This design comes from an exercise in tuning for small area, a short achievable clock period and few clock cycles per item on the open sky130 flow, not from production work.
Where RTL was checked, it was by simulation tests only, not by an equivalence proof against the original.
The series may have gaps, and a smaller design here may also do less where the tests do not look.
Only the layout flow was run in run 6; the RTL was not checked for function there.
Power and IR drop assume default switching activity.

**Run 1: the worst timing path**

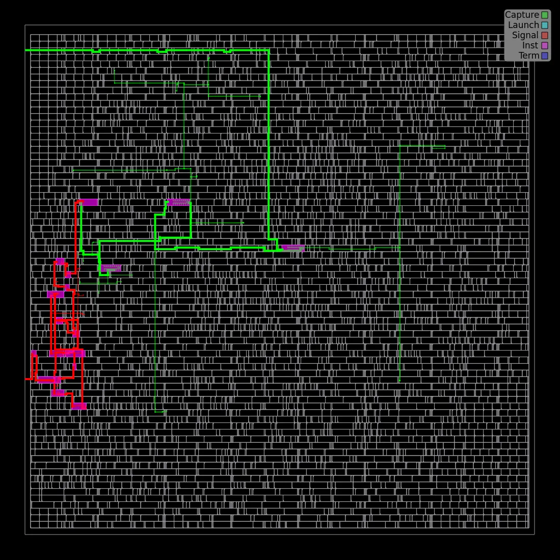
**Run 1: sizing map**

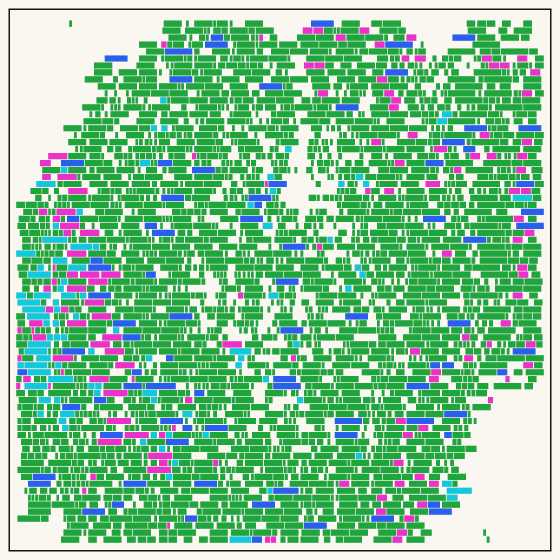
**Run 1: layout detail**

Window x 146 to 171, y 40 to 65 microns. Cells in grey, sequential cells in the stronger grey; small squares are vias.
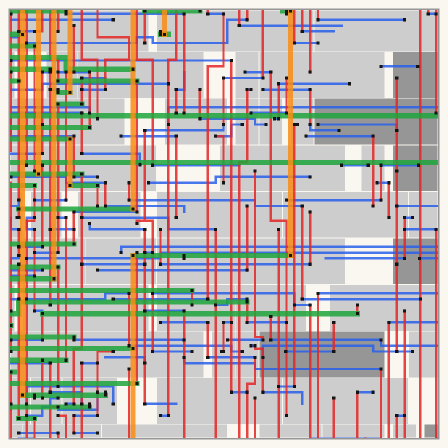
**Run 1: metal 1**

Supply wires on this layer in grey.
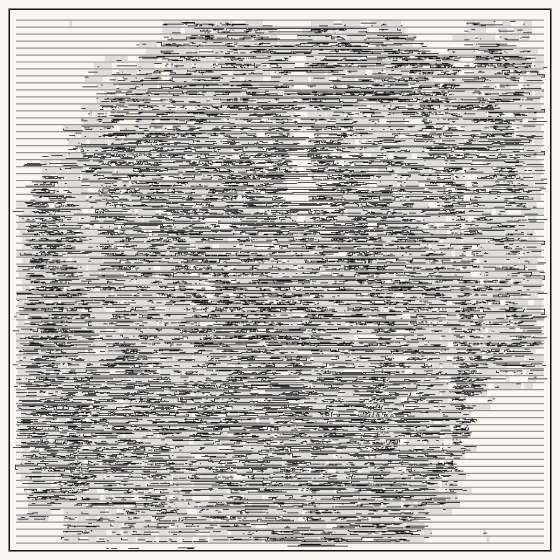
--- flow/design.v: outline only ---
// module CONV: 1248 lines
module CONV (
  output logic        busy,
  output logic [11:0] iaddr,
  output logic        cwr,
  output logic [11:0] caddr_wr,
  output logic [19:0] cdata_wr,
  output logic        crd,
  output logic [11:0] caddr_rd,
  output logic [ 2:0] csel,
  input               clk,
  input               reset,
  input        [19:0] idata,
  input        [19:0] cdata_rd,
  input               ready
);
  // ...
==> flow/flow/run.sh <==
#!/bin/bash
set -euo pipefail
MARGIN=6
sed "s/SETUP_SLACK_MARGIN=[0-9.]*/SETUP_SLACK_MARGIN=$MARGIN/" standard.sh > standard_margin.sh
bash standard_margin.sh > flow.log 2>&1
==> flow/standard.sh <==
#!/bin/bash
# synth_recipe.tcl (not shown) runs the flow's synth.tcl, then flattens the netlist and writes it again
# the make line also repeats each setting of config.mk as NAME=value (left out here)
make -C /OpenROAD-flow-scripts/flow DESIGN_CONFIG=/design/flow/config.mk WORK_HOME=/design/flow/orfs CLKGATE_MAP_FILE= SYNTH_SCRIPT=/design/flow/synth_recipe.tcl "${@:-finish}"
==> flow/config.mk <==
export PLATFORM = sky130hd
export DESIGN_NAME = CONV
export DESIGN_NICKNAME = CONV
export VERILOG_FILES = /design/flow/design.v
export SDC_FILE = /design/flow/constraint.sdc
export NUM_CORES = 4
export LEC_CHECK = 0
export CAP_MARGIN = 20
export CORE_MARGIN = 2
export CORE_UTILIZATION = 65
export PLACE_DENSITY = 0.85
export SETUP_SLACK_MARGIN = 5
export SLEW_MARGIN = 20
export TNS_END_PERCENT = 100
==> flow/constraint.sdc <==
create_clock -name core_clock -period 9.5 [get_ports {clk}]
set_input_delay 1.9000 -clock core_clock [delete_from_list [all_inputs] [get_ports {clk}]]
set_output_delay 1.9000 -clock core_clock [all_outputs]
set_load 0.01 [all_outputs]
==> flow_summary.toml, run 1 <==
[power]
irDropWorstVdd_mv = 0.173
finalPower_mw = 7.03
power_switching_mw = 2.65
p_seq_frac = 0.369
combinationalPower_mw = 2.57
p_leak_nw = 13.9
p_int_mw = 4.38
power_leader = "sequential cells"

[sta]
worst_pin_slew_ps = 950
holdWs_ps = 410
fin_crit_sh = 0.382
timing_max_transition_violations_final = 0
rsz0062_at_grt = "yes"
hold_viol = 0

[synth]
synth_common_cells = "inv_1 (445), fa_1 (346), dfxtp_1 (328), nand2_1 (205), clkbuf_1 (142)"
synth_top_cells_by_area = "fa_1 (25%), dfxtp_1 (24%), ha_1 (6.3%)"
synth_seq_area_share = 0.303
syn_area_per_cell_sq_um = 9.90
synth_top_area_cell = "fa_1"
synth-xor-area-share = 0.0155
synth_seq_cells = 394
synth.area.mux_share = 0.0472
yosysMostFrequentCell = "inv_1"
yosysUniqueCellTypes = 80
ys.flop_type = "dfxtp_1"
synthesis.area_sq_um = 27800
synth_top_family_by_area = "adder cells"
yosysTopAreaCellShare = 0.249

[floorplan]
core_sq_um = 42000
start_util = 0.660
ios = 105
n_tap_cell = 539
die_y_microns = 211

[final_layout]
multi_input_area_sq_um = 17300
buffers = 161
seq_cells = 394
inverters = 449
fin_area_sq_um = 31400
multi_input_gates = 1787
final-clk-cell-share = 0.0506
drive_gt1_frac = 0.108
clkbuf_count = 60

[drt]
wl_met1_microns = 30100
remaining_drc_errors = 0
met3_wirelength_microns = 10800

[global_route]
grtUsageMet3 = 0.105
grt_pass1_wl_microns = 126000
overflow = 0
grt_start_max_net_pins = 84

[place]
place_area_sq_um = 29000
placedCellCount = 3292
post-dp-hpwl_microns = 57900

[worst_setup_path]
cpLargestDelayFamily = "compound AO/OA/AOI/OAI gates"
crit_chain = "buf_2, ha_4, inv_2, fa_2, nor2b_4, o21ai_4, a21boi_4, o21ai_4, buf_4, buf_4, a21oi_1, a311oi_1, nor4_1"
slowest_delay_ps = 380
crit_type = "in -> reg"
crit_path_start_kind = "input pin"
rr_worst_depth = 8
crit_slowest_cell = "fa_2"

[outcome]
run_status = "finished clean"

[clocking]
cts_root_buf = "clkbuf_16"
ctsHoldBuffers = 0
htreeDepth = 2
ctsResizeCount = 81
cts_tree = "yes"
clk_latency_ps = 610
cts_buffer_depth = 3

[hold_path]
holdCritPathClass = "reg -> reg"
Testbench counts for the RTL of run 1, summed over its fixed seeds: cycles 147,528, images 12.
-- 'the worst timing path' (at the start) --
fin cells: 3,412
Final TNS setup: 0 ps
fin crit period: 3630 ps
fin worst setup slack: 5870 ps

-- 'sizing map' (at the start) --
colour	size	cells	share
green	_0 and _1 cells	2,563	89%
magenta	_2 cells	134	4.7%
cyan	_3 and _4 cells	92	3.2%
blue	_6 and larger	84	2.9%

-- 'layout detail' (at the start) --
colour	layer
green	metal 3
red	metal 2
orange	metal 4
blue	metal 1
sequential cells in the window	2
most frequent	fa_1 (14), inv_1 (8)
cells with their middle in the window	39

-- 'metal 1' (at the start) --
longest straight run	75.0 microns
share of all routed wire	36%
M1 GR Usage: 0.475
via count: 22,433
final wirelength: 83,300 microns

**Run 1: sequential cells coloured by netlist name**

Bar = 50 microns.
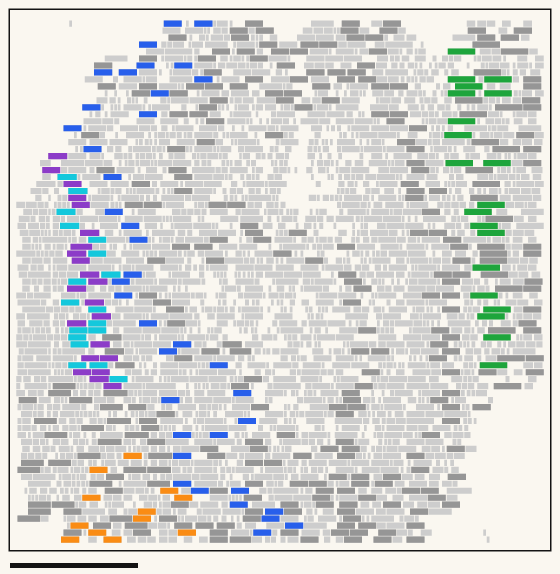

==> run 2, diff against run 1 <==
==> flow/flow/run.sh (replaced) <==
#!/bin/bash
set -euo pipefail
MARGIN=6.25
sed "s/SETUP_SLACK_MARGIN=[0-9.]*/SETUP_SLACK_MARGIN=$MARGIN/" standard.sh > standard_margin.sh
bash standard_margin.sh > flow.log 2>&1
--- a/flow/config.mk
+++ b/flow/config.mk
@@ -7,8 +7,8 @@
 export LEC_CHECK = 0
 export CAP_MARGIN = 20
 export CORE_MARGIN = 2
-export CORE_UTILIZATION = 65
-export PLACE_DENSITY = 0.85
+export CORE_UTILIZATION = 55
+export PLACE_DENSITY = 0.72
 export SETUP_SLACK_MARGIN = 5
 export SLEW_MARGIN = 20
 export TNS_END_PERCENT = 100
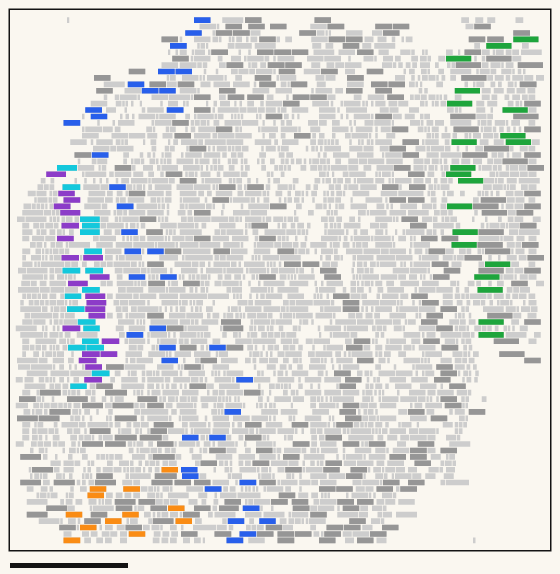
**Above:** run 2 (sequential cells coloured by netlist name).
Bar = 50 microns.
colour	netlist name	flops
purple	P3	22
orange	waddr	12
cyan	P	18
green	Y	20
blue	S0	38
not coloured	284
Power Sequential: 2.59 mW
sequential cell area share: 0.262

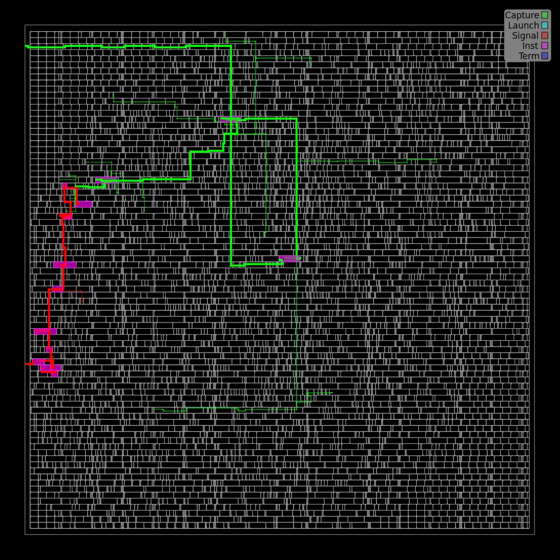
**Above:** run 2 (the worst timing path).
fin crit period: 3420 ps
Util after Layout: 0.649

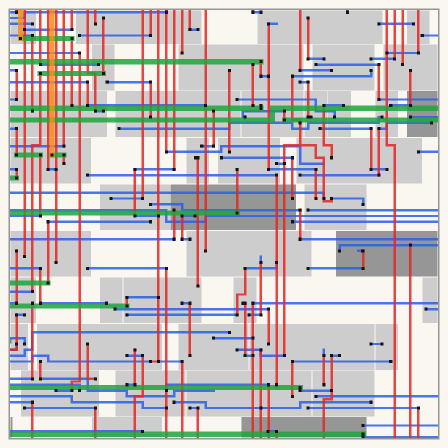
**Above:** run 2 (layout detail).
Window x 159 to 184, y 45 to 70 microns. Cells in grey, sequential cells in the stronger grey; small squares are vias.

==> flow_summary.toml, run 2 <==
[synth]
synth_top_family_by_area = "adder cells"
synth_seq_area_share = 0.303
synth_top_area_cell = "fa_1"
yosysUniqueCellTypes = 80
synth-xor-area-share = 0.0155
synthesis.area_sq_um = 27800
yosysTopAreaCellShare = 0.249
yosysMostFrequentCell = "inv_1"
ys.flop_type = "dfxtp_1"
synth_top_cells_by_area = "fa_1 (25%), dfxtp_1 (24%), ha_1 (6.3%)"
syn_area_per_cell_sq_um = 9.90
synthCells = 2805
ys_warn_count = 1
synth_common_cells = "inv_1 (445), fa_1 (346), dfxtp_1 (328), nand2_1 (205), clkbuf_1 (142)"
synth_seq_cells = 394
synth_edf_count = 40
synthArstFlopShare = 0.0660
synth.area.mux_share = 0.0472

[power]
switching_share = 0.377
p_seq_frac = 0.377
power_leader = "sequential cells"
irDropWorstVdd_mv = 0.152
power_switching_mw = 2.59
p_int_mw = 4.27
clockPowerShare = 0.259
comb_power_share = 0.364
combinationalPower_mw = 2.50
finalPower_mw = 6.86
p_leak_nw = 14.4

[worst_setup_path]
crit_path_end_kind = "register"
crit_type = "in -> reg"
path_depth = 10
crit_path_start_kind = "input pin"
worstPathRequired_ps = 9980
crit_slowest_cell = "o41ai_4"
r2r_slack_ps = 6150
rr_worst_depth = 10
cpLargestDelayFamily = "compound AO/OA/AOI/OAI gates"
crit_chain = "buf_8, ha_4, a21o_1, a21o_1, a2111oi_4, o31ai_2, o41ai_4, a21oi_1, nor3_1, nor3_1"
slowest_delay_ps = 420
cp_data_arrival_time_ps = 3900

[final_layout]
nonClkBufAreaFrac = 0.0745
layout_commonest_cell = "inv_1"
multi_input_area_share = 0.537
final_cells = 3615
area_delta_synth_final_pct = 16.9
clkbuf_count = 64
dominant_cells = "multi-input gates"
final_nets = 3437
regArea_sq_um = 8510
buffers = 229
multi_input_gates = 1788
seq_cells = 394
fillers = 3912
multi_input_area_sq_um = 17400
final-clk-cell-share = 0.0458
mostFrequentLayoutCells = "inv_1 (420), fa_1 (336), dfxtp_1 (292)"
fin_area_sq_um = 32400
inverters = 449
drive_gt1_frac = 0.143

[clocking]
cts_inserted_buffers = 46
cts_sinks = 394
htreeDepth = 2
clk_latency_ps = 620
ctsResizeCount = 233
cts_tree = "yes"
cts_buffer_depth = 3
cts_root_buf = "clkbuf_16"
ctsHoldBuffers = 0

[floorplan]
core_sq_um = 50000
die-width_microns = 229
die_y_microns = 229
n_tap_cell = 672
start_util = 0.556
ios = 105

[place]
post-dp-hpwl_microns = 58700
placedCellCount = 3424
dpl_worst_slack_ps = 4870
place_area_sq_um = 29200

[sta]
hold_viol = 0
holdWs_ps = 406
fin_ws_ps = 6080
fin_crit_sh = 0.360
worst_pin_slew_ps = 962
timing_max_transition_violations_final = 0
rsz0062_at_grt = "yes"
tns_ps = 0

[hold_path]
hold-path-cell-count = 1
holdCritPathClass = "reg -> reg"

[drt]
met3_wirelength_microns = 10600
avgRoutedWirePerCell_microns = 23.3
via_per_inst = 6.17
vias = 22287
remaining_drc_errors = 0
top_layer_used = "met5"
wirelength_microns = 84100
wl_met1_microns = 32000
wl_met2_microns = 37700

[global_route]
grt_start_max_net_pins = 77
overflow = 0
antenna_found_initial = 2
grt_pass1_wl_microns = 127000
groute.usage.overall = 0.311
grt_pass1_vias = 22967
grtUsageMet3 = 0.0912
grt-busiest-layer = "met2"
met1_usage = 0.414

[run]
drv_cap = 0

[outcome]
run_status = "finished clean"
**Run 2: sizing map**

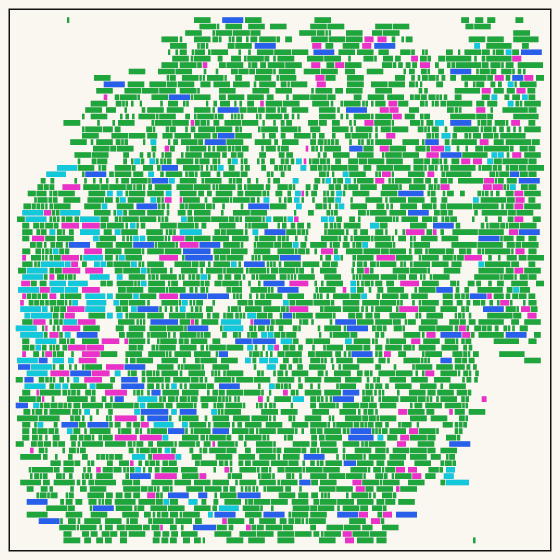

==> run 3, diff against run 2 <==
==> flow/flow/run.sh (replaced) <==
#!/bin/bash
set -euo pipefail
MARGIN=6
sed "s/SETUP_SLACK_MARGIN=[0-9.]*/SETUP_SLACK_MARGIN=$MARGIN/" standard.sh > standard_margin.sh
bash standard_margin.sh > flow.log 2>&1
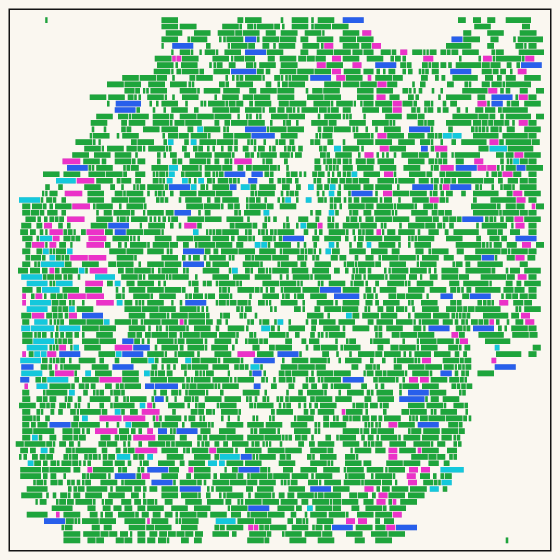
**Above:** run 3 (sizing map).
colour	size	cells	share
green	_0 and _1 cells	2,568	89%
magenta	_2 cells	131	4.6%
blue	_6 and larger	80	2.8%
cyan	_3 and _4 cells	91	3.2%
fin worst setup slack: 6050 ps
design area: 31,500 sq um
Non-CTS buffers: 154

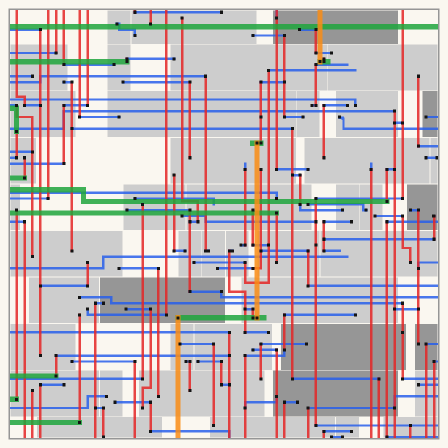
**Above:** run 3 (layout detail).
Window x 159 to 184, y 45 to 70 microns. Cells in grey, sequential cells in the stronger grey; small squares are vias.

==> flow_summary.toml, run 3 <==
[outcome]
run_status = "finished clean"

[synth]
synthCells = 2805
synth_top_family_by_area = "adder cells"
synth_seq_area_share = 0.303
synthArstFlopShare = 0.0660
synth_common_cells = "inv_1 (445), fa_1 (346), dfxtp_1 (328), nand2_1 (205), clkbuf_1 (142)"
synth_top_cells_by_area = "fa_1 (25%), dfxtp_1 (24%), ha_1 (6.3%)"
synth_seq_cells = 394
ys_warn_count = 1
yosysTopAreaCellShare = 0.249
syn_area_per_cell_sq_um = 9.90
synthesis.area_sq_um = 27800
synth_top_area_cell = "fa_1"
yosysUniqueCellTypes = 80
synth_edf_count = 40
yosysMostFrequentCell = "inv_1"

[floorplan]
core_sq_um = 50000
die_y_microns = 229
die-width_microns = 229
n_tap_cell = 672
ios = 105
start_util = 0.556

[sta]
tns_ps = 0
holdWs_ps = 414
fin_crit_sh = 0.363
rsz0062_at_grt = "yes"
hold_viol = 0
timing_max_transition_violations_final = 0
worst_pin_slew_ps = 1230

[power]
finalPower_mw = 6.90
p_seq_frac = 0.374
irDropWorstVdd_mv = 0.134
clockPowerShare = 0.270
pg_seq_mw = 2.58
power_leader = "sequential cells"
switching_share = 0.372
power_switching_mw = 2.57
combinationalPower_mw = 2.46
comb_power_share = 0.356

[worst_setup_path]
rr_worst_depth = 7
crit_path_start_kind = "input pin"
r2r_slack_ps = 6050
path_depth = 10
crit_chain = "buf_8, ha_4, a21o_1, a21o_1, a2111oi_4, o31ai_4, o41ai_4, buf_4, xor2_2, nor2_1"
cp_data_arrival_time_ps = 3940
cpLargestDelayFamily = "compound AO/OA/AOI/OAI gates"
crit_path_end_kind = "register"

[run]
drv_cap = 0

[clocking]
ctsHoldBuffers = 0
ctsResizeCount = 65
cts_inserted_buffers = 46
clk_latency_ps = 620
cts_buffer_depth = 3
cts_tree = "yes"

[drt]
top_layer_used = "met4"
wirelength_microns = 79400
wl_met1_microns = 32200
wl_met2_microns = 35600
avgRoutedWirePerCell_microns = 22.4

[global_route]
met1_usage = 0.410
grtUsageMet3 = 0.0856
grt-busiest-layer = "met2"
grt_pass1_wl_microns = 124000
overflow = 0

[final_layout]
multi_input_area_share = 0.550
final_nets = 3361
regArea_sq_um = 8460
nonClkBufAreaFrac = 0.0489
clkbuf_count = 63
dominant_cells = "multi-input gates"
layout_commonest_cell = "inv_1"
multi_input_gates = 1787
seq_cells = 394
multi_input_area_sq_um = 17300
area_delta_synth_final_pct = 13.4
mostFrequentLayoutCells = "inv_1 (435), fa_1 (345), dfxtp_1 (305)"

[hold_path]
hold-path-cell-count = 1
holdCritPathClass = "reg -> reg"

[place]
post-dp-hpwl_microns = 58400
placedCellCount = 3424
dpl_worst_slack_ps = 4880
place_area_sq_um = 29200
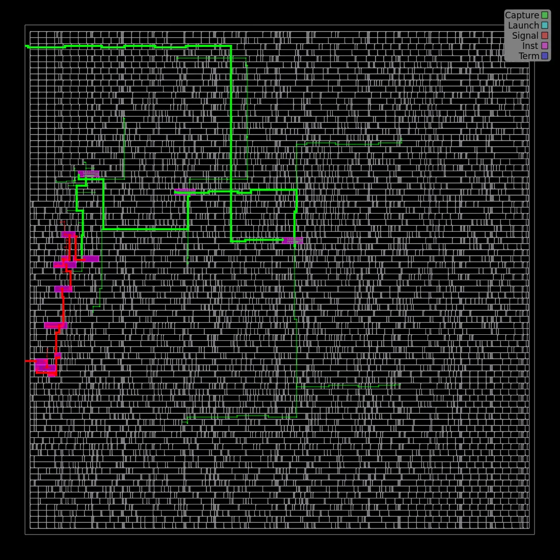
**Above:** run 3 (the worst timing path).
Util after Layout: 0.630
fin crit period: 3450 ps
fin cells: 3,542

**Run 3: metal 1**

Supply wires on this layer in grey.
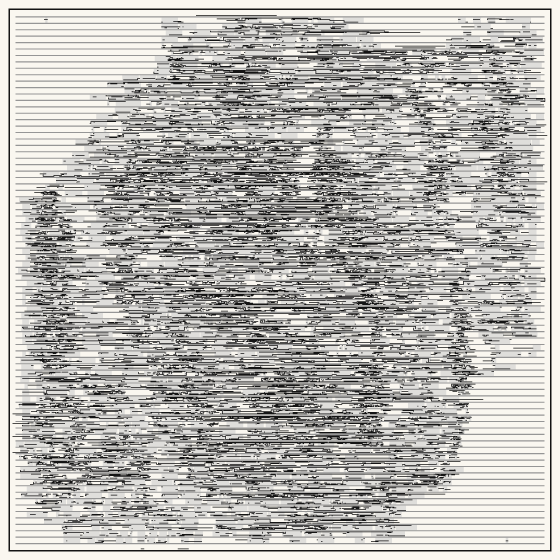

==> run 4, diff against run 3 <==
--- a/flow/config.mk
+++ b/flow/config.mk
@@ -8,6 +8,7 @@
 export CAP_MARGIN = 20
 export CORE_MARGIN = 2
 export CORE_UTILIZATION = 55
+export CTS_BUF_LIST = sky130_fd_sc_hd__clkbuf_4 sky130_fd_sc_hd__clkbuf_8
 export PLACE_DENSITY = 0.72
 export SETUP_SLACK_MARGIN = 5
 export SLEW_MARGIN = 20
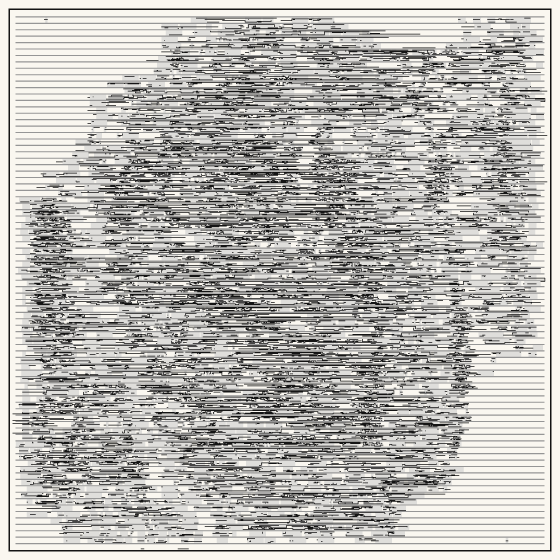
**Above:** run 4 (metal 1).
Supply wires on this layer in grey.
main direction	horizontal
wire length on this layer	31.9 mm
M1 GR Usage: 0.407
via count: 21,594
final wirelength: 79,600 microns

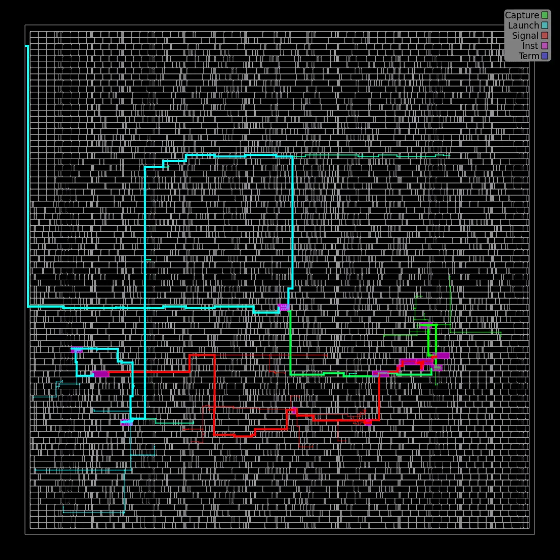
**Above:** run 4 (the worst timing path).
fin worst setup slack: 6050 ps
fin cells: 3,580
Util after Layout: 0.627
fin crit period: 3450 ps

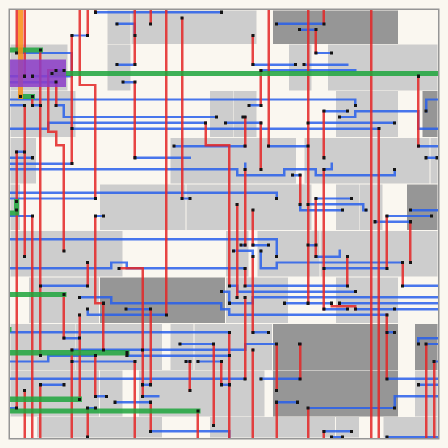
**Above:** run 4 (layout detail).
Window x 159 to 184, y 45 to 70 microns. Cells in grey, sequential cells in the stronger grey; small squares are vias.

==> flow_summary.toml, run 4 <==
[place]
post-dp-hpwl_microns = 58400
placedCellCount = 3424
dpl_worst_slack_ps = 4880
place_area_sq_um = 29200

[sta]
tns_ps = 0
fin_crit_sh = 0.363
hold_viol = 0
holdWs_ps = 415
timing_max_transition_violations_final = 0

[drt]
wl_met1_microns = 31900
wl_met2_microns = 35200

[floorplan]
die_y_microns = 229
start_util = 0.556
ios = 105
core_sq_um = 50000

[global_route]
grt-busiest-layer = "met2"
grtUsageMet3 = 0.0916
overflow = 0

[synth]
synth_top_family_by_area = "adder cells"
synth_seq_cells = 394
synth_top_cells_by_area = "fa_1 (25%), dfxtp_1 (24%), ha_1 (6.3%)"
synth_seq_area_share = 0.303
ys_warn_count = 1
syn_area_per_cell_sq_um = 9.90
synth_top_area_cell = "fa_1"
yosysTopAreaCellShare = 0.249
synthCells = 2805
synthesis.area_sq_um = 27800
synthArstFlopShare = 0.0660
yosysMostFrequentCell = "inv_1"
synth_edf_count = 40

[power]
combinationalPower_mw = 2.45
switching_share = 0.376
power_leader = "sequential cells"
finalPower_mw = 6.73
comb_power_share = 0.365
clockPowerShare = 0.253
power_switching_mw = 2.53
p_seq_frac = 0.383
pg_seq_mw = 2.58

[final_layout]
final_nets = 3385
multi_input_gates = 1787
mostFrequentLayoutCells = "inv_1 (435), fa_1 (345), dfxtp_1 (307)"
area_delta_synth_final_pct = 12.8
dominant_cells = "multi-input gates"
multi_input_area_sq_um = 17300
buffers = 152
clkbuf_count = 109
seq_cells = 394

[clocking]
cts_tree = "yes"
clk_latency_ps = 680
ctsResizeCount = 85
ctsHoldBuffers = 0

[worst_setup_path]
crit_chain = "inv_1, a21o_1, fa_1, inv_1, fa_1, inv_1, fa_1"
cp_data_arrival_time_ps = 3950
crit_path_start_kind = "register"
r2r_slack_ps = 6050
path_depth = 7
crit_path_end_kind = "register"

[hold_path]
holdCritPathClass = "reg -> reg"

[outcome]
run_status = "finished clean"
**Run 4: sequential cells coloured by netlist name**

Bar = 50 microns.
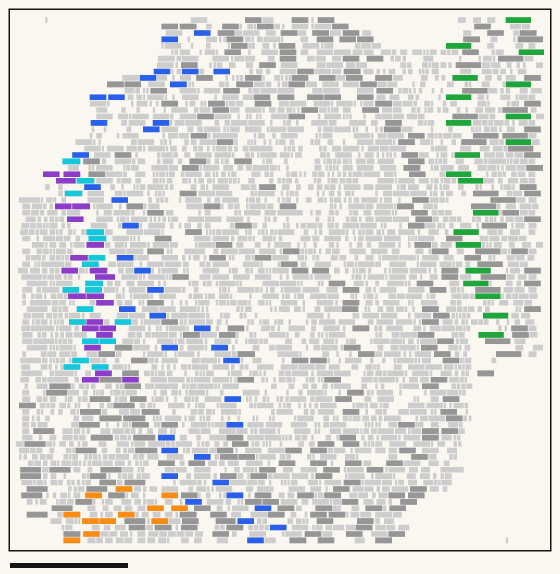

==> run 5, diff against run 4 <==
==> flow/run.sh (new file) <==
#!/bin/bash
# synth_recipe.tcl (not shown) runs the flow's synth.tcl, then flattens the netlist and writes it again
# the make line also repeats each setting of config.mk as NAME=value (left out here)
make -C /OpenROAD-flow-scripts/flow DESIGN_CONFIG=/design/flow/config.mk WORK_HOME=/design/flow/orfs CLKGATE_MAP_FILE= SYNTH_SCRIPT=/design/flow/synth_recipe.tcl finish
--- a/flow/config.mk
+++ b/flow/config.mk
@@ -8,7 +8,6 @@
 export CAP_MARGIN = 20
 export CORE_MARGIN = 2
 export CORE_UTILIZATION = 55
-export CTS_BUF_LIST = sky130_fd_sc_hd__clkbuf_4 sky130_fd_sc_hd__clkbuf_8
 export PLACE_DENSITY = 0.72
 export SETUP_SLACK_MARGIN = 5
 export SLEW_MARGIN = 20
removed: flow/flow/run.sh
removed: flow/standard.sh
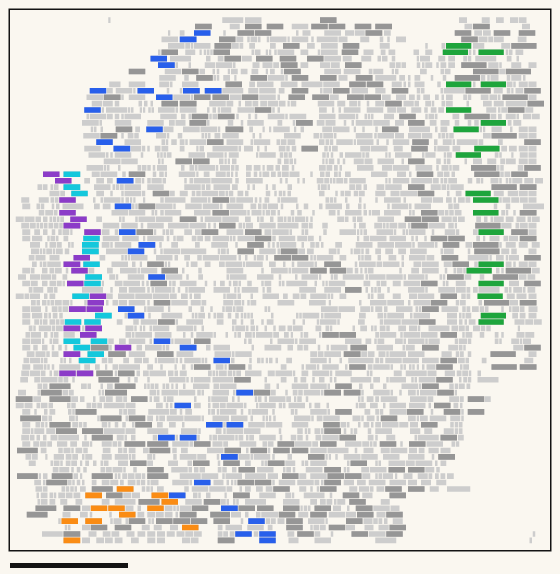
**Above:** run 5 (sequential cells coloured by netlist name).
Bar = 50 microns.
colour	netlist name	flops
purple	P3	22
orange	waddr	12
blue	S0	38
cyan	P	18
green	Y	20
not coloured	284
Power Sequential: 2.58 mW
Util after Layout: 0.614
sequential cell area share: 0.275
sequential cell area: 8430 sq um

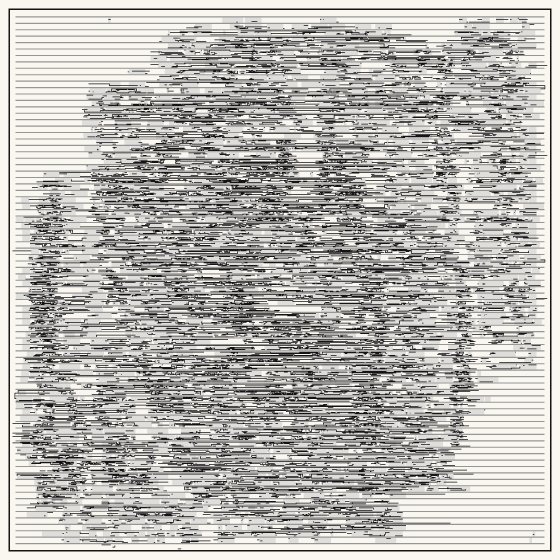
**Above:** run 5 (metal 1).
Supply wires on this layer in grey.
main direction	horizontal
nets with wire on the layer	3,123
wire length on this layer	31.8 mm
longest straight run	78.7 microns
share of all routed wire	41%

==> flow_summary.toml, run 5 <==
[outcome]
run_status = "finished clean"

[worst_setup_path]
r2r_slack_ps = 5180
crit_path_end_kind = "register"
cp_data_arrival_time_ps = 4780
crit_chain = "inv_2, buf_6, nand2_1, nand2_1, o21ai_0, fa_1, inv_1, fa_1, fa_1, inv_1, fa_1"
path_depth = 11

[place]
dpl_worst_slack_ps = 4700
place_area_sq_um = 29100
placedCellCount = 3425
post-dp-hpwl_microns = 58800

[clocking]
clk_latency_ps = 610
ctsHoldBuffers = 0
cts_tree = "yes"

[synth]
yosysMostFrequentCell = "inv_1"
yosysTopAreaCellShare = 0.249
synthesis.area_sq_um = 27800
synthCells = 2805
synth_seq_cells = 394
syn_area_per_cell_sq_um = 9.90
ys_warn_count = 1
synthArstFlopShare = 0.0660
synth_edf_count = 40
synth_top_cells_by_area = "fa_1 (25%), dfxtp_1 (24%), ha_1 (6.3%)"
synth_top_area_cell = "fa_1"
synth_top_family_by_area = "adder cells"

[floorplan]
die_y_microns = 229
start_util = 0.556
ios = 105
core_sq_um = 50000

[global_route]
grtUsageMet3 = 0.0736
overflow = 0
met1_usage = 0.403
grt_pass1_vias = 22211

[sta]
tns_ps = 0
fin_crit_sh = 0.454
timing_max_transition_violations_final = 0
hold_viol = 0

[drt]
wl_met1_microns = 31800
vias = 21214

[final_layout]
buffers = 125
mostFrequentLayoutCells = "inv_1 (442), fa_1 (346), dfxtp_1 (324)"
multi_input_area_sq_um = 17000
seq_cells = 394
multi_input_gates = 1787
area_delta_synth_final_pct = 10.5
dominant_cells = "multi-input gates"
clkbuf_count = 61
final_nets = 3330

[power]
clockPowerShare = 0.266
finalPower_mw = 6.86
power_switching_mw = 2.56
p_seq_frac = 0.376
switching_share = 0.373
combinationalPower_mw = 2.45

[hold_path]
holdCritPathClass = "reg -> reg"
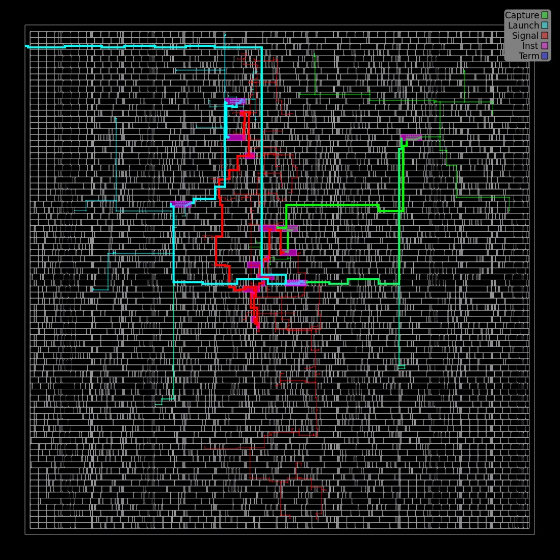
**Above:** run 5 (the worst timing path).
fin crit period: 4320 ps
fin cells: 3,509
fin worst setup slack: 5180 ps

**Run 5: layout detail**

Window x 159 to 184, y 45 to 70 microns. Cells in grey, sequential cells in the stronger grey; small squares are vias.
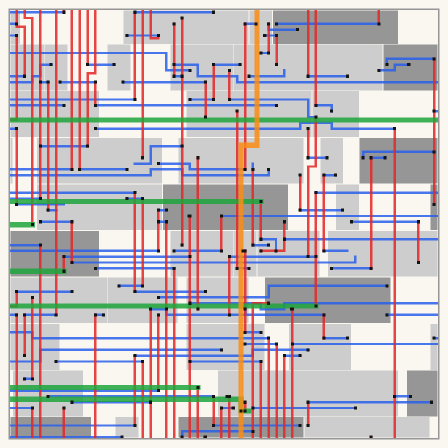

==> run 6, diff against run 5 <==
--- a/flow/design.v
+++ b/flow/design.v
@@ -1226,8 +1226,181 @@
     S2 <= ns2;
     C2 <= nc2;
   end
-  logic [37:0] A2sum;
-  assign A2sum = S2 + C2;
+  wire [37:0] A2sum_g0 = S2 & C2;
+  wire [37:0] A2sum_p0 = S2 ^ C2;
+  wire A2sum_cg0 = A2sum_g0[1] | (A2sum_p0[1] & A2sum_g0[0]);
+  wire A2sum_cp0 = A2sum_p0[1] & A2sum_p0[0];
+  wire A2sum_cg1 = A2sum_g0[3] | (A2sum_p0[3] & A2sum_g0[2]);
+  wire A2sum_cp1 = A2sum_p0[3] & A2sum_p0[2];
+  wire A2sum_cg2 = A2sum_g0[5] | (A2sum_p0[5] & A2sum_g0[4]);
+  wire A2sum_cp2 = A2sum_p0[5] & A2sum_p0[4];
+  wire A2sum_cg3 = A2sum_g0[7] | (A2sum_p0[7] & A2sum_g0[6]);
+  wire A2sum_cp3 = A2sum_p0[7] & A2sum_p0[6];
+  wire A2sum_cg4 = A2sum_g0[9] | (A2sum_p0[9] & A2sum_g0[8]);
+  wire A2sum_cp4 = A2sum_p0[9] & A2sum_p0[8];
+  wire A2sum_cg5 = A2sum_g0[11] | (A2sum_p0[11] & A2sum_g0[10]);
+  wire A2sum_cp5 = A2sum_p0[11] & A2sum_p0[10];
+  wire A2sum_cg6 = A2sum_g0[13] | (A2sum_p0[13] & A2sum_g0[12]);
+  wire A2sum_cp6 = A2sum_p0[13] & A2sum_p0[12];
+  wire A2sum_cg7 = A2sum_g0[15] | (A2sum_p0[15] & A2sum_g0[14]);
+  wire A2sum_cp7 = A2sum_p0[15] & A2sum_p0[14];
+  wire A2sum_cg8 = A2sum_g0[17] | (A2sum_p0[17] & A2sum_g0[16]);
+  wire A2sum_cp8 = A2sum_p0[17] & A2sum_p0[16];
+  wire A2sum_cg9 = A2sum_g0[19] | (A2sum_p0[19] & A2sum_g0[18]);
+  wire A2sum_cp9 = A2sum_p0[19] & A2sum_p0[18];
+  wire A2sum_cg10 = A2sum_g0[21] | (A2sum_p0[21] & A2sum_g0[20]);
+  wire A2sum_cp10 = A2sum_p0[21] & A2sum_p0[20];
+  wire A2sum_cg11 = A2sum_g0[23] | (A2sum_p0[23] & A2sum_g0[22]);
+  wire A2sum_cp11 = A2sum_p0[23] & A2sum_p0[22];
+  wire A2sum_cg12 = A2sum_g0[25] | (A2sum_p0[25] & A2sum_g0[24]);
+  wire A2sum_cp12 = A2sum_p0[25] & A2sum_p0[24];
+  wire A2sum_cg13 = A2sum_g0[27] | (A2sum_p0[27] & A2sum_g0[26]);
+  wire A2sum_cp13 = A2sum_p0[27] & A2sum_p0[26];
+  wire A2sum_cg14 = A2sum_g0[29] | (A2sum_p0[29] & A2sum_g0[28]);
+  wire A2sum_cp14 = A2sum_p0[29] & A2sum_p0[28];
+  wire A2sum_cg15 = A2sum_g0[31] | (A2sum_p0[31] & A2sum_g0[30]);
+  wire A2sum_cp15 = A2sum_p0[31] & A2sum_p0[30];
+  wire A2sum_cg16 = A2sum_g0[33] | (A2sum_p0[33] & A2sum_g0[32]);
+  wire A2sum_cp16 = A2sum_p0[33] & A2sum_p0[32];
+  wire A2sum_cg17 = A2sum_g0[35] | (A2sum_p0[35] & A2sum_g0[34]);
+  wire A2sum_cp17 = A2sum_p0[35] & A2sum_p0[34];
+  wire A2sum_cg18 = A2sum_g0[37] | (A2sum_p0[37] & A2sum_g0[36]);
+  wire A2sum_cp18 = A2sum_p0[37] & A2sum_p0[36];
+  wire A2sum_cg19 = A2sum_cg1 | (A2sum_cp1 & A2sum_cg0);
+  wire A2sum_cp19 = A2sum_cp1 & A2sum_cp0;
+  wire A2sum_cg20 = A2sum_cg3 | (A2sum_cp3 & A2sum_cg2);
+  wire A2sum_cp20 = A2sum_cp3 & A2sum_cp2;
+  wire A2sum_cg21 = A2sum_cg5 | (A2sum_cp5 & A2sum_cg4);
+  wire A2sum_cp21 = A2sum_cp5 & A2sum_cp4;
+  wire A2sum_cg22 = A2sum_cg7 | (A2sum_cp7 & A2sum_cg6);
+  wire A2sum_cp22 = A2sum_cp7 & A2sum_cp6;
+  wire A2sum_cg23 = A2sum_cg9 | (A2sum_cp9 & A2sum_cg8);
+  wire A2sum_cp23 = A2sum_cp9 & A2sum_cp8;
+  wire A2sum_cg24 = A2sum_cg11 | (A2sum_cp11 & A2sum_cg10);
+  wire A2sum_cp24 = A2sum_cp11 & A2sum_cp10;
+  wire A2sum_cg25 = A2sum_cg13 | (A2sum_cp13 & A2sum_cg12);
+  wire A2sum_cp25 = A2sum_cp13 & A2sum_cp12;
+  wire A2sum_cg26 = A2sum_cg15 | (A2sum_cp15 & A2sum_cg14);
+  wire A2sum_cp26 = A2sum_cp15 & A2sum_cp14;
+  wire A2sum_cg27 = A2sum_cg17 | (A2sum_cp17 & A2sum_cg16);
+  wire A2sum_cp27 = A2sum_cp17 & A2sum_cp16;
+  wire A2sum_cg28 = A2sum_cg20 | (A2sum_cp20 & A2sum_cg19);
+  wire A2sum_cp28 = A2sum_cp20 & A2sum_cp19;
+  wire A2sum_cg29 = A2sum_cg22 | (A2sum_cp22 & A2sum_cg21);
+  wire A2sum_cp29 = A2sum_cp22 & A2sum_cp21;
+  wire A2sum_cg30 = A2sum_cg24 | (A2sum_cp24 & A2sum_cg23);
+  wire A2sum_cp30 = A2sum_cp24 & A2sum_cp23;
+  wire A2sum_cg31 = A2sum_cg26 | (A2sum_cp26 & A2sum_cg25);
+  wire A2sum_cp31 = A2sum_cp26 & A2sum_cp25;
+  wire A2sum_cg32 = A2sum_cg29 | (A2sum_cp29 & A2sum_cg28);
+  wire A2sum_cp32 = A2sum_cp29 & A2sum_cp28;
+  wire A2sum_cg33 = A2sum_cg31 | (A2sum_cp31 & A2sum_cg30);
+  wire A2sum_cp33 = A2sum_cp31 & A2sum_cp30;
+  wire A2sum_cg34 = A2sum_cg33 | (A2sum_cp33 & A2sum_cg32);
+  wire A2sum_cp34 = A2sum_cp33 & A2sum_cp32;
+  wire A2sum_cg35 = A2sum_cg30 | (A2sum_cp30 & A2sum_cg32);
+  wire A2sum_cp35 = A2sum_cp30 & A2sum_cp32;
+  wire A2sum_cg36 = A2sum_cg21 | (A2sum_cp21 & A2sum_cg28);
+  wire A2sum_cp36 = A2sum_cp21 & A2sum_cp28;
+  wire A2sum_cg37 = A2sum_cg23 | (A2sum_cp23 & A2sum_cg32);
+  wire A2sum_cp37 = A2sum_cp23 & A2sum_cp32;
+  wire A2sum_cg38 = A2sum_cg25 | (A2sum_cp25 & A2sum_cg35);
+  wire A2sum_cp38 = A2sum_cp25 & A2sum_cp35;
+  wire A2sum_cg39 = A2sum_cg27 | (A2sum_cp27 & A2sum_cg34);
+  wire A2sum_cp39 = A2sum_cp27 & A2sum_cp34;
+  wire A2sum_cg40 = A2sum_cg2 | (A2sum_cp2 & A2sum_cg19);
+  wire A2sum_cp40 = A2sum_cp2 & A2sum_cp19;
+  wire A2sum_cg41 = A2sum_cg4 | (A2sum_cp4 & A2sum_cg28);
+  wire A2sum_cp41 = A2sum_cp4 & A2sum_cp28;
+  wire A2sum_cg42 = A2sum_cg6 | (A2sum_cp6 & A2sum_cg36);
+  wire A2sum_cp42 = A2sum_cp6 & A2sum_cp36;
+  wire A2sum_cg43 = A2sum_cg8 | (A2sum_cp8 & A2sum_cg32);
+  wire A2sum_cp43 = A2sum_cp8 & A2sum_cp32;
+  wire A2sum_cg44 = A2sum_cg10 | (A2sum_cp10 & A2sum_cg37);
+  wire A2sum_cp44 = A2sum_cp10 & A2sum_cp37;
+  wire A2sum_cg45 = A2sum_cg12 | (A2sum_cp12 & A2sum_cg35);
+  wire A2sum_cp45 = A2sum_cp12 & A2sum_cp35;
+  wire A2sum_cg46 = A2sum_cg14 | (A2sum_cp14 & A2sum_cg38);
+  wire A2sum_cp46 = A2sum_cp14 & A2sum_cp38;
+  wire A2sum_cg47 = A2sum_cg16 | (A2sum_cp16 & A2sum_cg34);
+  wire A2sum_cp47 = A2sum_cp16 & A2sum_cp34;
+  wire A2sum_cg48 = A2sum_cg18 | (A2sum_cp18 & A2sum_cg39);
+  wire A2sum_cp48 = A2sum_cp18 & A2sum_cp39;
+  wire A2sum_cg49 = A2sum_g0[2] | (A2sum_p0[2] & A2sum_cg0);
+  wire A2sum_cp49 = A2sum_p0[2] & A2sum_cp0;
+  wire A2sum_cg50 = A2sum_g0[4] | (A2sum_p0[4] & A2sum_cg19);
+  wire A2sum_cp50 = A2sum_p0[4] & A2sum_cp19;
+  wire A2sum_cg51 = A2sum_g0[6] | (A2sum_p0[6] & A2sum_cg40);
+  wire A2sum_cp51 = A2sum_p0[6] & A2sum_cp40;
+  wire A2sum_cg52 = A2sum_g0[8] | (A2sum_p0[8] & A2sum_cg28);
+  wire A2sum_cp52 = A2sum_p0[8] & A2sum_cp28;
+  wire A2sum_cg53 = A2sum_g0[10] | (A2sum_p0[10] & A2sum_cg41);
+  wire A2sum_cp53 = A2sum_p0[10] & A2sum_cp41;
+  wire A2sum_cg54 = A2sum_g0[12] | (A2sum_p0[12] & A2sum_cg36);
+  wire A2sum_cp54 = A2sum_p0[12] & A2sum_cp36;
+  wire A2sum_cg55 = A2sum_g0[14] | (A2sum_p0[14] & A2sum_cg42);
+  wire A2sum_cp55 = A2sum_p0[14] & A2sum_cp42;
+  wire A2sum_cg56 = A2sum_g0[16] | (A2sum_p0[16] & A2sum_cg32);
+  wire A2sum_cp56 = A2sum_p0[16] & A2sum_cp32;
+  wire A2sum_cg57 = A2sum_g0[18] | (A2sum_p0[18] & A2sum_cg43);
+  wire A2sum_cp57 = A2sum_p0[18] & A2sum_cp43;
+  wire A2sum_cg58 = A2sum_g0[20] | (A2sum_p0[20] & A2sum_cg37);
+  wire A2sum_cp58 = A2sum_p0[20] & A2sum_cp37;
+  wire A2sum_cg59 = A2sum_g0[22] | (A2sum_p0[22] & A2sum_cg44);
+  wire A2sum_cp59 = A2sum_p0[22] & A2sum_cp44;
+  wire A2sum_cg60 = A2sum_g0[24] | (A2sum_p0[24] & A2sum_cg35);
+  wire A2sum_cp60 = A2sum_p0[24] & A2sum_cp35;
+  wire A2sum_cg61 = A2sum_g0[26] | (A2sum_p0[26] & A2sum_cg45);
+  wire A2sum_cp61 = A2sum_p0[26] & A2sum_cp45;
+  wire A2sum_cg62 = A2sum_g0[28] | (A2sum_p0[28] & A2sum_cg38);
+  wire A2sum_cp62 = A2sum_p0[28] & A2sum_cp38;
+  wire A2sum_cg63 = A2sum_g0[30] | (A2sum_p0[30] & A2sum_cg46);
+  wire A2sum_cp63 = A2sum_p0[30] & A2sum_cp46;
+  wire A2sum_cg64 = A2sum_g0[32] | (A2sum_p0[32] & A2sum_cg34);
+  wire A2sum_cp64 = A2sum_p0[32] & A2sum_cp34;
+  wire A2sum_cg65 = A2sum_g0[34] | (A2sum_p0[34] & A2sum_cg47);
+  wire A2sum_cp65 = A2sum_p0[34] & A2sum_cp47;
+  wire A2sum_cg66 = A2sum_g0[36] | (A2sum_p0[36] & A2sum_cg39);
+  wire A2sum_cp66 = A2sum_p0[36] & A2sum_cp39;
+  wire [37:0] A2sum;
+  assign A2sum[0] = A2sum_p0[0];
+  assign A2sum[1] = A2sum_p0[1] ^ A2sum_g0[0];
+  assign A2sum[2] = A2sum_p0[2] ^ A2sum_cg0;
+  assign A2sum[3] = A2sum_p0[3] ^ A2sum_cg49;
+  assign A2sum[4] = A2sum_p0[4] ^ A2sum_cg19;
+  assign A2sum[5] = A2sum_p0[5] ^ A2sum_cg50;
+  assign A2sum[6] = A2sum_p0[6] ^ A2sum_cg40;
+  assign A2sum[7] = A2sum_p0[7] ^ A2sum_cg51;
+  assign A2sum[8] = A2sum_p0[8] ^ A2sum_cg28;
+  assign A2sum[9] = A2sum_p0[9] ^ A2sum_cg52;
+  assign A2sum[10] = A2sum_p0[10] ^ A2sum_cg41;
+  assign A2sum[11] = A2sum_p0[11] ^ A2sum_cg53;
+  assign A2sum[12] = A2sum_p0[12] ^ A2sum_cg36;
+  assign A2sum[13] = A2sum_p0[13] ^ A2sum_cg54;
+  assign A2sum[14] = A2sum_p0[14] ^ A2sum_cg42;
+  assign A2sum[15] = A2sum_p0[15] ^ A2sum_cg55;
+  assign A2sum[16] = A2sum_p0[16] ^ A2sum_cg32;
+  assign A2sum[17] = A2sum_p0[17] ^ A2sum_cg56;
+  assign A2sum[18] = A2sum_p0[18] ^ A2sum_cg43;
+  assign A2sum[19] = A2sum_p0[19] ^ A2sum_cg57;
+  assign A2sum[20] = A2sum_p0[20] ^ A2sum_cg37;
+  assign A2sum[21] = A2sum_p0[21] ^ A2sum_cg58;
+  assign A2sum[22] = A2sum_p0[22] ^ A2sum_cg44;
+  assign A2sum[23] = A2sum_p0[23] ^ A2sum_cg59;
+  assign A2sum[24] = A2sum_p0[24] ^ A2sum_cg35;
+  assign A2sum[25] = A2sum_p0[25] ^ A2sum_cg60;
+  assign A2sum[26] = A2sum_p0[26] ^ A2sum_cg45;
+  assign A2sum[27] = A2sum_p0[27] ^ A2sum_cg61;
+  assign A2sum[28] = A2sum_p0[28] ^ A2sum_cg38;
+  assign A2sum[29] = A2sum_p0[29] ^ A2sum_cg62;
+  assign A2sum[30] = A2sum_p0[30] ^ A2sum_cg46;
+  assign A2sum[31] = A2sum_p0[31] ^ A2sum_cg63;
+  assign A2sum[32] = A2sum_p0[32] ^ A2sum_cg34;
+  assign A2sum[33] = A2sum_p0[33] ^ A2sum_cg64;
+  assign A2sum[34] = A2sum_p0[34] ^ A2sum_cg47;
+  assign A2sum[35] = A2sum_p0[35] ^ A2sum_cg65;
+  assign A2sum[36] = A2sum_p0[36] ^ A2sum_cg39;
+  assign A2sum[37] = A2sum_p0[37] ^ A2sum_cg66;
   logic [19:0] Y, m, Rd;
   logic [19:0] mb, mx;
   assign mb = e4 ? Y : Rd;
==> flow/flow/run.sh (new file) <==
#!/bin/bash
set -euo pipefail
MARGIN=6
sed "s/SETUP_SLACK_MARGIN=[0-9.]*/SETUP_SLACK_MARGIN=$MARGIN/" standard.sh > standard_margin.sh
bash standard_margin.sh > flow.log 2>&1
==> flow/standard.sh (new file) <==
#!/bin/bash
# synth_recipe.tcl (not shown) runs the flow's synth.tcl, then flattens the netlist and writes it again
# the make line also repeats each setting of config.mk as NAME=value (left out here)
make -C /OpenROAD-flow-scripts/flow DESIGN_CONFIG=/design/flow/config.mk WORK_HOME=/design/flow/orfs CLKGATE_MAP_FILE= SYNTH_SCRIPT=/design/flow/synth_recipe.tcl "${@:-finish}"
removed: flow/run.sh
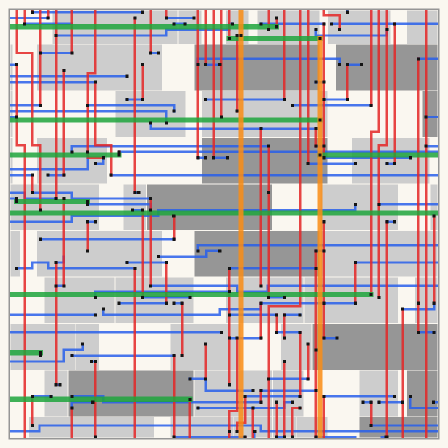
**Above:** run 6 (layout detail).
Window x 159 to 184, y 45 to 70 microns. Cells in grey, sequential cells in the stronger grey; small squares are vias.
colour	layer
green	metal 3
orange	metal 4
red	metal 2
blue	metal 1
most frequent	dfxtp_1 (7), fa_1 (6)
cells with their middle in the window	35
sequential cells in the window	7

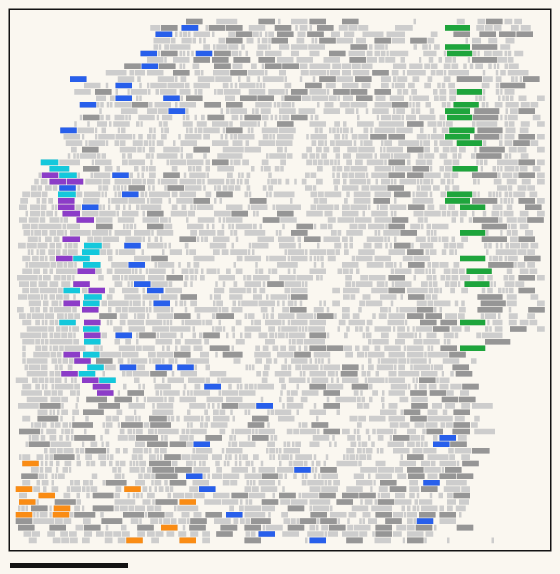
**Above:** run 6 (sequential cells coloured by netlist name).
Bar = 50 microns.
colour	netlist name	flops
blue	S0	38
green	Y	20
purple	P3	22
orange	waddr	12
cyan	P	18
not coloured	284
sequential cell area: 8460 sq um
Util after Layout: 0.637
sequential cell area share: 0.265

==> flow_summary.toml, run 6 <==
[global_route]
grt_pass1_vias = 22527
overflow = 0
met1_usage = 0.427

[final_layout]
seq_cells = 394
multi_input_area_share = 0.551
mostFrequentLayoutCells = "inv_1 (426), fa_1 (358), dfxtp_1 (306)"
final_nets = 3394
multi_input_area_sq_um = 17600
area_delta_synth_final_pct = 14.6
multi_input_gates = 1786
final_cells = 3562
final-clk-cell-share = 0.0468
buffers = 189
clkbuf_count = 62

[worst_setup_path]
cp_data_arrival_time_ps = 3990
crit_chain = "buf_8, buf_4, ha_4, a211oi_2, o21ai_2, a31oi_4, buf_6, buf_6, buf_6, buf_6, buf_6, nor3_4, a21oi_2, xor2_1, nor2_1"
crit_path_end_kind = "register"
path_depth = 15
r2r_slack_ps = 5980
path_common_cell = "buf_6"

[place]
dpl_worst_slack_ps = 4680
placedCellCount = 3423
post-dp-hpwl_microns = 59300
place_area_sq_um = 29400

[clocking]
path_clk_slew_ps = 60
cts_tree = "yes"
clk_latency_ps = 590
ctsHoldBuffers = 0
cts_root_buf = "clkbuf_16"
ctsResizeCount = 117

[synth]
yosysMostFrequentCell = "inv_1"
synth_top_family_by_area = "adder cells"
syn_area_per_cell_sq_um = 9.95
synth_top_cells_by_area = "fa_1 (26%), dfxtp_1 (24%), ha_1 (6.1%)"
yosysTopAreaCellShare = 0.260
synth_edf_count = 40
ys_warn_count = 1
synth_common_cells = "inv_1 (431), fa_1 (362), dfxtp_1 (328), nand2_1 (188), clkbuf_1 (151)"
synthesis.area_sq_um = 27900
synthCells = 2804
synth_seq_cells = 394
synthArstFlopShare = 0.0660
synth_top_area_cell = "fa_1"

[sta]
timing_max_transition_violations_final = 0
fin_ws_ps = 5980
hold_viol = 0
relSlewSlack = 0.348
tns_ps = 0
fin_crit_sh = 0.370
finalWorstPathRequiredPeriod_ps = 3520

[floorplan]
start_util = 0.556
core_sq_um = 50200
die_y_microns = 229

[power]
p_int_mw = 4.35
switching_share = 0.375
p_seq_frac = 0.371
combinationalPower_mw = 2.59
clockPowerShare = 0.257
pg_seq_mw = 2.58
finalPower_mw = 6.96
power_switching_mw = 2.61

[drt]
wl_met1_microns = 33300
avgRoutedWirePerCell_microns = 23.0

[outcome]
run_status = "finished clean"

[hold_path]
holdCritPathClass = "reg -> reg"
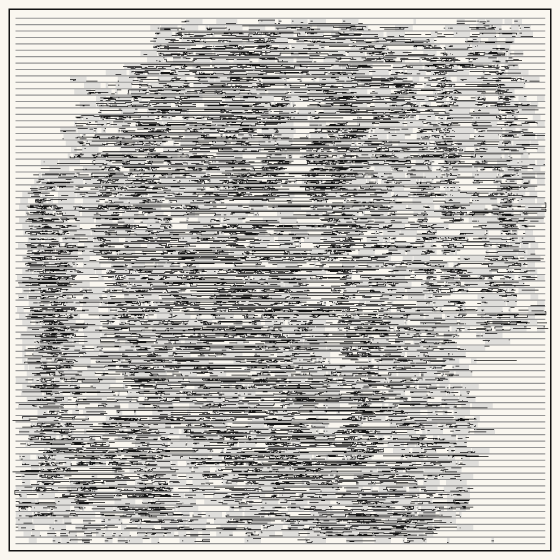
**Above:** run 6 (metal 1).
Supply wires on this layer in grey.
nets with wire on the layer	3,181
wire length on this layer	33.3 mm
main direction	horizontal
share of all routed wire	41%
longest straight run	75.4 microns

**Run 6: sizing map**

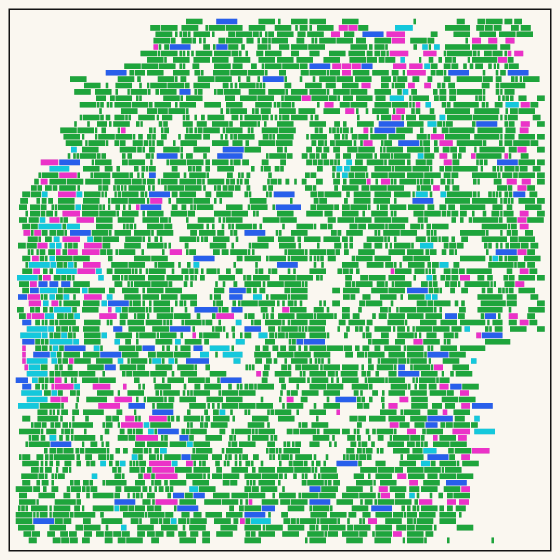

==> run 7: too many edits to list; what changed since run 6 <==
flow/design.v: 1421 -> 1214 lines; modules unchanged: 0
  CONV: edited, 1421 -> 1214 lines
--- a/flow/config.mk
+++ b/flow/config.mk
@@ -9,4 +9,5 @@
 export CORE_MARGIN = 2
 export CORE_UTILIZATION = 55
+export CTS_BUF_LIST = sky130_fd_sc_hd__clkbuf_4 sky130_fd_sc_hd__clkbuf_8
 export PLACE_DENSITY = 0.72
 export SETUP_SLACK_MARGIN = 5
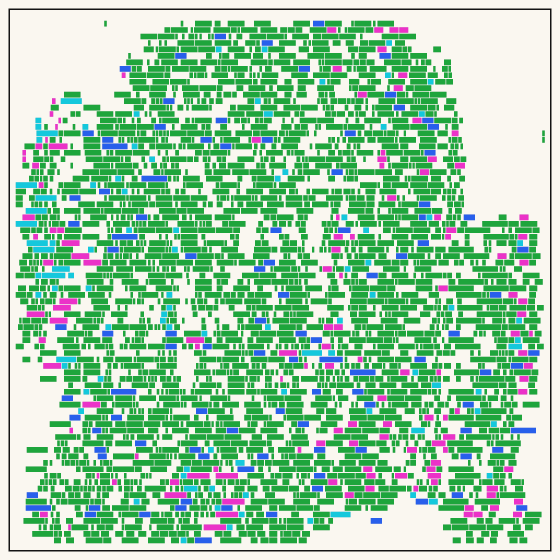
**Above:** run 7 (sizing map).
design area: 30,900 sq um
Non-CTS buffers: 153
P&R area growth vs syn: 12.5%
fin worst setup slack: 5980 ps

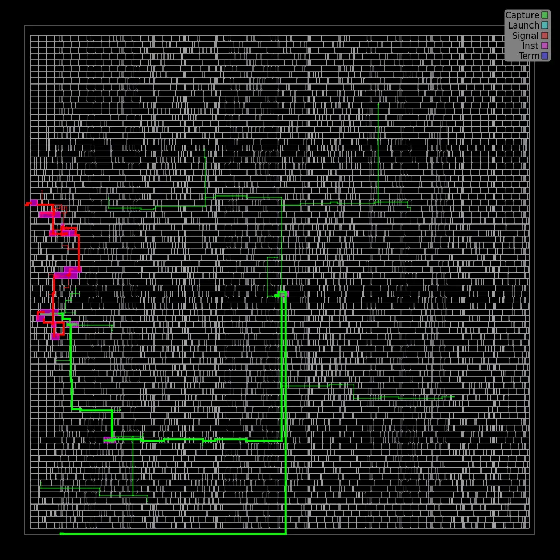
**Above:** run 7 (the worst timing path).
fin crit period: 3520 ps
Util after Layout: 0.628

==> flow_summary.toml, run 7 <==
[power]
pg_seq_mw = 2.59
combinationalPower_mw = 2.47
p_int_mw = 4.34
switching_share = 0.370
p_seq_frac = 0.377
power_switching_mw = 2.55
finalPower_mw = 6.89

[worst_setup_path]
crit_chain = "dlygate4sd2_1, ha_4, a21o_1, a21oi_2, nor2_1, a21oi_2, o31ai_4, o41ai_4, o21ai_1, a21oi_2, mux2i_1"
crit_path_end_kind = "register"
cp_data_arrival_time_ps = 4100
path_depth = 11
r2r_slack_ps = 6080

[floorplan]
die_y_microns = 227
start_util = 0.558
core_sq_um = 49200

[global_route]
groute.usage.overall = 0.298
overflow = 0
grt_pass1_vias = 21199
grt-busiest-layer = "met2"

[final_layout]
clkbuf_count = 105
final-clk-cell-share = 0.0519
final_nets = 3320
seq_cells = 394
multi_input_area_share = 0.549
multi_input_area_sq_um = 17000

[place]
post-dp-hpwl_microns = 55300
place_area_sq_um = 28800
placedCellCount = 3365
gp_congestion = 0.912
dpl_worst_slack_ps = 4900

[synth]
synth_edf_count = 40
synthCells = 2752
synth_top_area_cell = "fa_1"
yosysTopAreaCellShare = 0.249
yosysMostFrequentCell = "inv_1"
synth_top_family_by_area = "adder cells"
syn_area_per_cell_sq_um = 9.97
synth_compound_area_frac = 0.148
synthesis.area_sq_um = 27400

[outcome]
run_status = "finished clean"

[clocking]
clk_latency_ps = 680
path_clk_slew_ps = 60
cts_tree = "yes"
cts_root_buf = "clkbuf_8"
ctsHoldBuffers = 0

[sta]
fin_crit_sh = 0.370
relSlewSlack = 0.343
hold_viol = 0

[drt]
wl_met1_microns = 31700
Testbench counts for the RTL of run 7, summed over its fixed seeds: cycles 147,528, images 12.
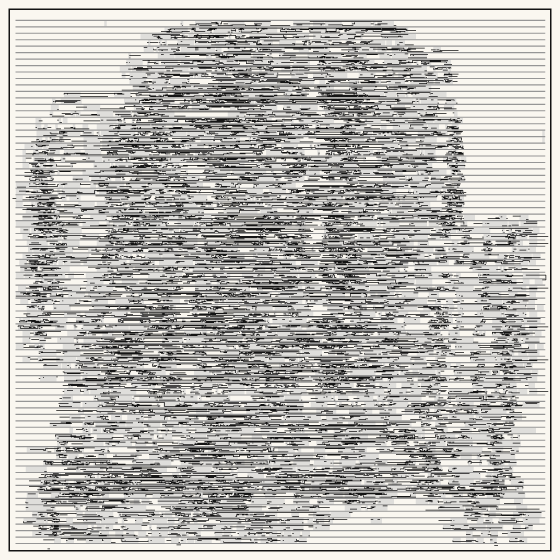
**Above:** run 7 (metal 1).
Supply wires on this layer in grey.
share of all routed wire	42%
main direction	horizontal
final wirelength: 75,800 microns
via count: 20,951
M1 GR Usage: 0.421

**Run 7: sequential cells coloured by netlist name**

Bar = 50 microns.
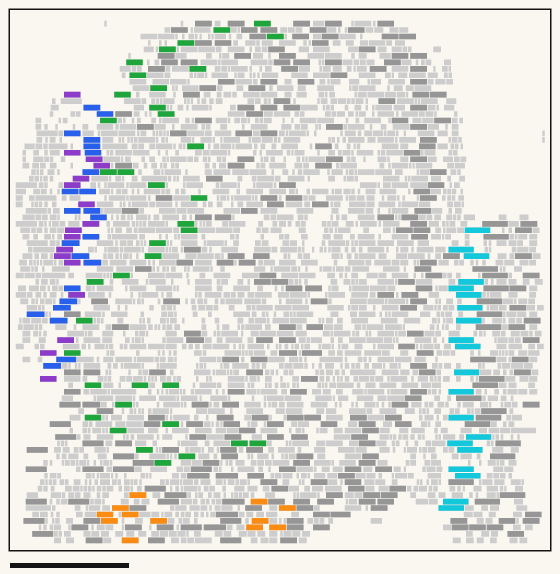

==> run 8, diff against run 7 <==
--- a/flow/config.mk
+++ b/flow/config.mk
@@ -9,6 +9,8 @@
 export CORE_MARGIN = 2
 export CORE_UTILIZATION = 55
 export CTS_BUF_LIST = sky130_fd_sc_hd__clkbuf_4 sky130_fd_sc_hd__clkbuf_8
+export CTS_CLUSTER_DIAMETER = 60
+export CTS_CLUSTER_SIZE = 15
 export PLACE_DENSITY = 0.72
 export SETUP_SLACK_MARGIN = 5
 export SLEW_MARGIN = 20
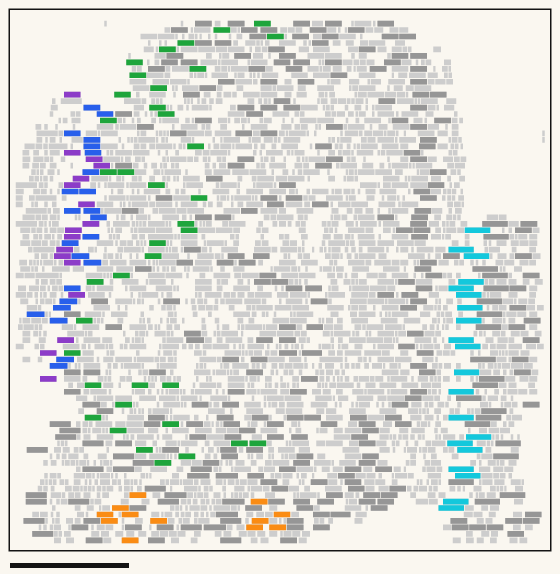
**Above:** run 8 (sequential cells coloured by netlist name).
Bar = 50 microns.
colour	netlist name	flops
blue	P5	23
green	S0	38
cyan	Y	20
purple	P	17
orange	waddr	12
not coloured	284

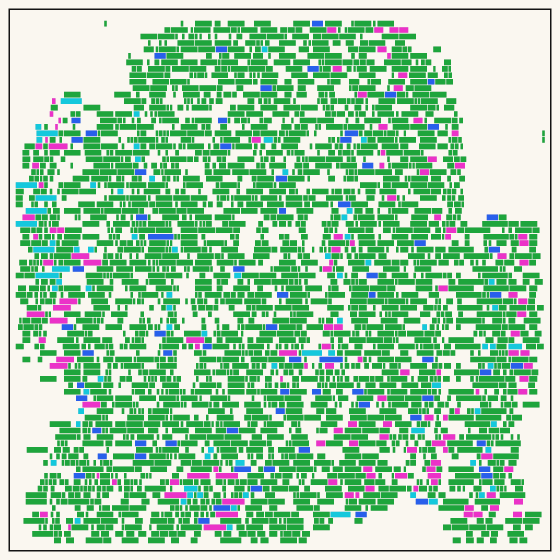
**Above:** run 8 (sizing map).
colour	size	cells	share
blue	_6 and larger	69	2.5%
magenta	_2 cells	126	4.5%
green	_0 and _1 cells	2,535	90%
cyan	_3 and _4 cells	78	2.8%
design area: 30,200 sq um
fin worst setup slack: 6030 ps
Non-CTS buffers: 155
P&R area growth vs syn: 9.87%

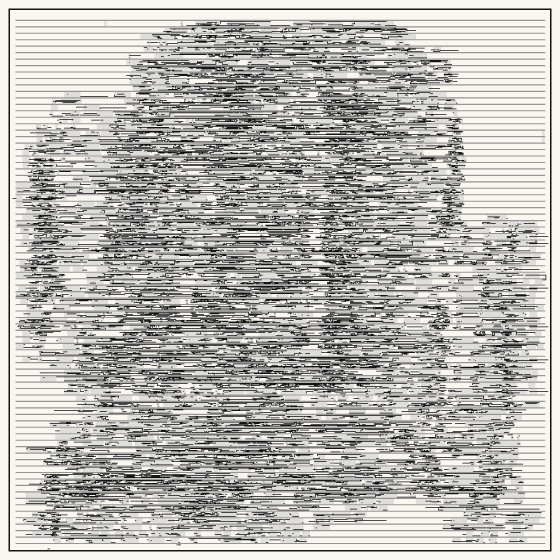
**Above:** run 8 (metal 1).
Supply wires on this layer in grey.
final wirelength: 74,800 microns
M1 GR Usage: 0.423
via count: 20,803

==> flow_summary.toml, run 8 <==
[synth]
synth_compound_area_frac = 0.148
synthCells = 2752
yosysTopAreaCellShare = 0.249
synth_edf_count = 40
synth-xor-area-share = 0.0150
synth.area.mux_share = 0.0511
synthesis.area_sq_um = 27400
synth_top_family_by_area = "adder cells"
syn_area_per_cell_sq_um = 9.97
synth_top_area_cell = "fa_1"
synth_seq_cells = 394
yosysMostFrequentCell = "inv_1"

[sta]
tns_ps = 0
relSlewSlack = 0.339
clock.fmax_ghz = 0.288
holdWs_ps = 413
fin_crit_sh = 0.365
hold_viol = 0
rsz0062_at_grt = "yes"
finalWorstPathRequiredPeriod_ps = 3470
worst_pin_slew_ps = 991

[final_layout]
multi_input_area_sq_um = 16900
fin_util = 0.614
multi_input_gates = 1769
multi_input_area_share = 0.562
final-clk-cell-share = 0.0286
seq_share = 0.280
fillers = 3996
final_cells = 3474
seq_cells = 394
clkbuf_count = 51
final_nets = 3290

[drt]
top_layer_used = "met4"
wl_met1_microns = 32100
dr.pass1.iters = 9
met3_wirelength_microns = 7430

[place]
gp_congestion = 0.912
place_area_sq_um = 28800
post-dp-hpwl_microns = 55300
dpl_worst_slack_ps = 4900
placedCellCount = 3365

[worst_setup_path]
slowest_delay_ps = 380
crit_path_end_kind = "register"
cp_data_arrival_time_ps = 4050
r2r_slack_ps = 6040
crit_chain = "clkdlybuf4s15_1, ha_4, nor2b_2, o21a_1, o21ai_2, a21o_1, o31ai_4, o41ai_4, o21ai_1, a21oi_2, mux2i_1"
path_depth = 11
rr_worst_depth = 10

[global_route]
groute.usage.overall = 0.293
grt-busiest-layer = "met2"
overflow = 0
grt_pass1_vias = 20940
grt_pass1_wl_microns = 117000

[outcome]
run_status = "finished clean"

[floorplan]
core_sq_um = 49200
dieArea_sq_um = 51700
n_tap_cell = 664
die_y_microns = 227
die-width_microns = 227
start_util = 0.558

[power]
combinationalPower_mw = 2.47
comb_power_share = 0.395
switching_share = 0.397
power_switching_mw = 2.48
finalPower_mw = 6.25
p_seq_frac = 0.414
pg_seq_mw = 2.59
clockPowerShare = 0.191
pg_clk_mw = 1.20
p_int_mw = 3.77

[hold_path]
holdCritPathClass = "reg -> reg"

[clocking]
ctsHoldBuffers = 0
path_clk_slew_ps = 90
cts_buffer_depth = 3
cts_tree = "yes"
cts_root_buf = "clkbuf_8"
htreeDepth = 2
clk_latency_ps = 670

[run]
drv_cap = 0
**Run 8: the worst timing path**

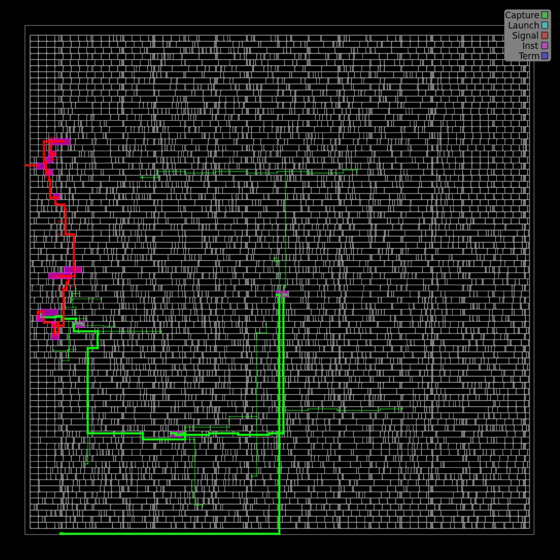

==> run 9, diff against run 8 <==
--- a/flow/config.mk
+++ b/flow/config.mk
@@ -9,8 +9,8 @@
 export CORE_MARGIN = 2
 export CORE_UTILIZATION = 55
 export CTS_BUF_LIST = sky130_fd_sc_hd__clkbuf_4 sky130_fd_sc_hd__clkbuf_8
-export CTS_CLUSTER_DIAMETER = 60
-export CTS_CLUSTER_SIZE = 15
+export CTS_CLUSTER_DIAMETER = 50
+export CTS_CLUSTER_SIZE = 12
 export PLACE_DENSITY = 0.72
 export SETUP_SLACK_MARGIN = 5
 export SLEW_MARGIN = 20
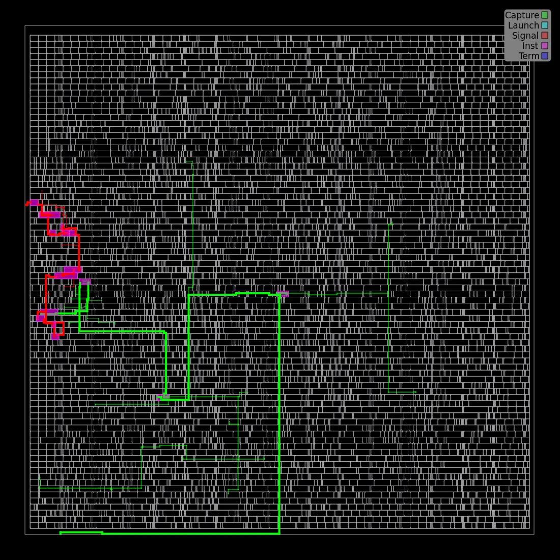
**Above:** run 9 (the worst timing path).
Util after Layout: 0.616
fin crit period: 3480 ps
fin cells: 3,484
fin worst setup slack: 6020 ps

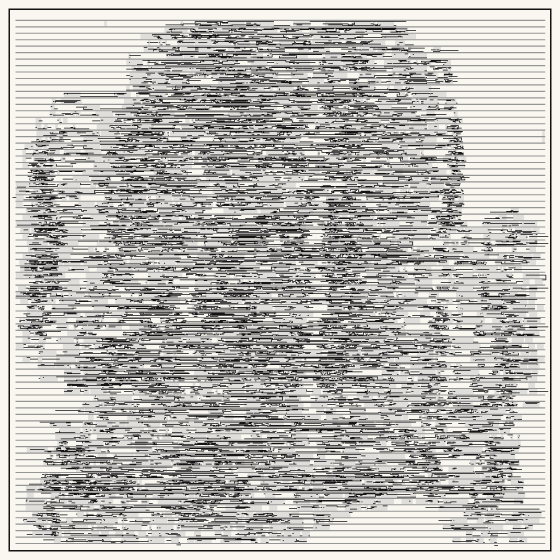
**Above:** run 9 (metal 1).
Supply wires on this layer in grey.
main direction	horizontal
longest straight run	89.7 microns
nets with wire on the layer	3,092
wire length on this layer	31.4 mm
share of all routed wire	42%

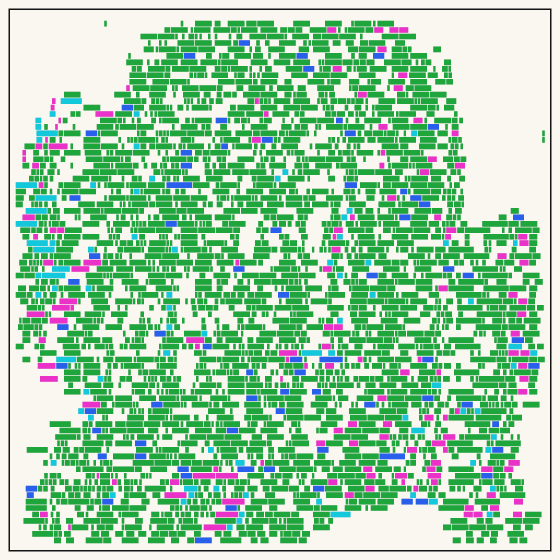
**Above:** run 9 (sizing map).
colour	size	cells	share
cyan	_3 and _4 cells	82	2.9%
green	_0 and _1 cells	2,528	90%
magenta	_2 cells	136	4.8%
blue	_6 and larger	74	2.6%
design area: 30,300 sq um
P&R area growth vs syn: 10.3%
Non-CTS buffers: 154

==> flow_summary.toml, run 9 <==
[synth]
synth-xor-area-share = 0.0150
yosysMostFrequentCell = "inv_1"
syn_area_per_cell_sq_um = 9.97
synth_top_area_cell = "fa_1"
synthesis.area_sq_um = 27400
synth_top_family_by_area = "adder cells"
synthCells = 2752
synth.area.mux_share = 0.0511
synth_seq_cells = 394
yosysTopAreaCellShare = 0.249
synth-adder-area-share = 0.307

[sta]
worst_pin_slew_ps = 978
clock.fmax_ghz = 0.287
holdWs_ps = 411
fin_crit_sh = 0.366
rsz0062_at_grt = "yes"
tns_ps = 0
hold_viol = 0
relSlewSlack = 0.348

[hold_path]
holdCritPathClass = "reg -> reg"

[global_route]
groute.usage.overall = 0.294
overflow = 0
grt_pass1_vias = 20946
met1_usage = 0.419
grt-busiest-layer = "met2"
grt_pass1_wl_microns = 117000

[final_layout]
multi_input_area_sq_um = 17000
seq_cells = 394
seq_share = 0.279
clkbuf_count = 62
multi_input_gates = 1769
final_nets = 3296
final-clk-cell-share = 0.0329
multi_input_area_share = 0.560
fillers = 3988

[worst_setup_path]
cp_data_arrival_time_ps = 4070
slowest_delay_ps = 370
rr_worst_depth = 10
r2r_slack_ps = 6040
crit_path_end_kind = "register"
crit_chain = "clkdlybuf4s15_1, ha_4, a21o_1, a21oi_2, nor2_1, a21oi_2, o31ai_4, o41ai_4, o21ai_1, a21oi_2, mux2i_1"

[power]
p_seq_frac = 0.407
combinationalPower_mw = 2.47
power_switching_mw = 2.48
p_leak_nw = 13.0
switching_share = 0.391
finalPower_mw = 6.36
p_int_mw = 3.88
comb_power_share = 0.389
pg_seq_mw = 2.59
pg_clk_mw = 1.30
clockPowerShare = 0.204

[outcome]
run_status = "finished clean"

[clocking]
ctsHoldBuffers = 0
cts_buffer_depth = 3
path_clk_slew_ps = 80
htreeDepth = 2
cts_root_buf = "clkbuf_8"
ctsResizeCount = 75
cts_tree = "yes"

[floorplan]
core_sq_um = 49200
start_util = 0.558
ios = 105
die_y_microns = 227

[drt]
wl_met1_microns = 31400
dr.pass1.iters = 8
top_layer_used = "met5"
met3_wirelength_microns = 8360
via_per_inst = 5.98
vias = 20822

[place]
gp_congestion = 0.912
post-dp-hpwl_microns = 55300
dpl_worst_slack_ps = 4900
placedCellCount = 3365

[run]
drv_cap = 0

==> re-timing with driven ports <==
The flow's constraints put no driver on any port. The routed layouts listed below were extracted and timed again, unchanged, in two steps. Step 1 assumes that a clkbuf_16 drives the clock port and a buf_2 every other input. Step 2 times the ports against the registers' clock, not the clock port: input delays grow and output delays shrink by t, the midpoint of the rising clock arrivals with the driver on. Slacks: no drivers / after step 1 / after step 2; pairs: no drivers / after step 1.
| run | shift t [ns] | setup slack, ns | worst data-port slew with drivers (ns) |
|---|---|---|---|
| run 1 | 0.651 | 5.870 / 5.892 / 5.241 | 0.04 |
| run 2 | 0.665 | 6.079 / 6.100 / 5.435 | 0.05 |
| run 3 | 0.655 | 6.048 / 5.998 / 5.411 | 0.05 |
| run 4 | 0.705 | 6.051 / 6.002 / 5.388 | 0.04 |
| run 5 | 0.657 | 5.183 / 5.183 / 4.595 | 0.04 |
| run 6 | 0.637 | 5.983 / 5.959 / 5.367 | 0.05 |
| run 7 | 0.710 | 5.983 / 5.998 / 5.310 | 0.05 |
| run 8 | 0.699 | 6.032 / 5.990 / 5.365 | 0.05 |
| run 9 | 0.693 | 6.019 / 6.004 / 5.355 | 0.05 |
After both steps setup and hold are still met in every run listed. The setup slack of run 7, which loses most, moves by +0.015 ns with the drivers and by -0.673 ns with both steps.
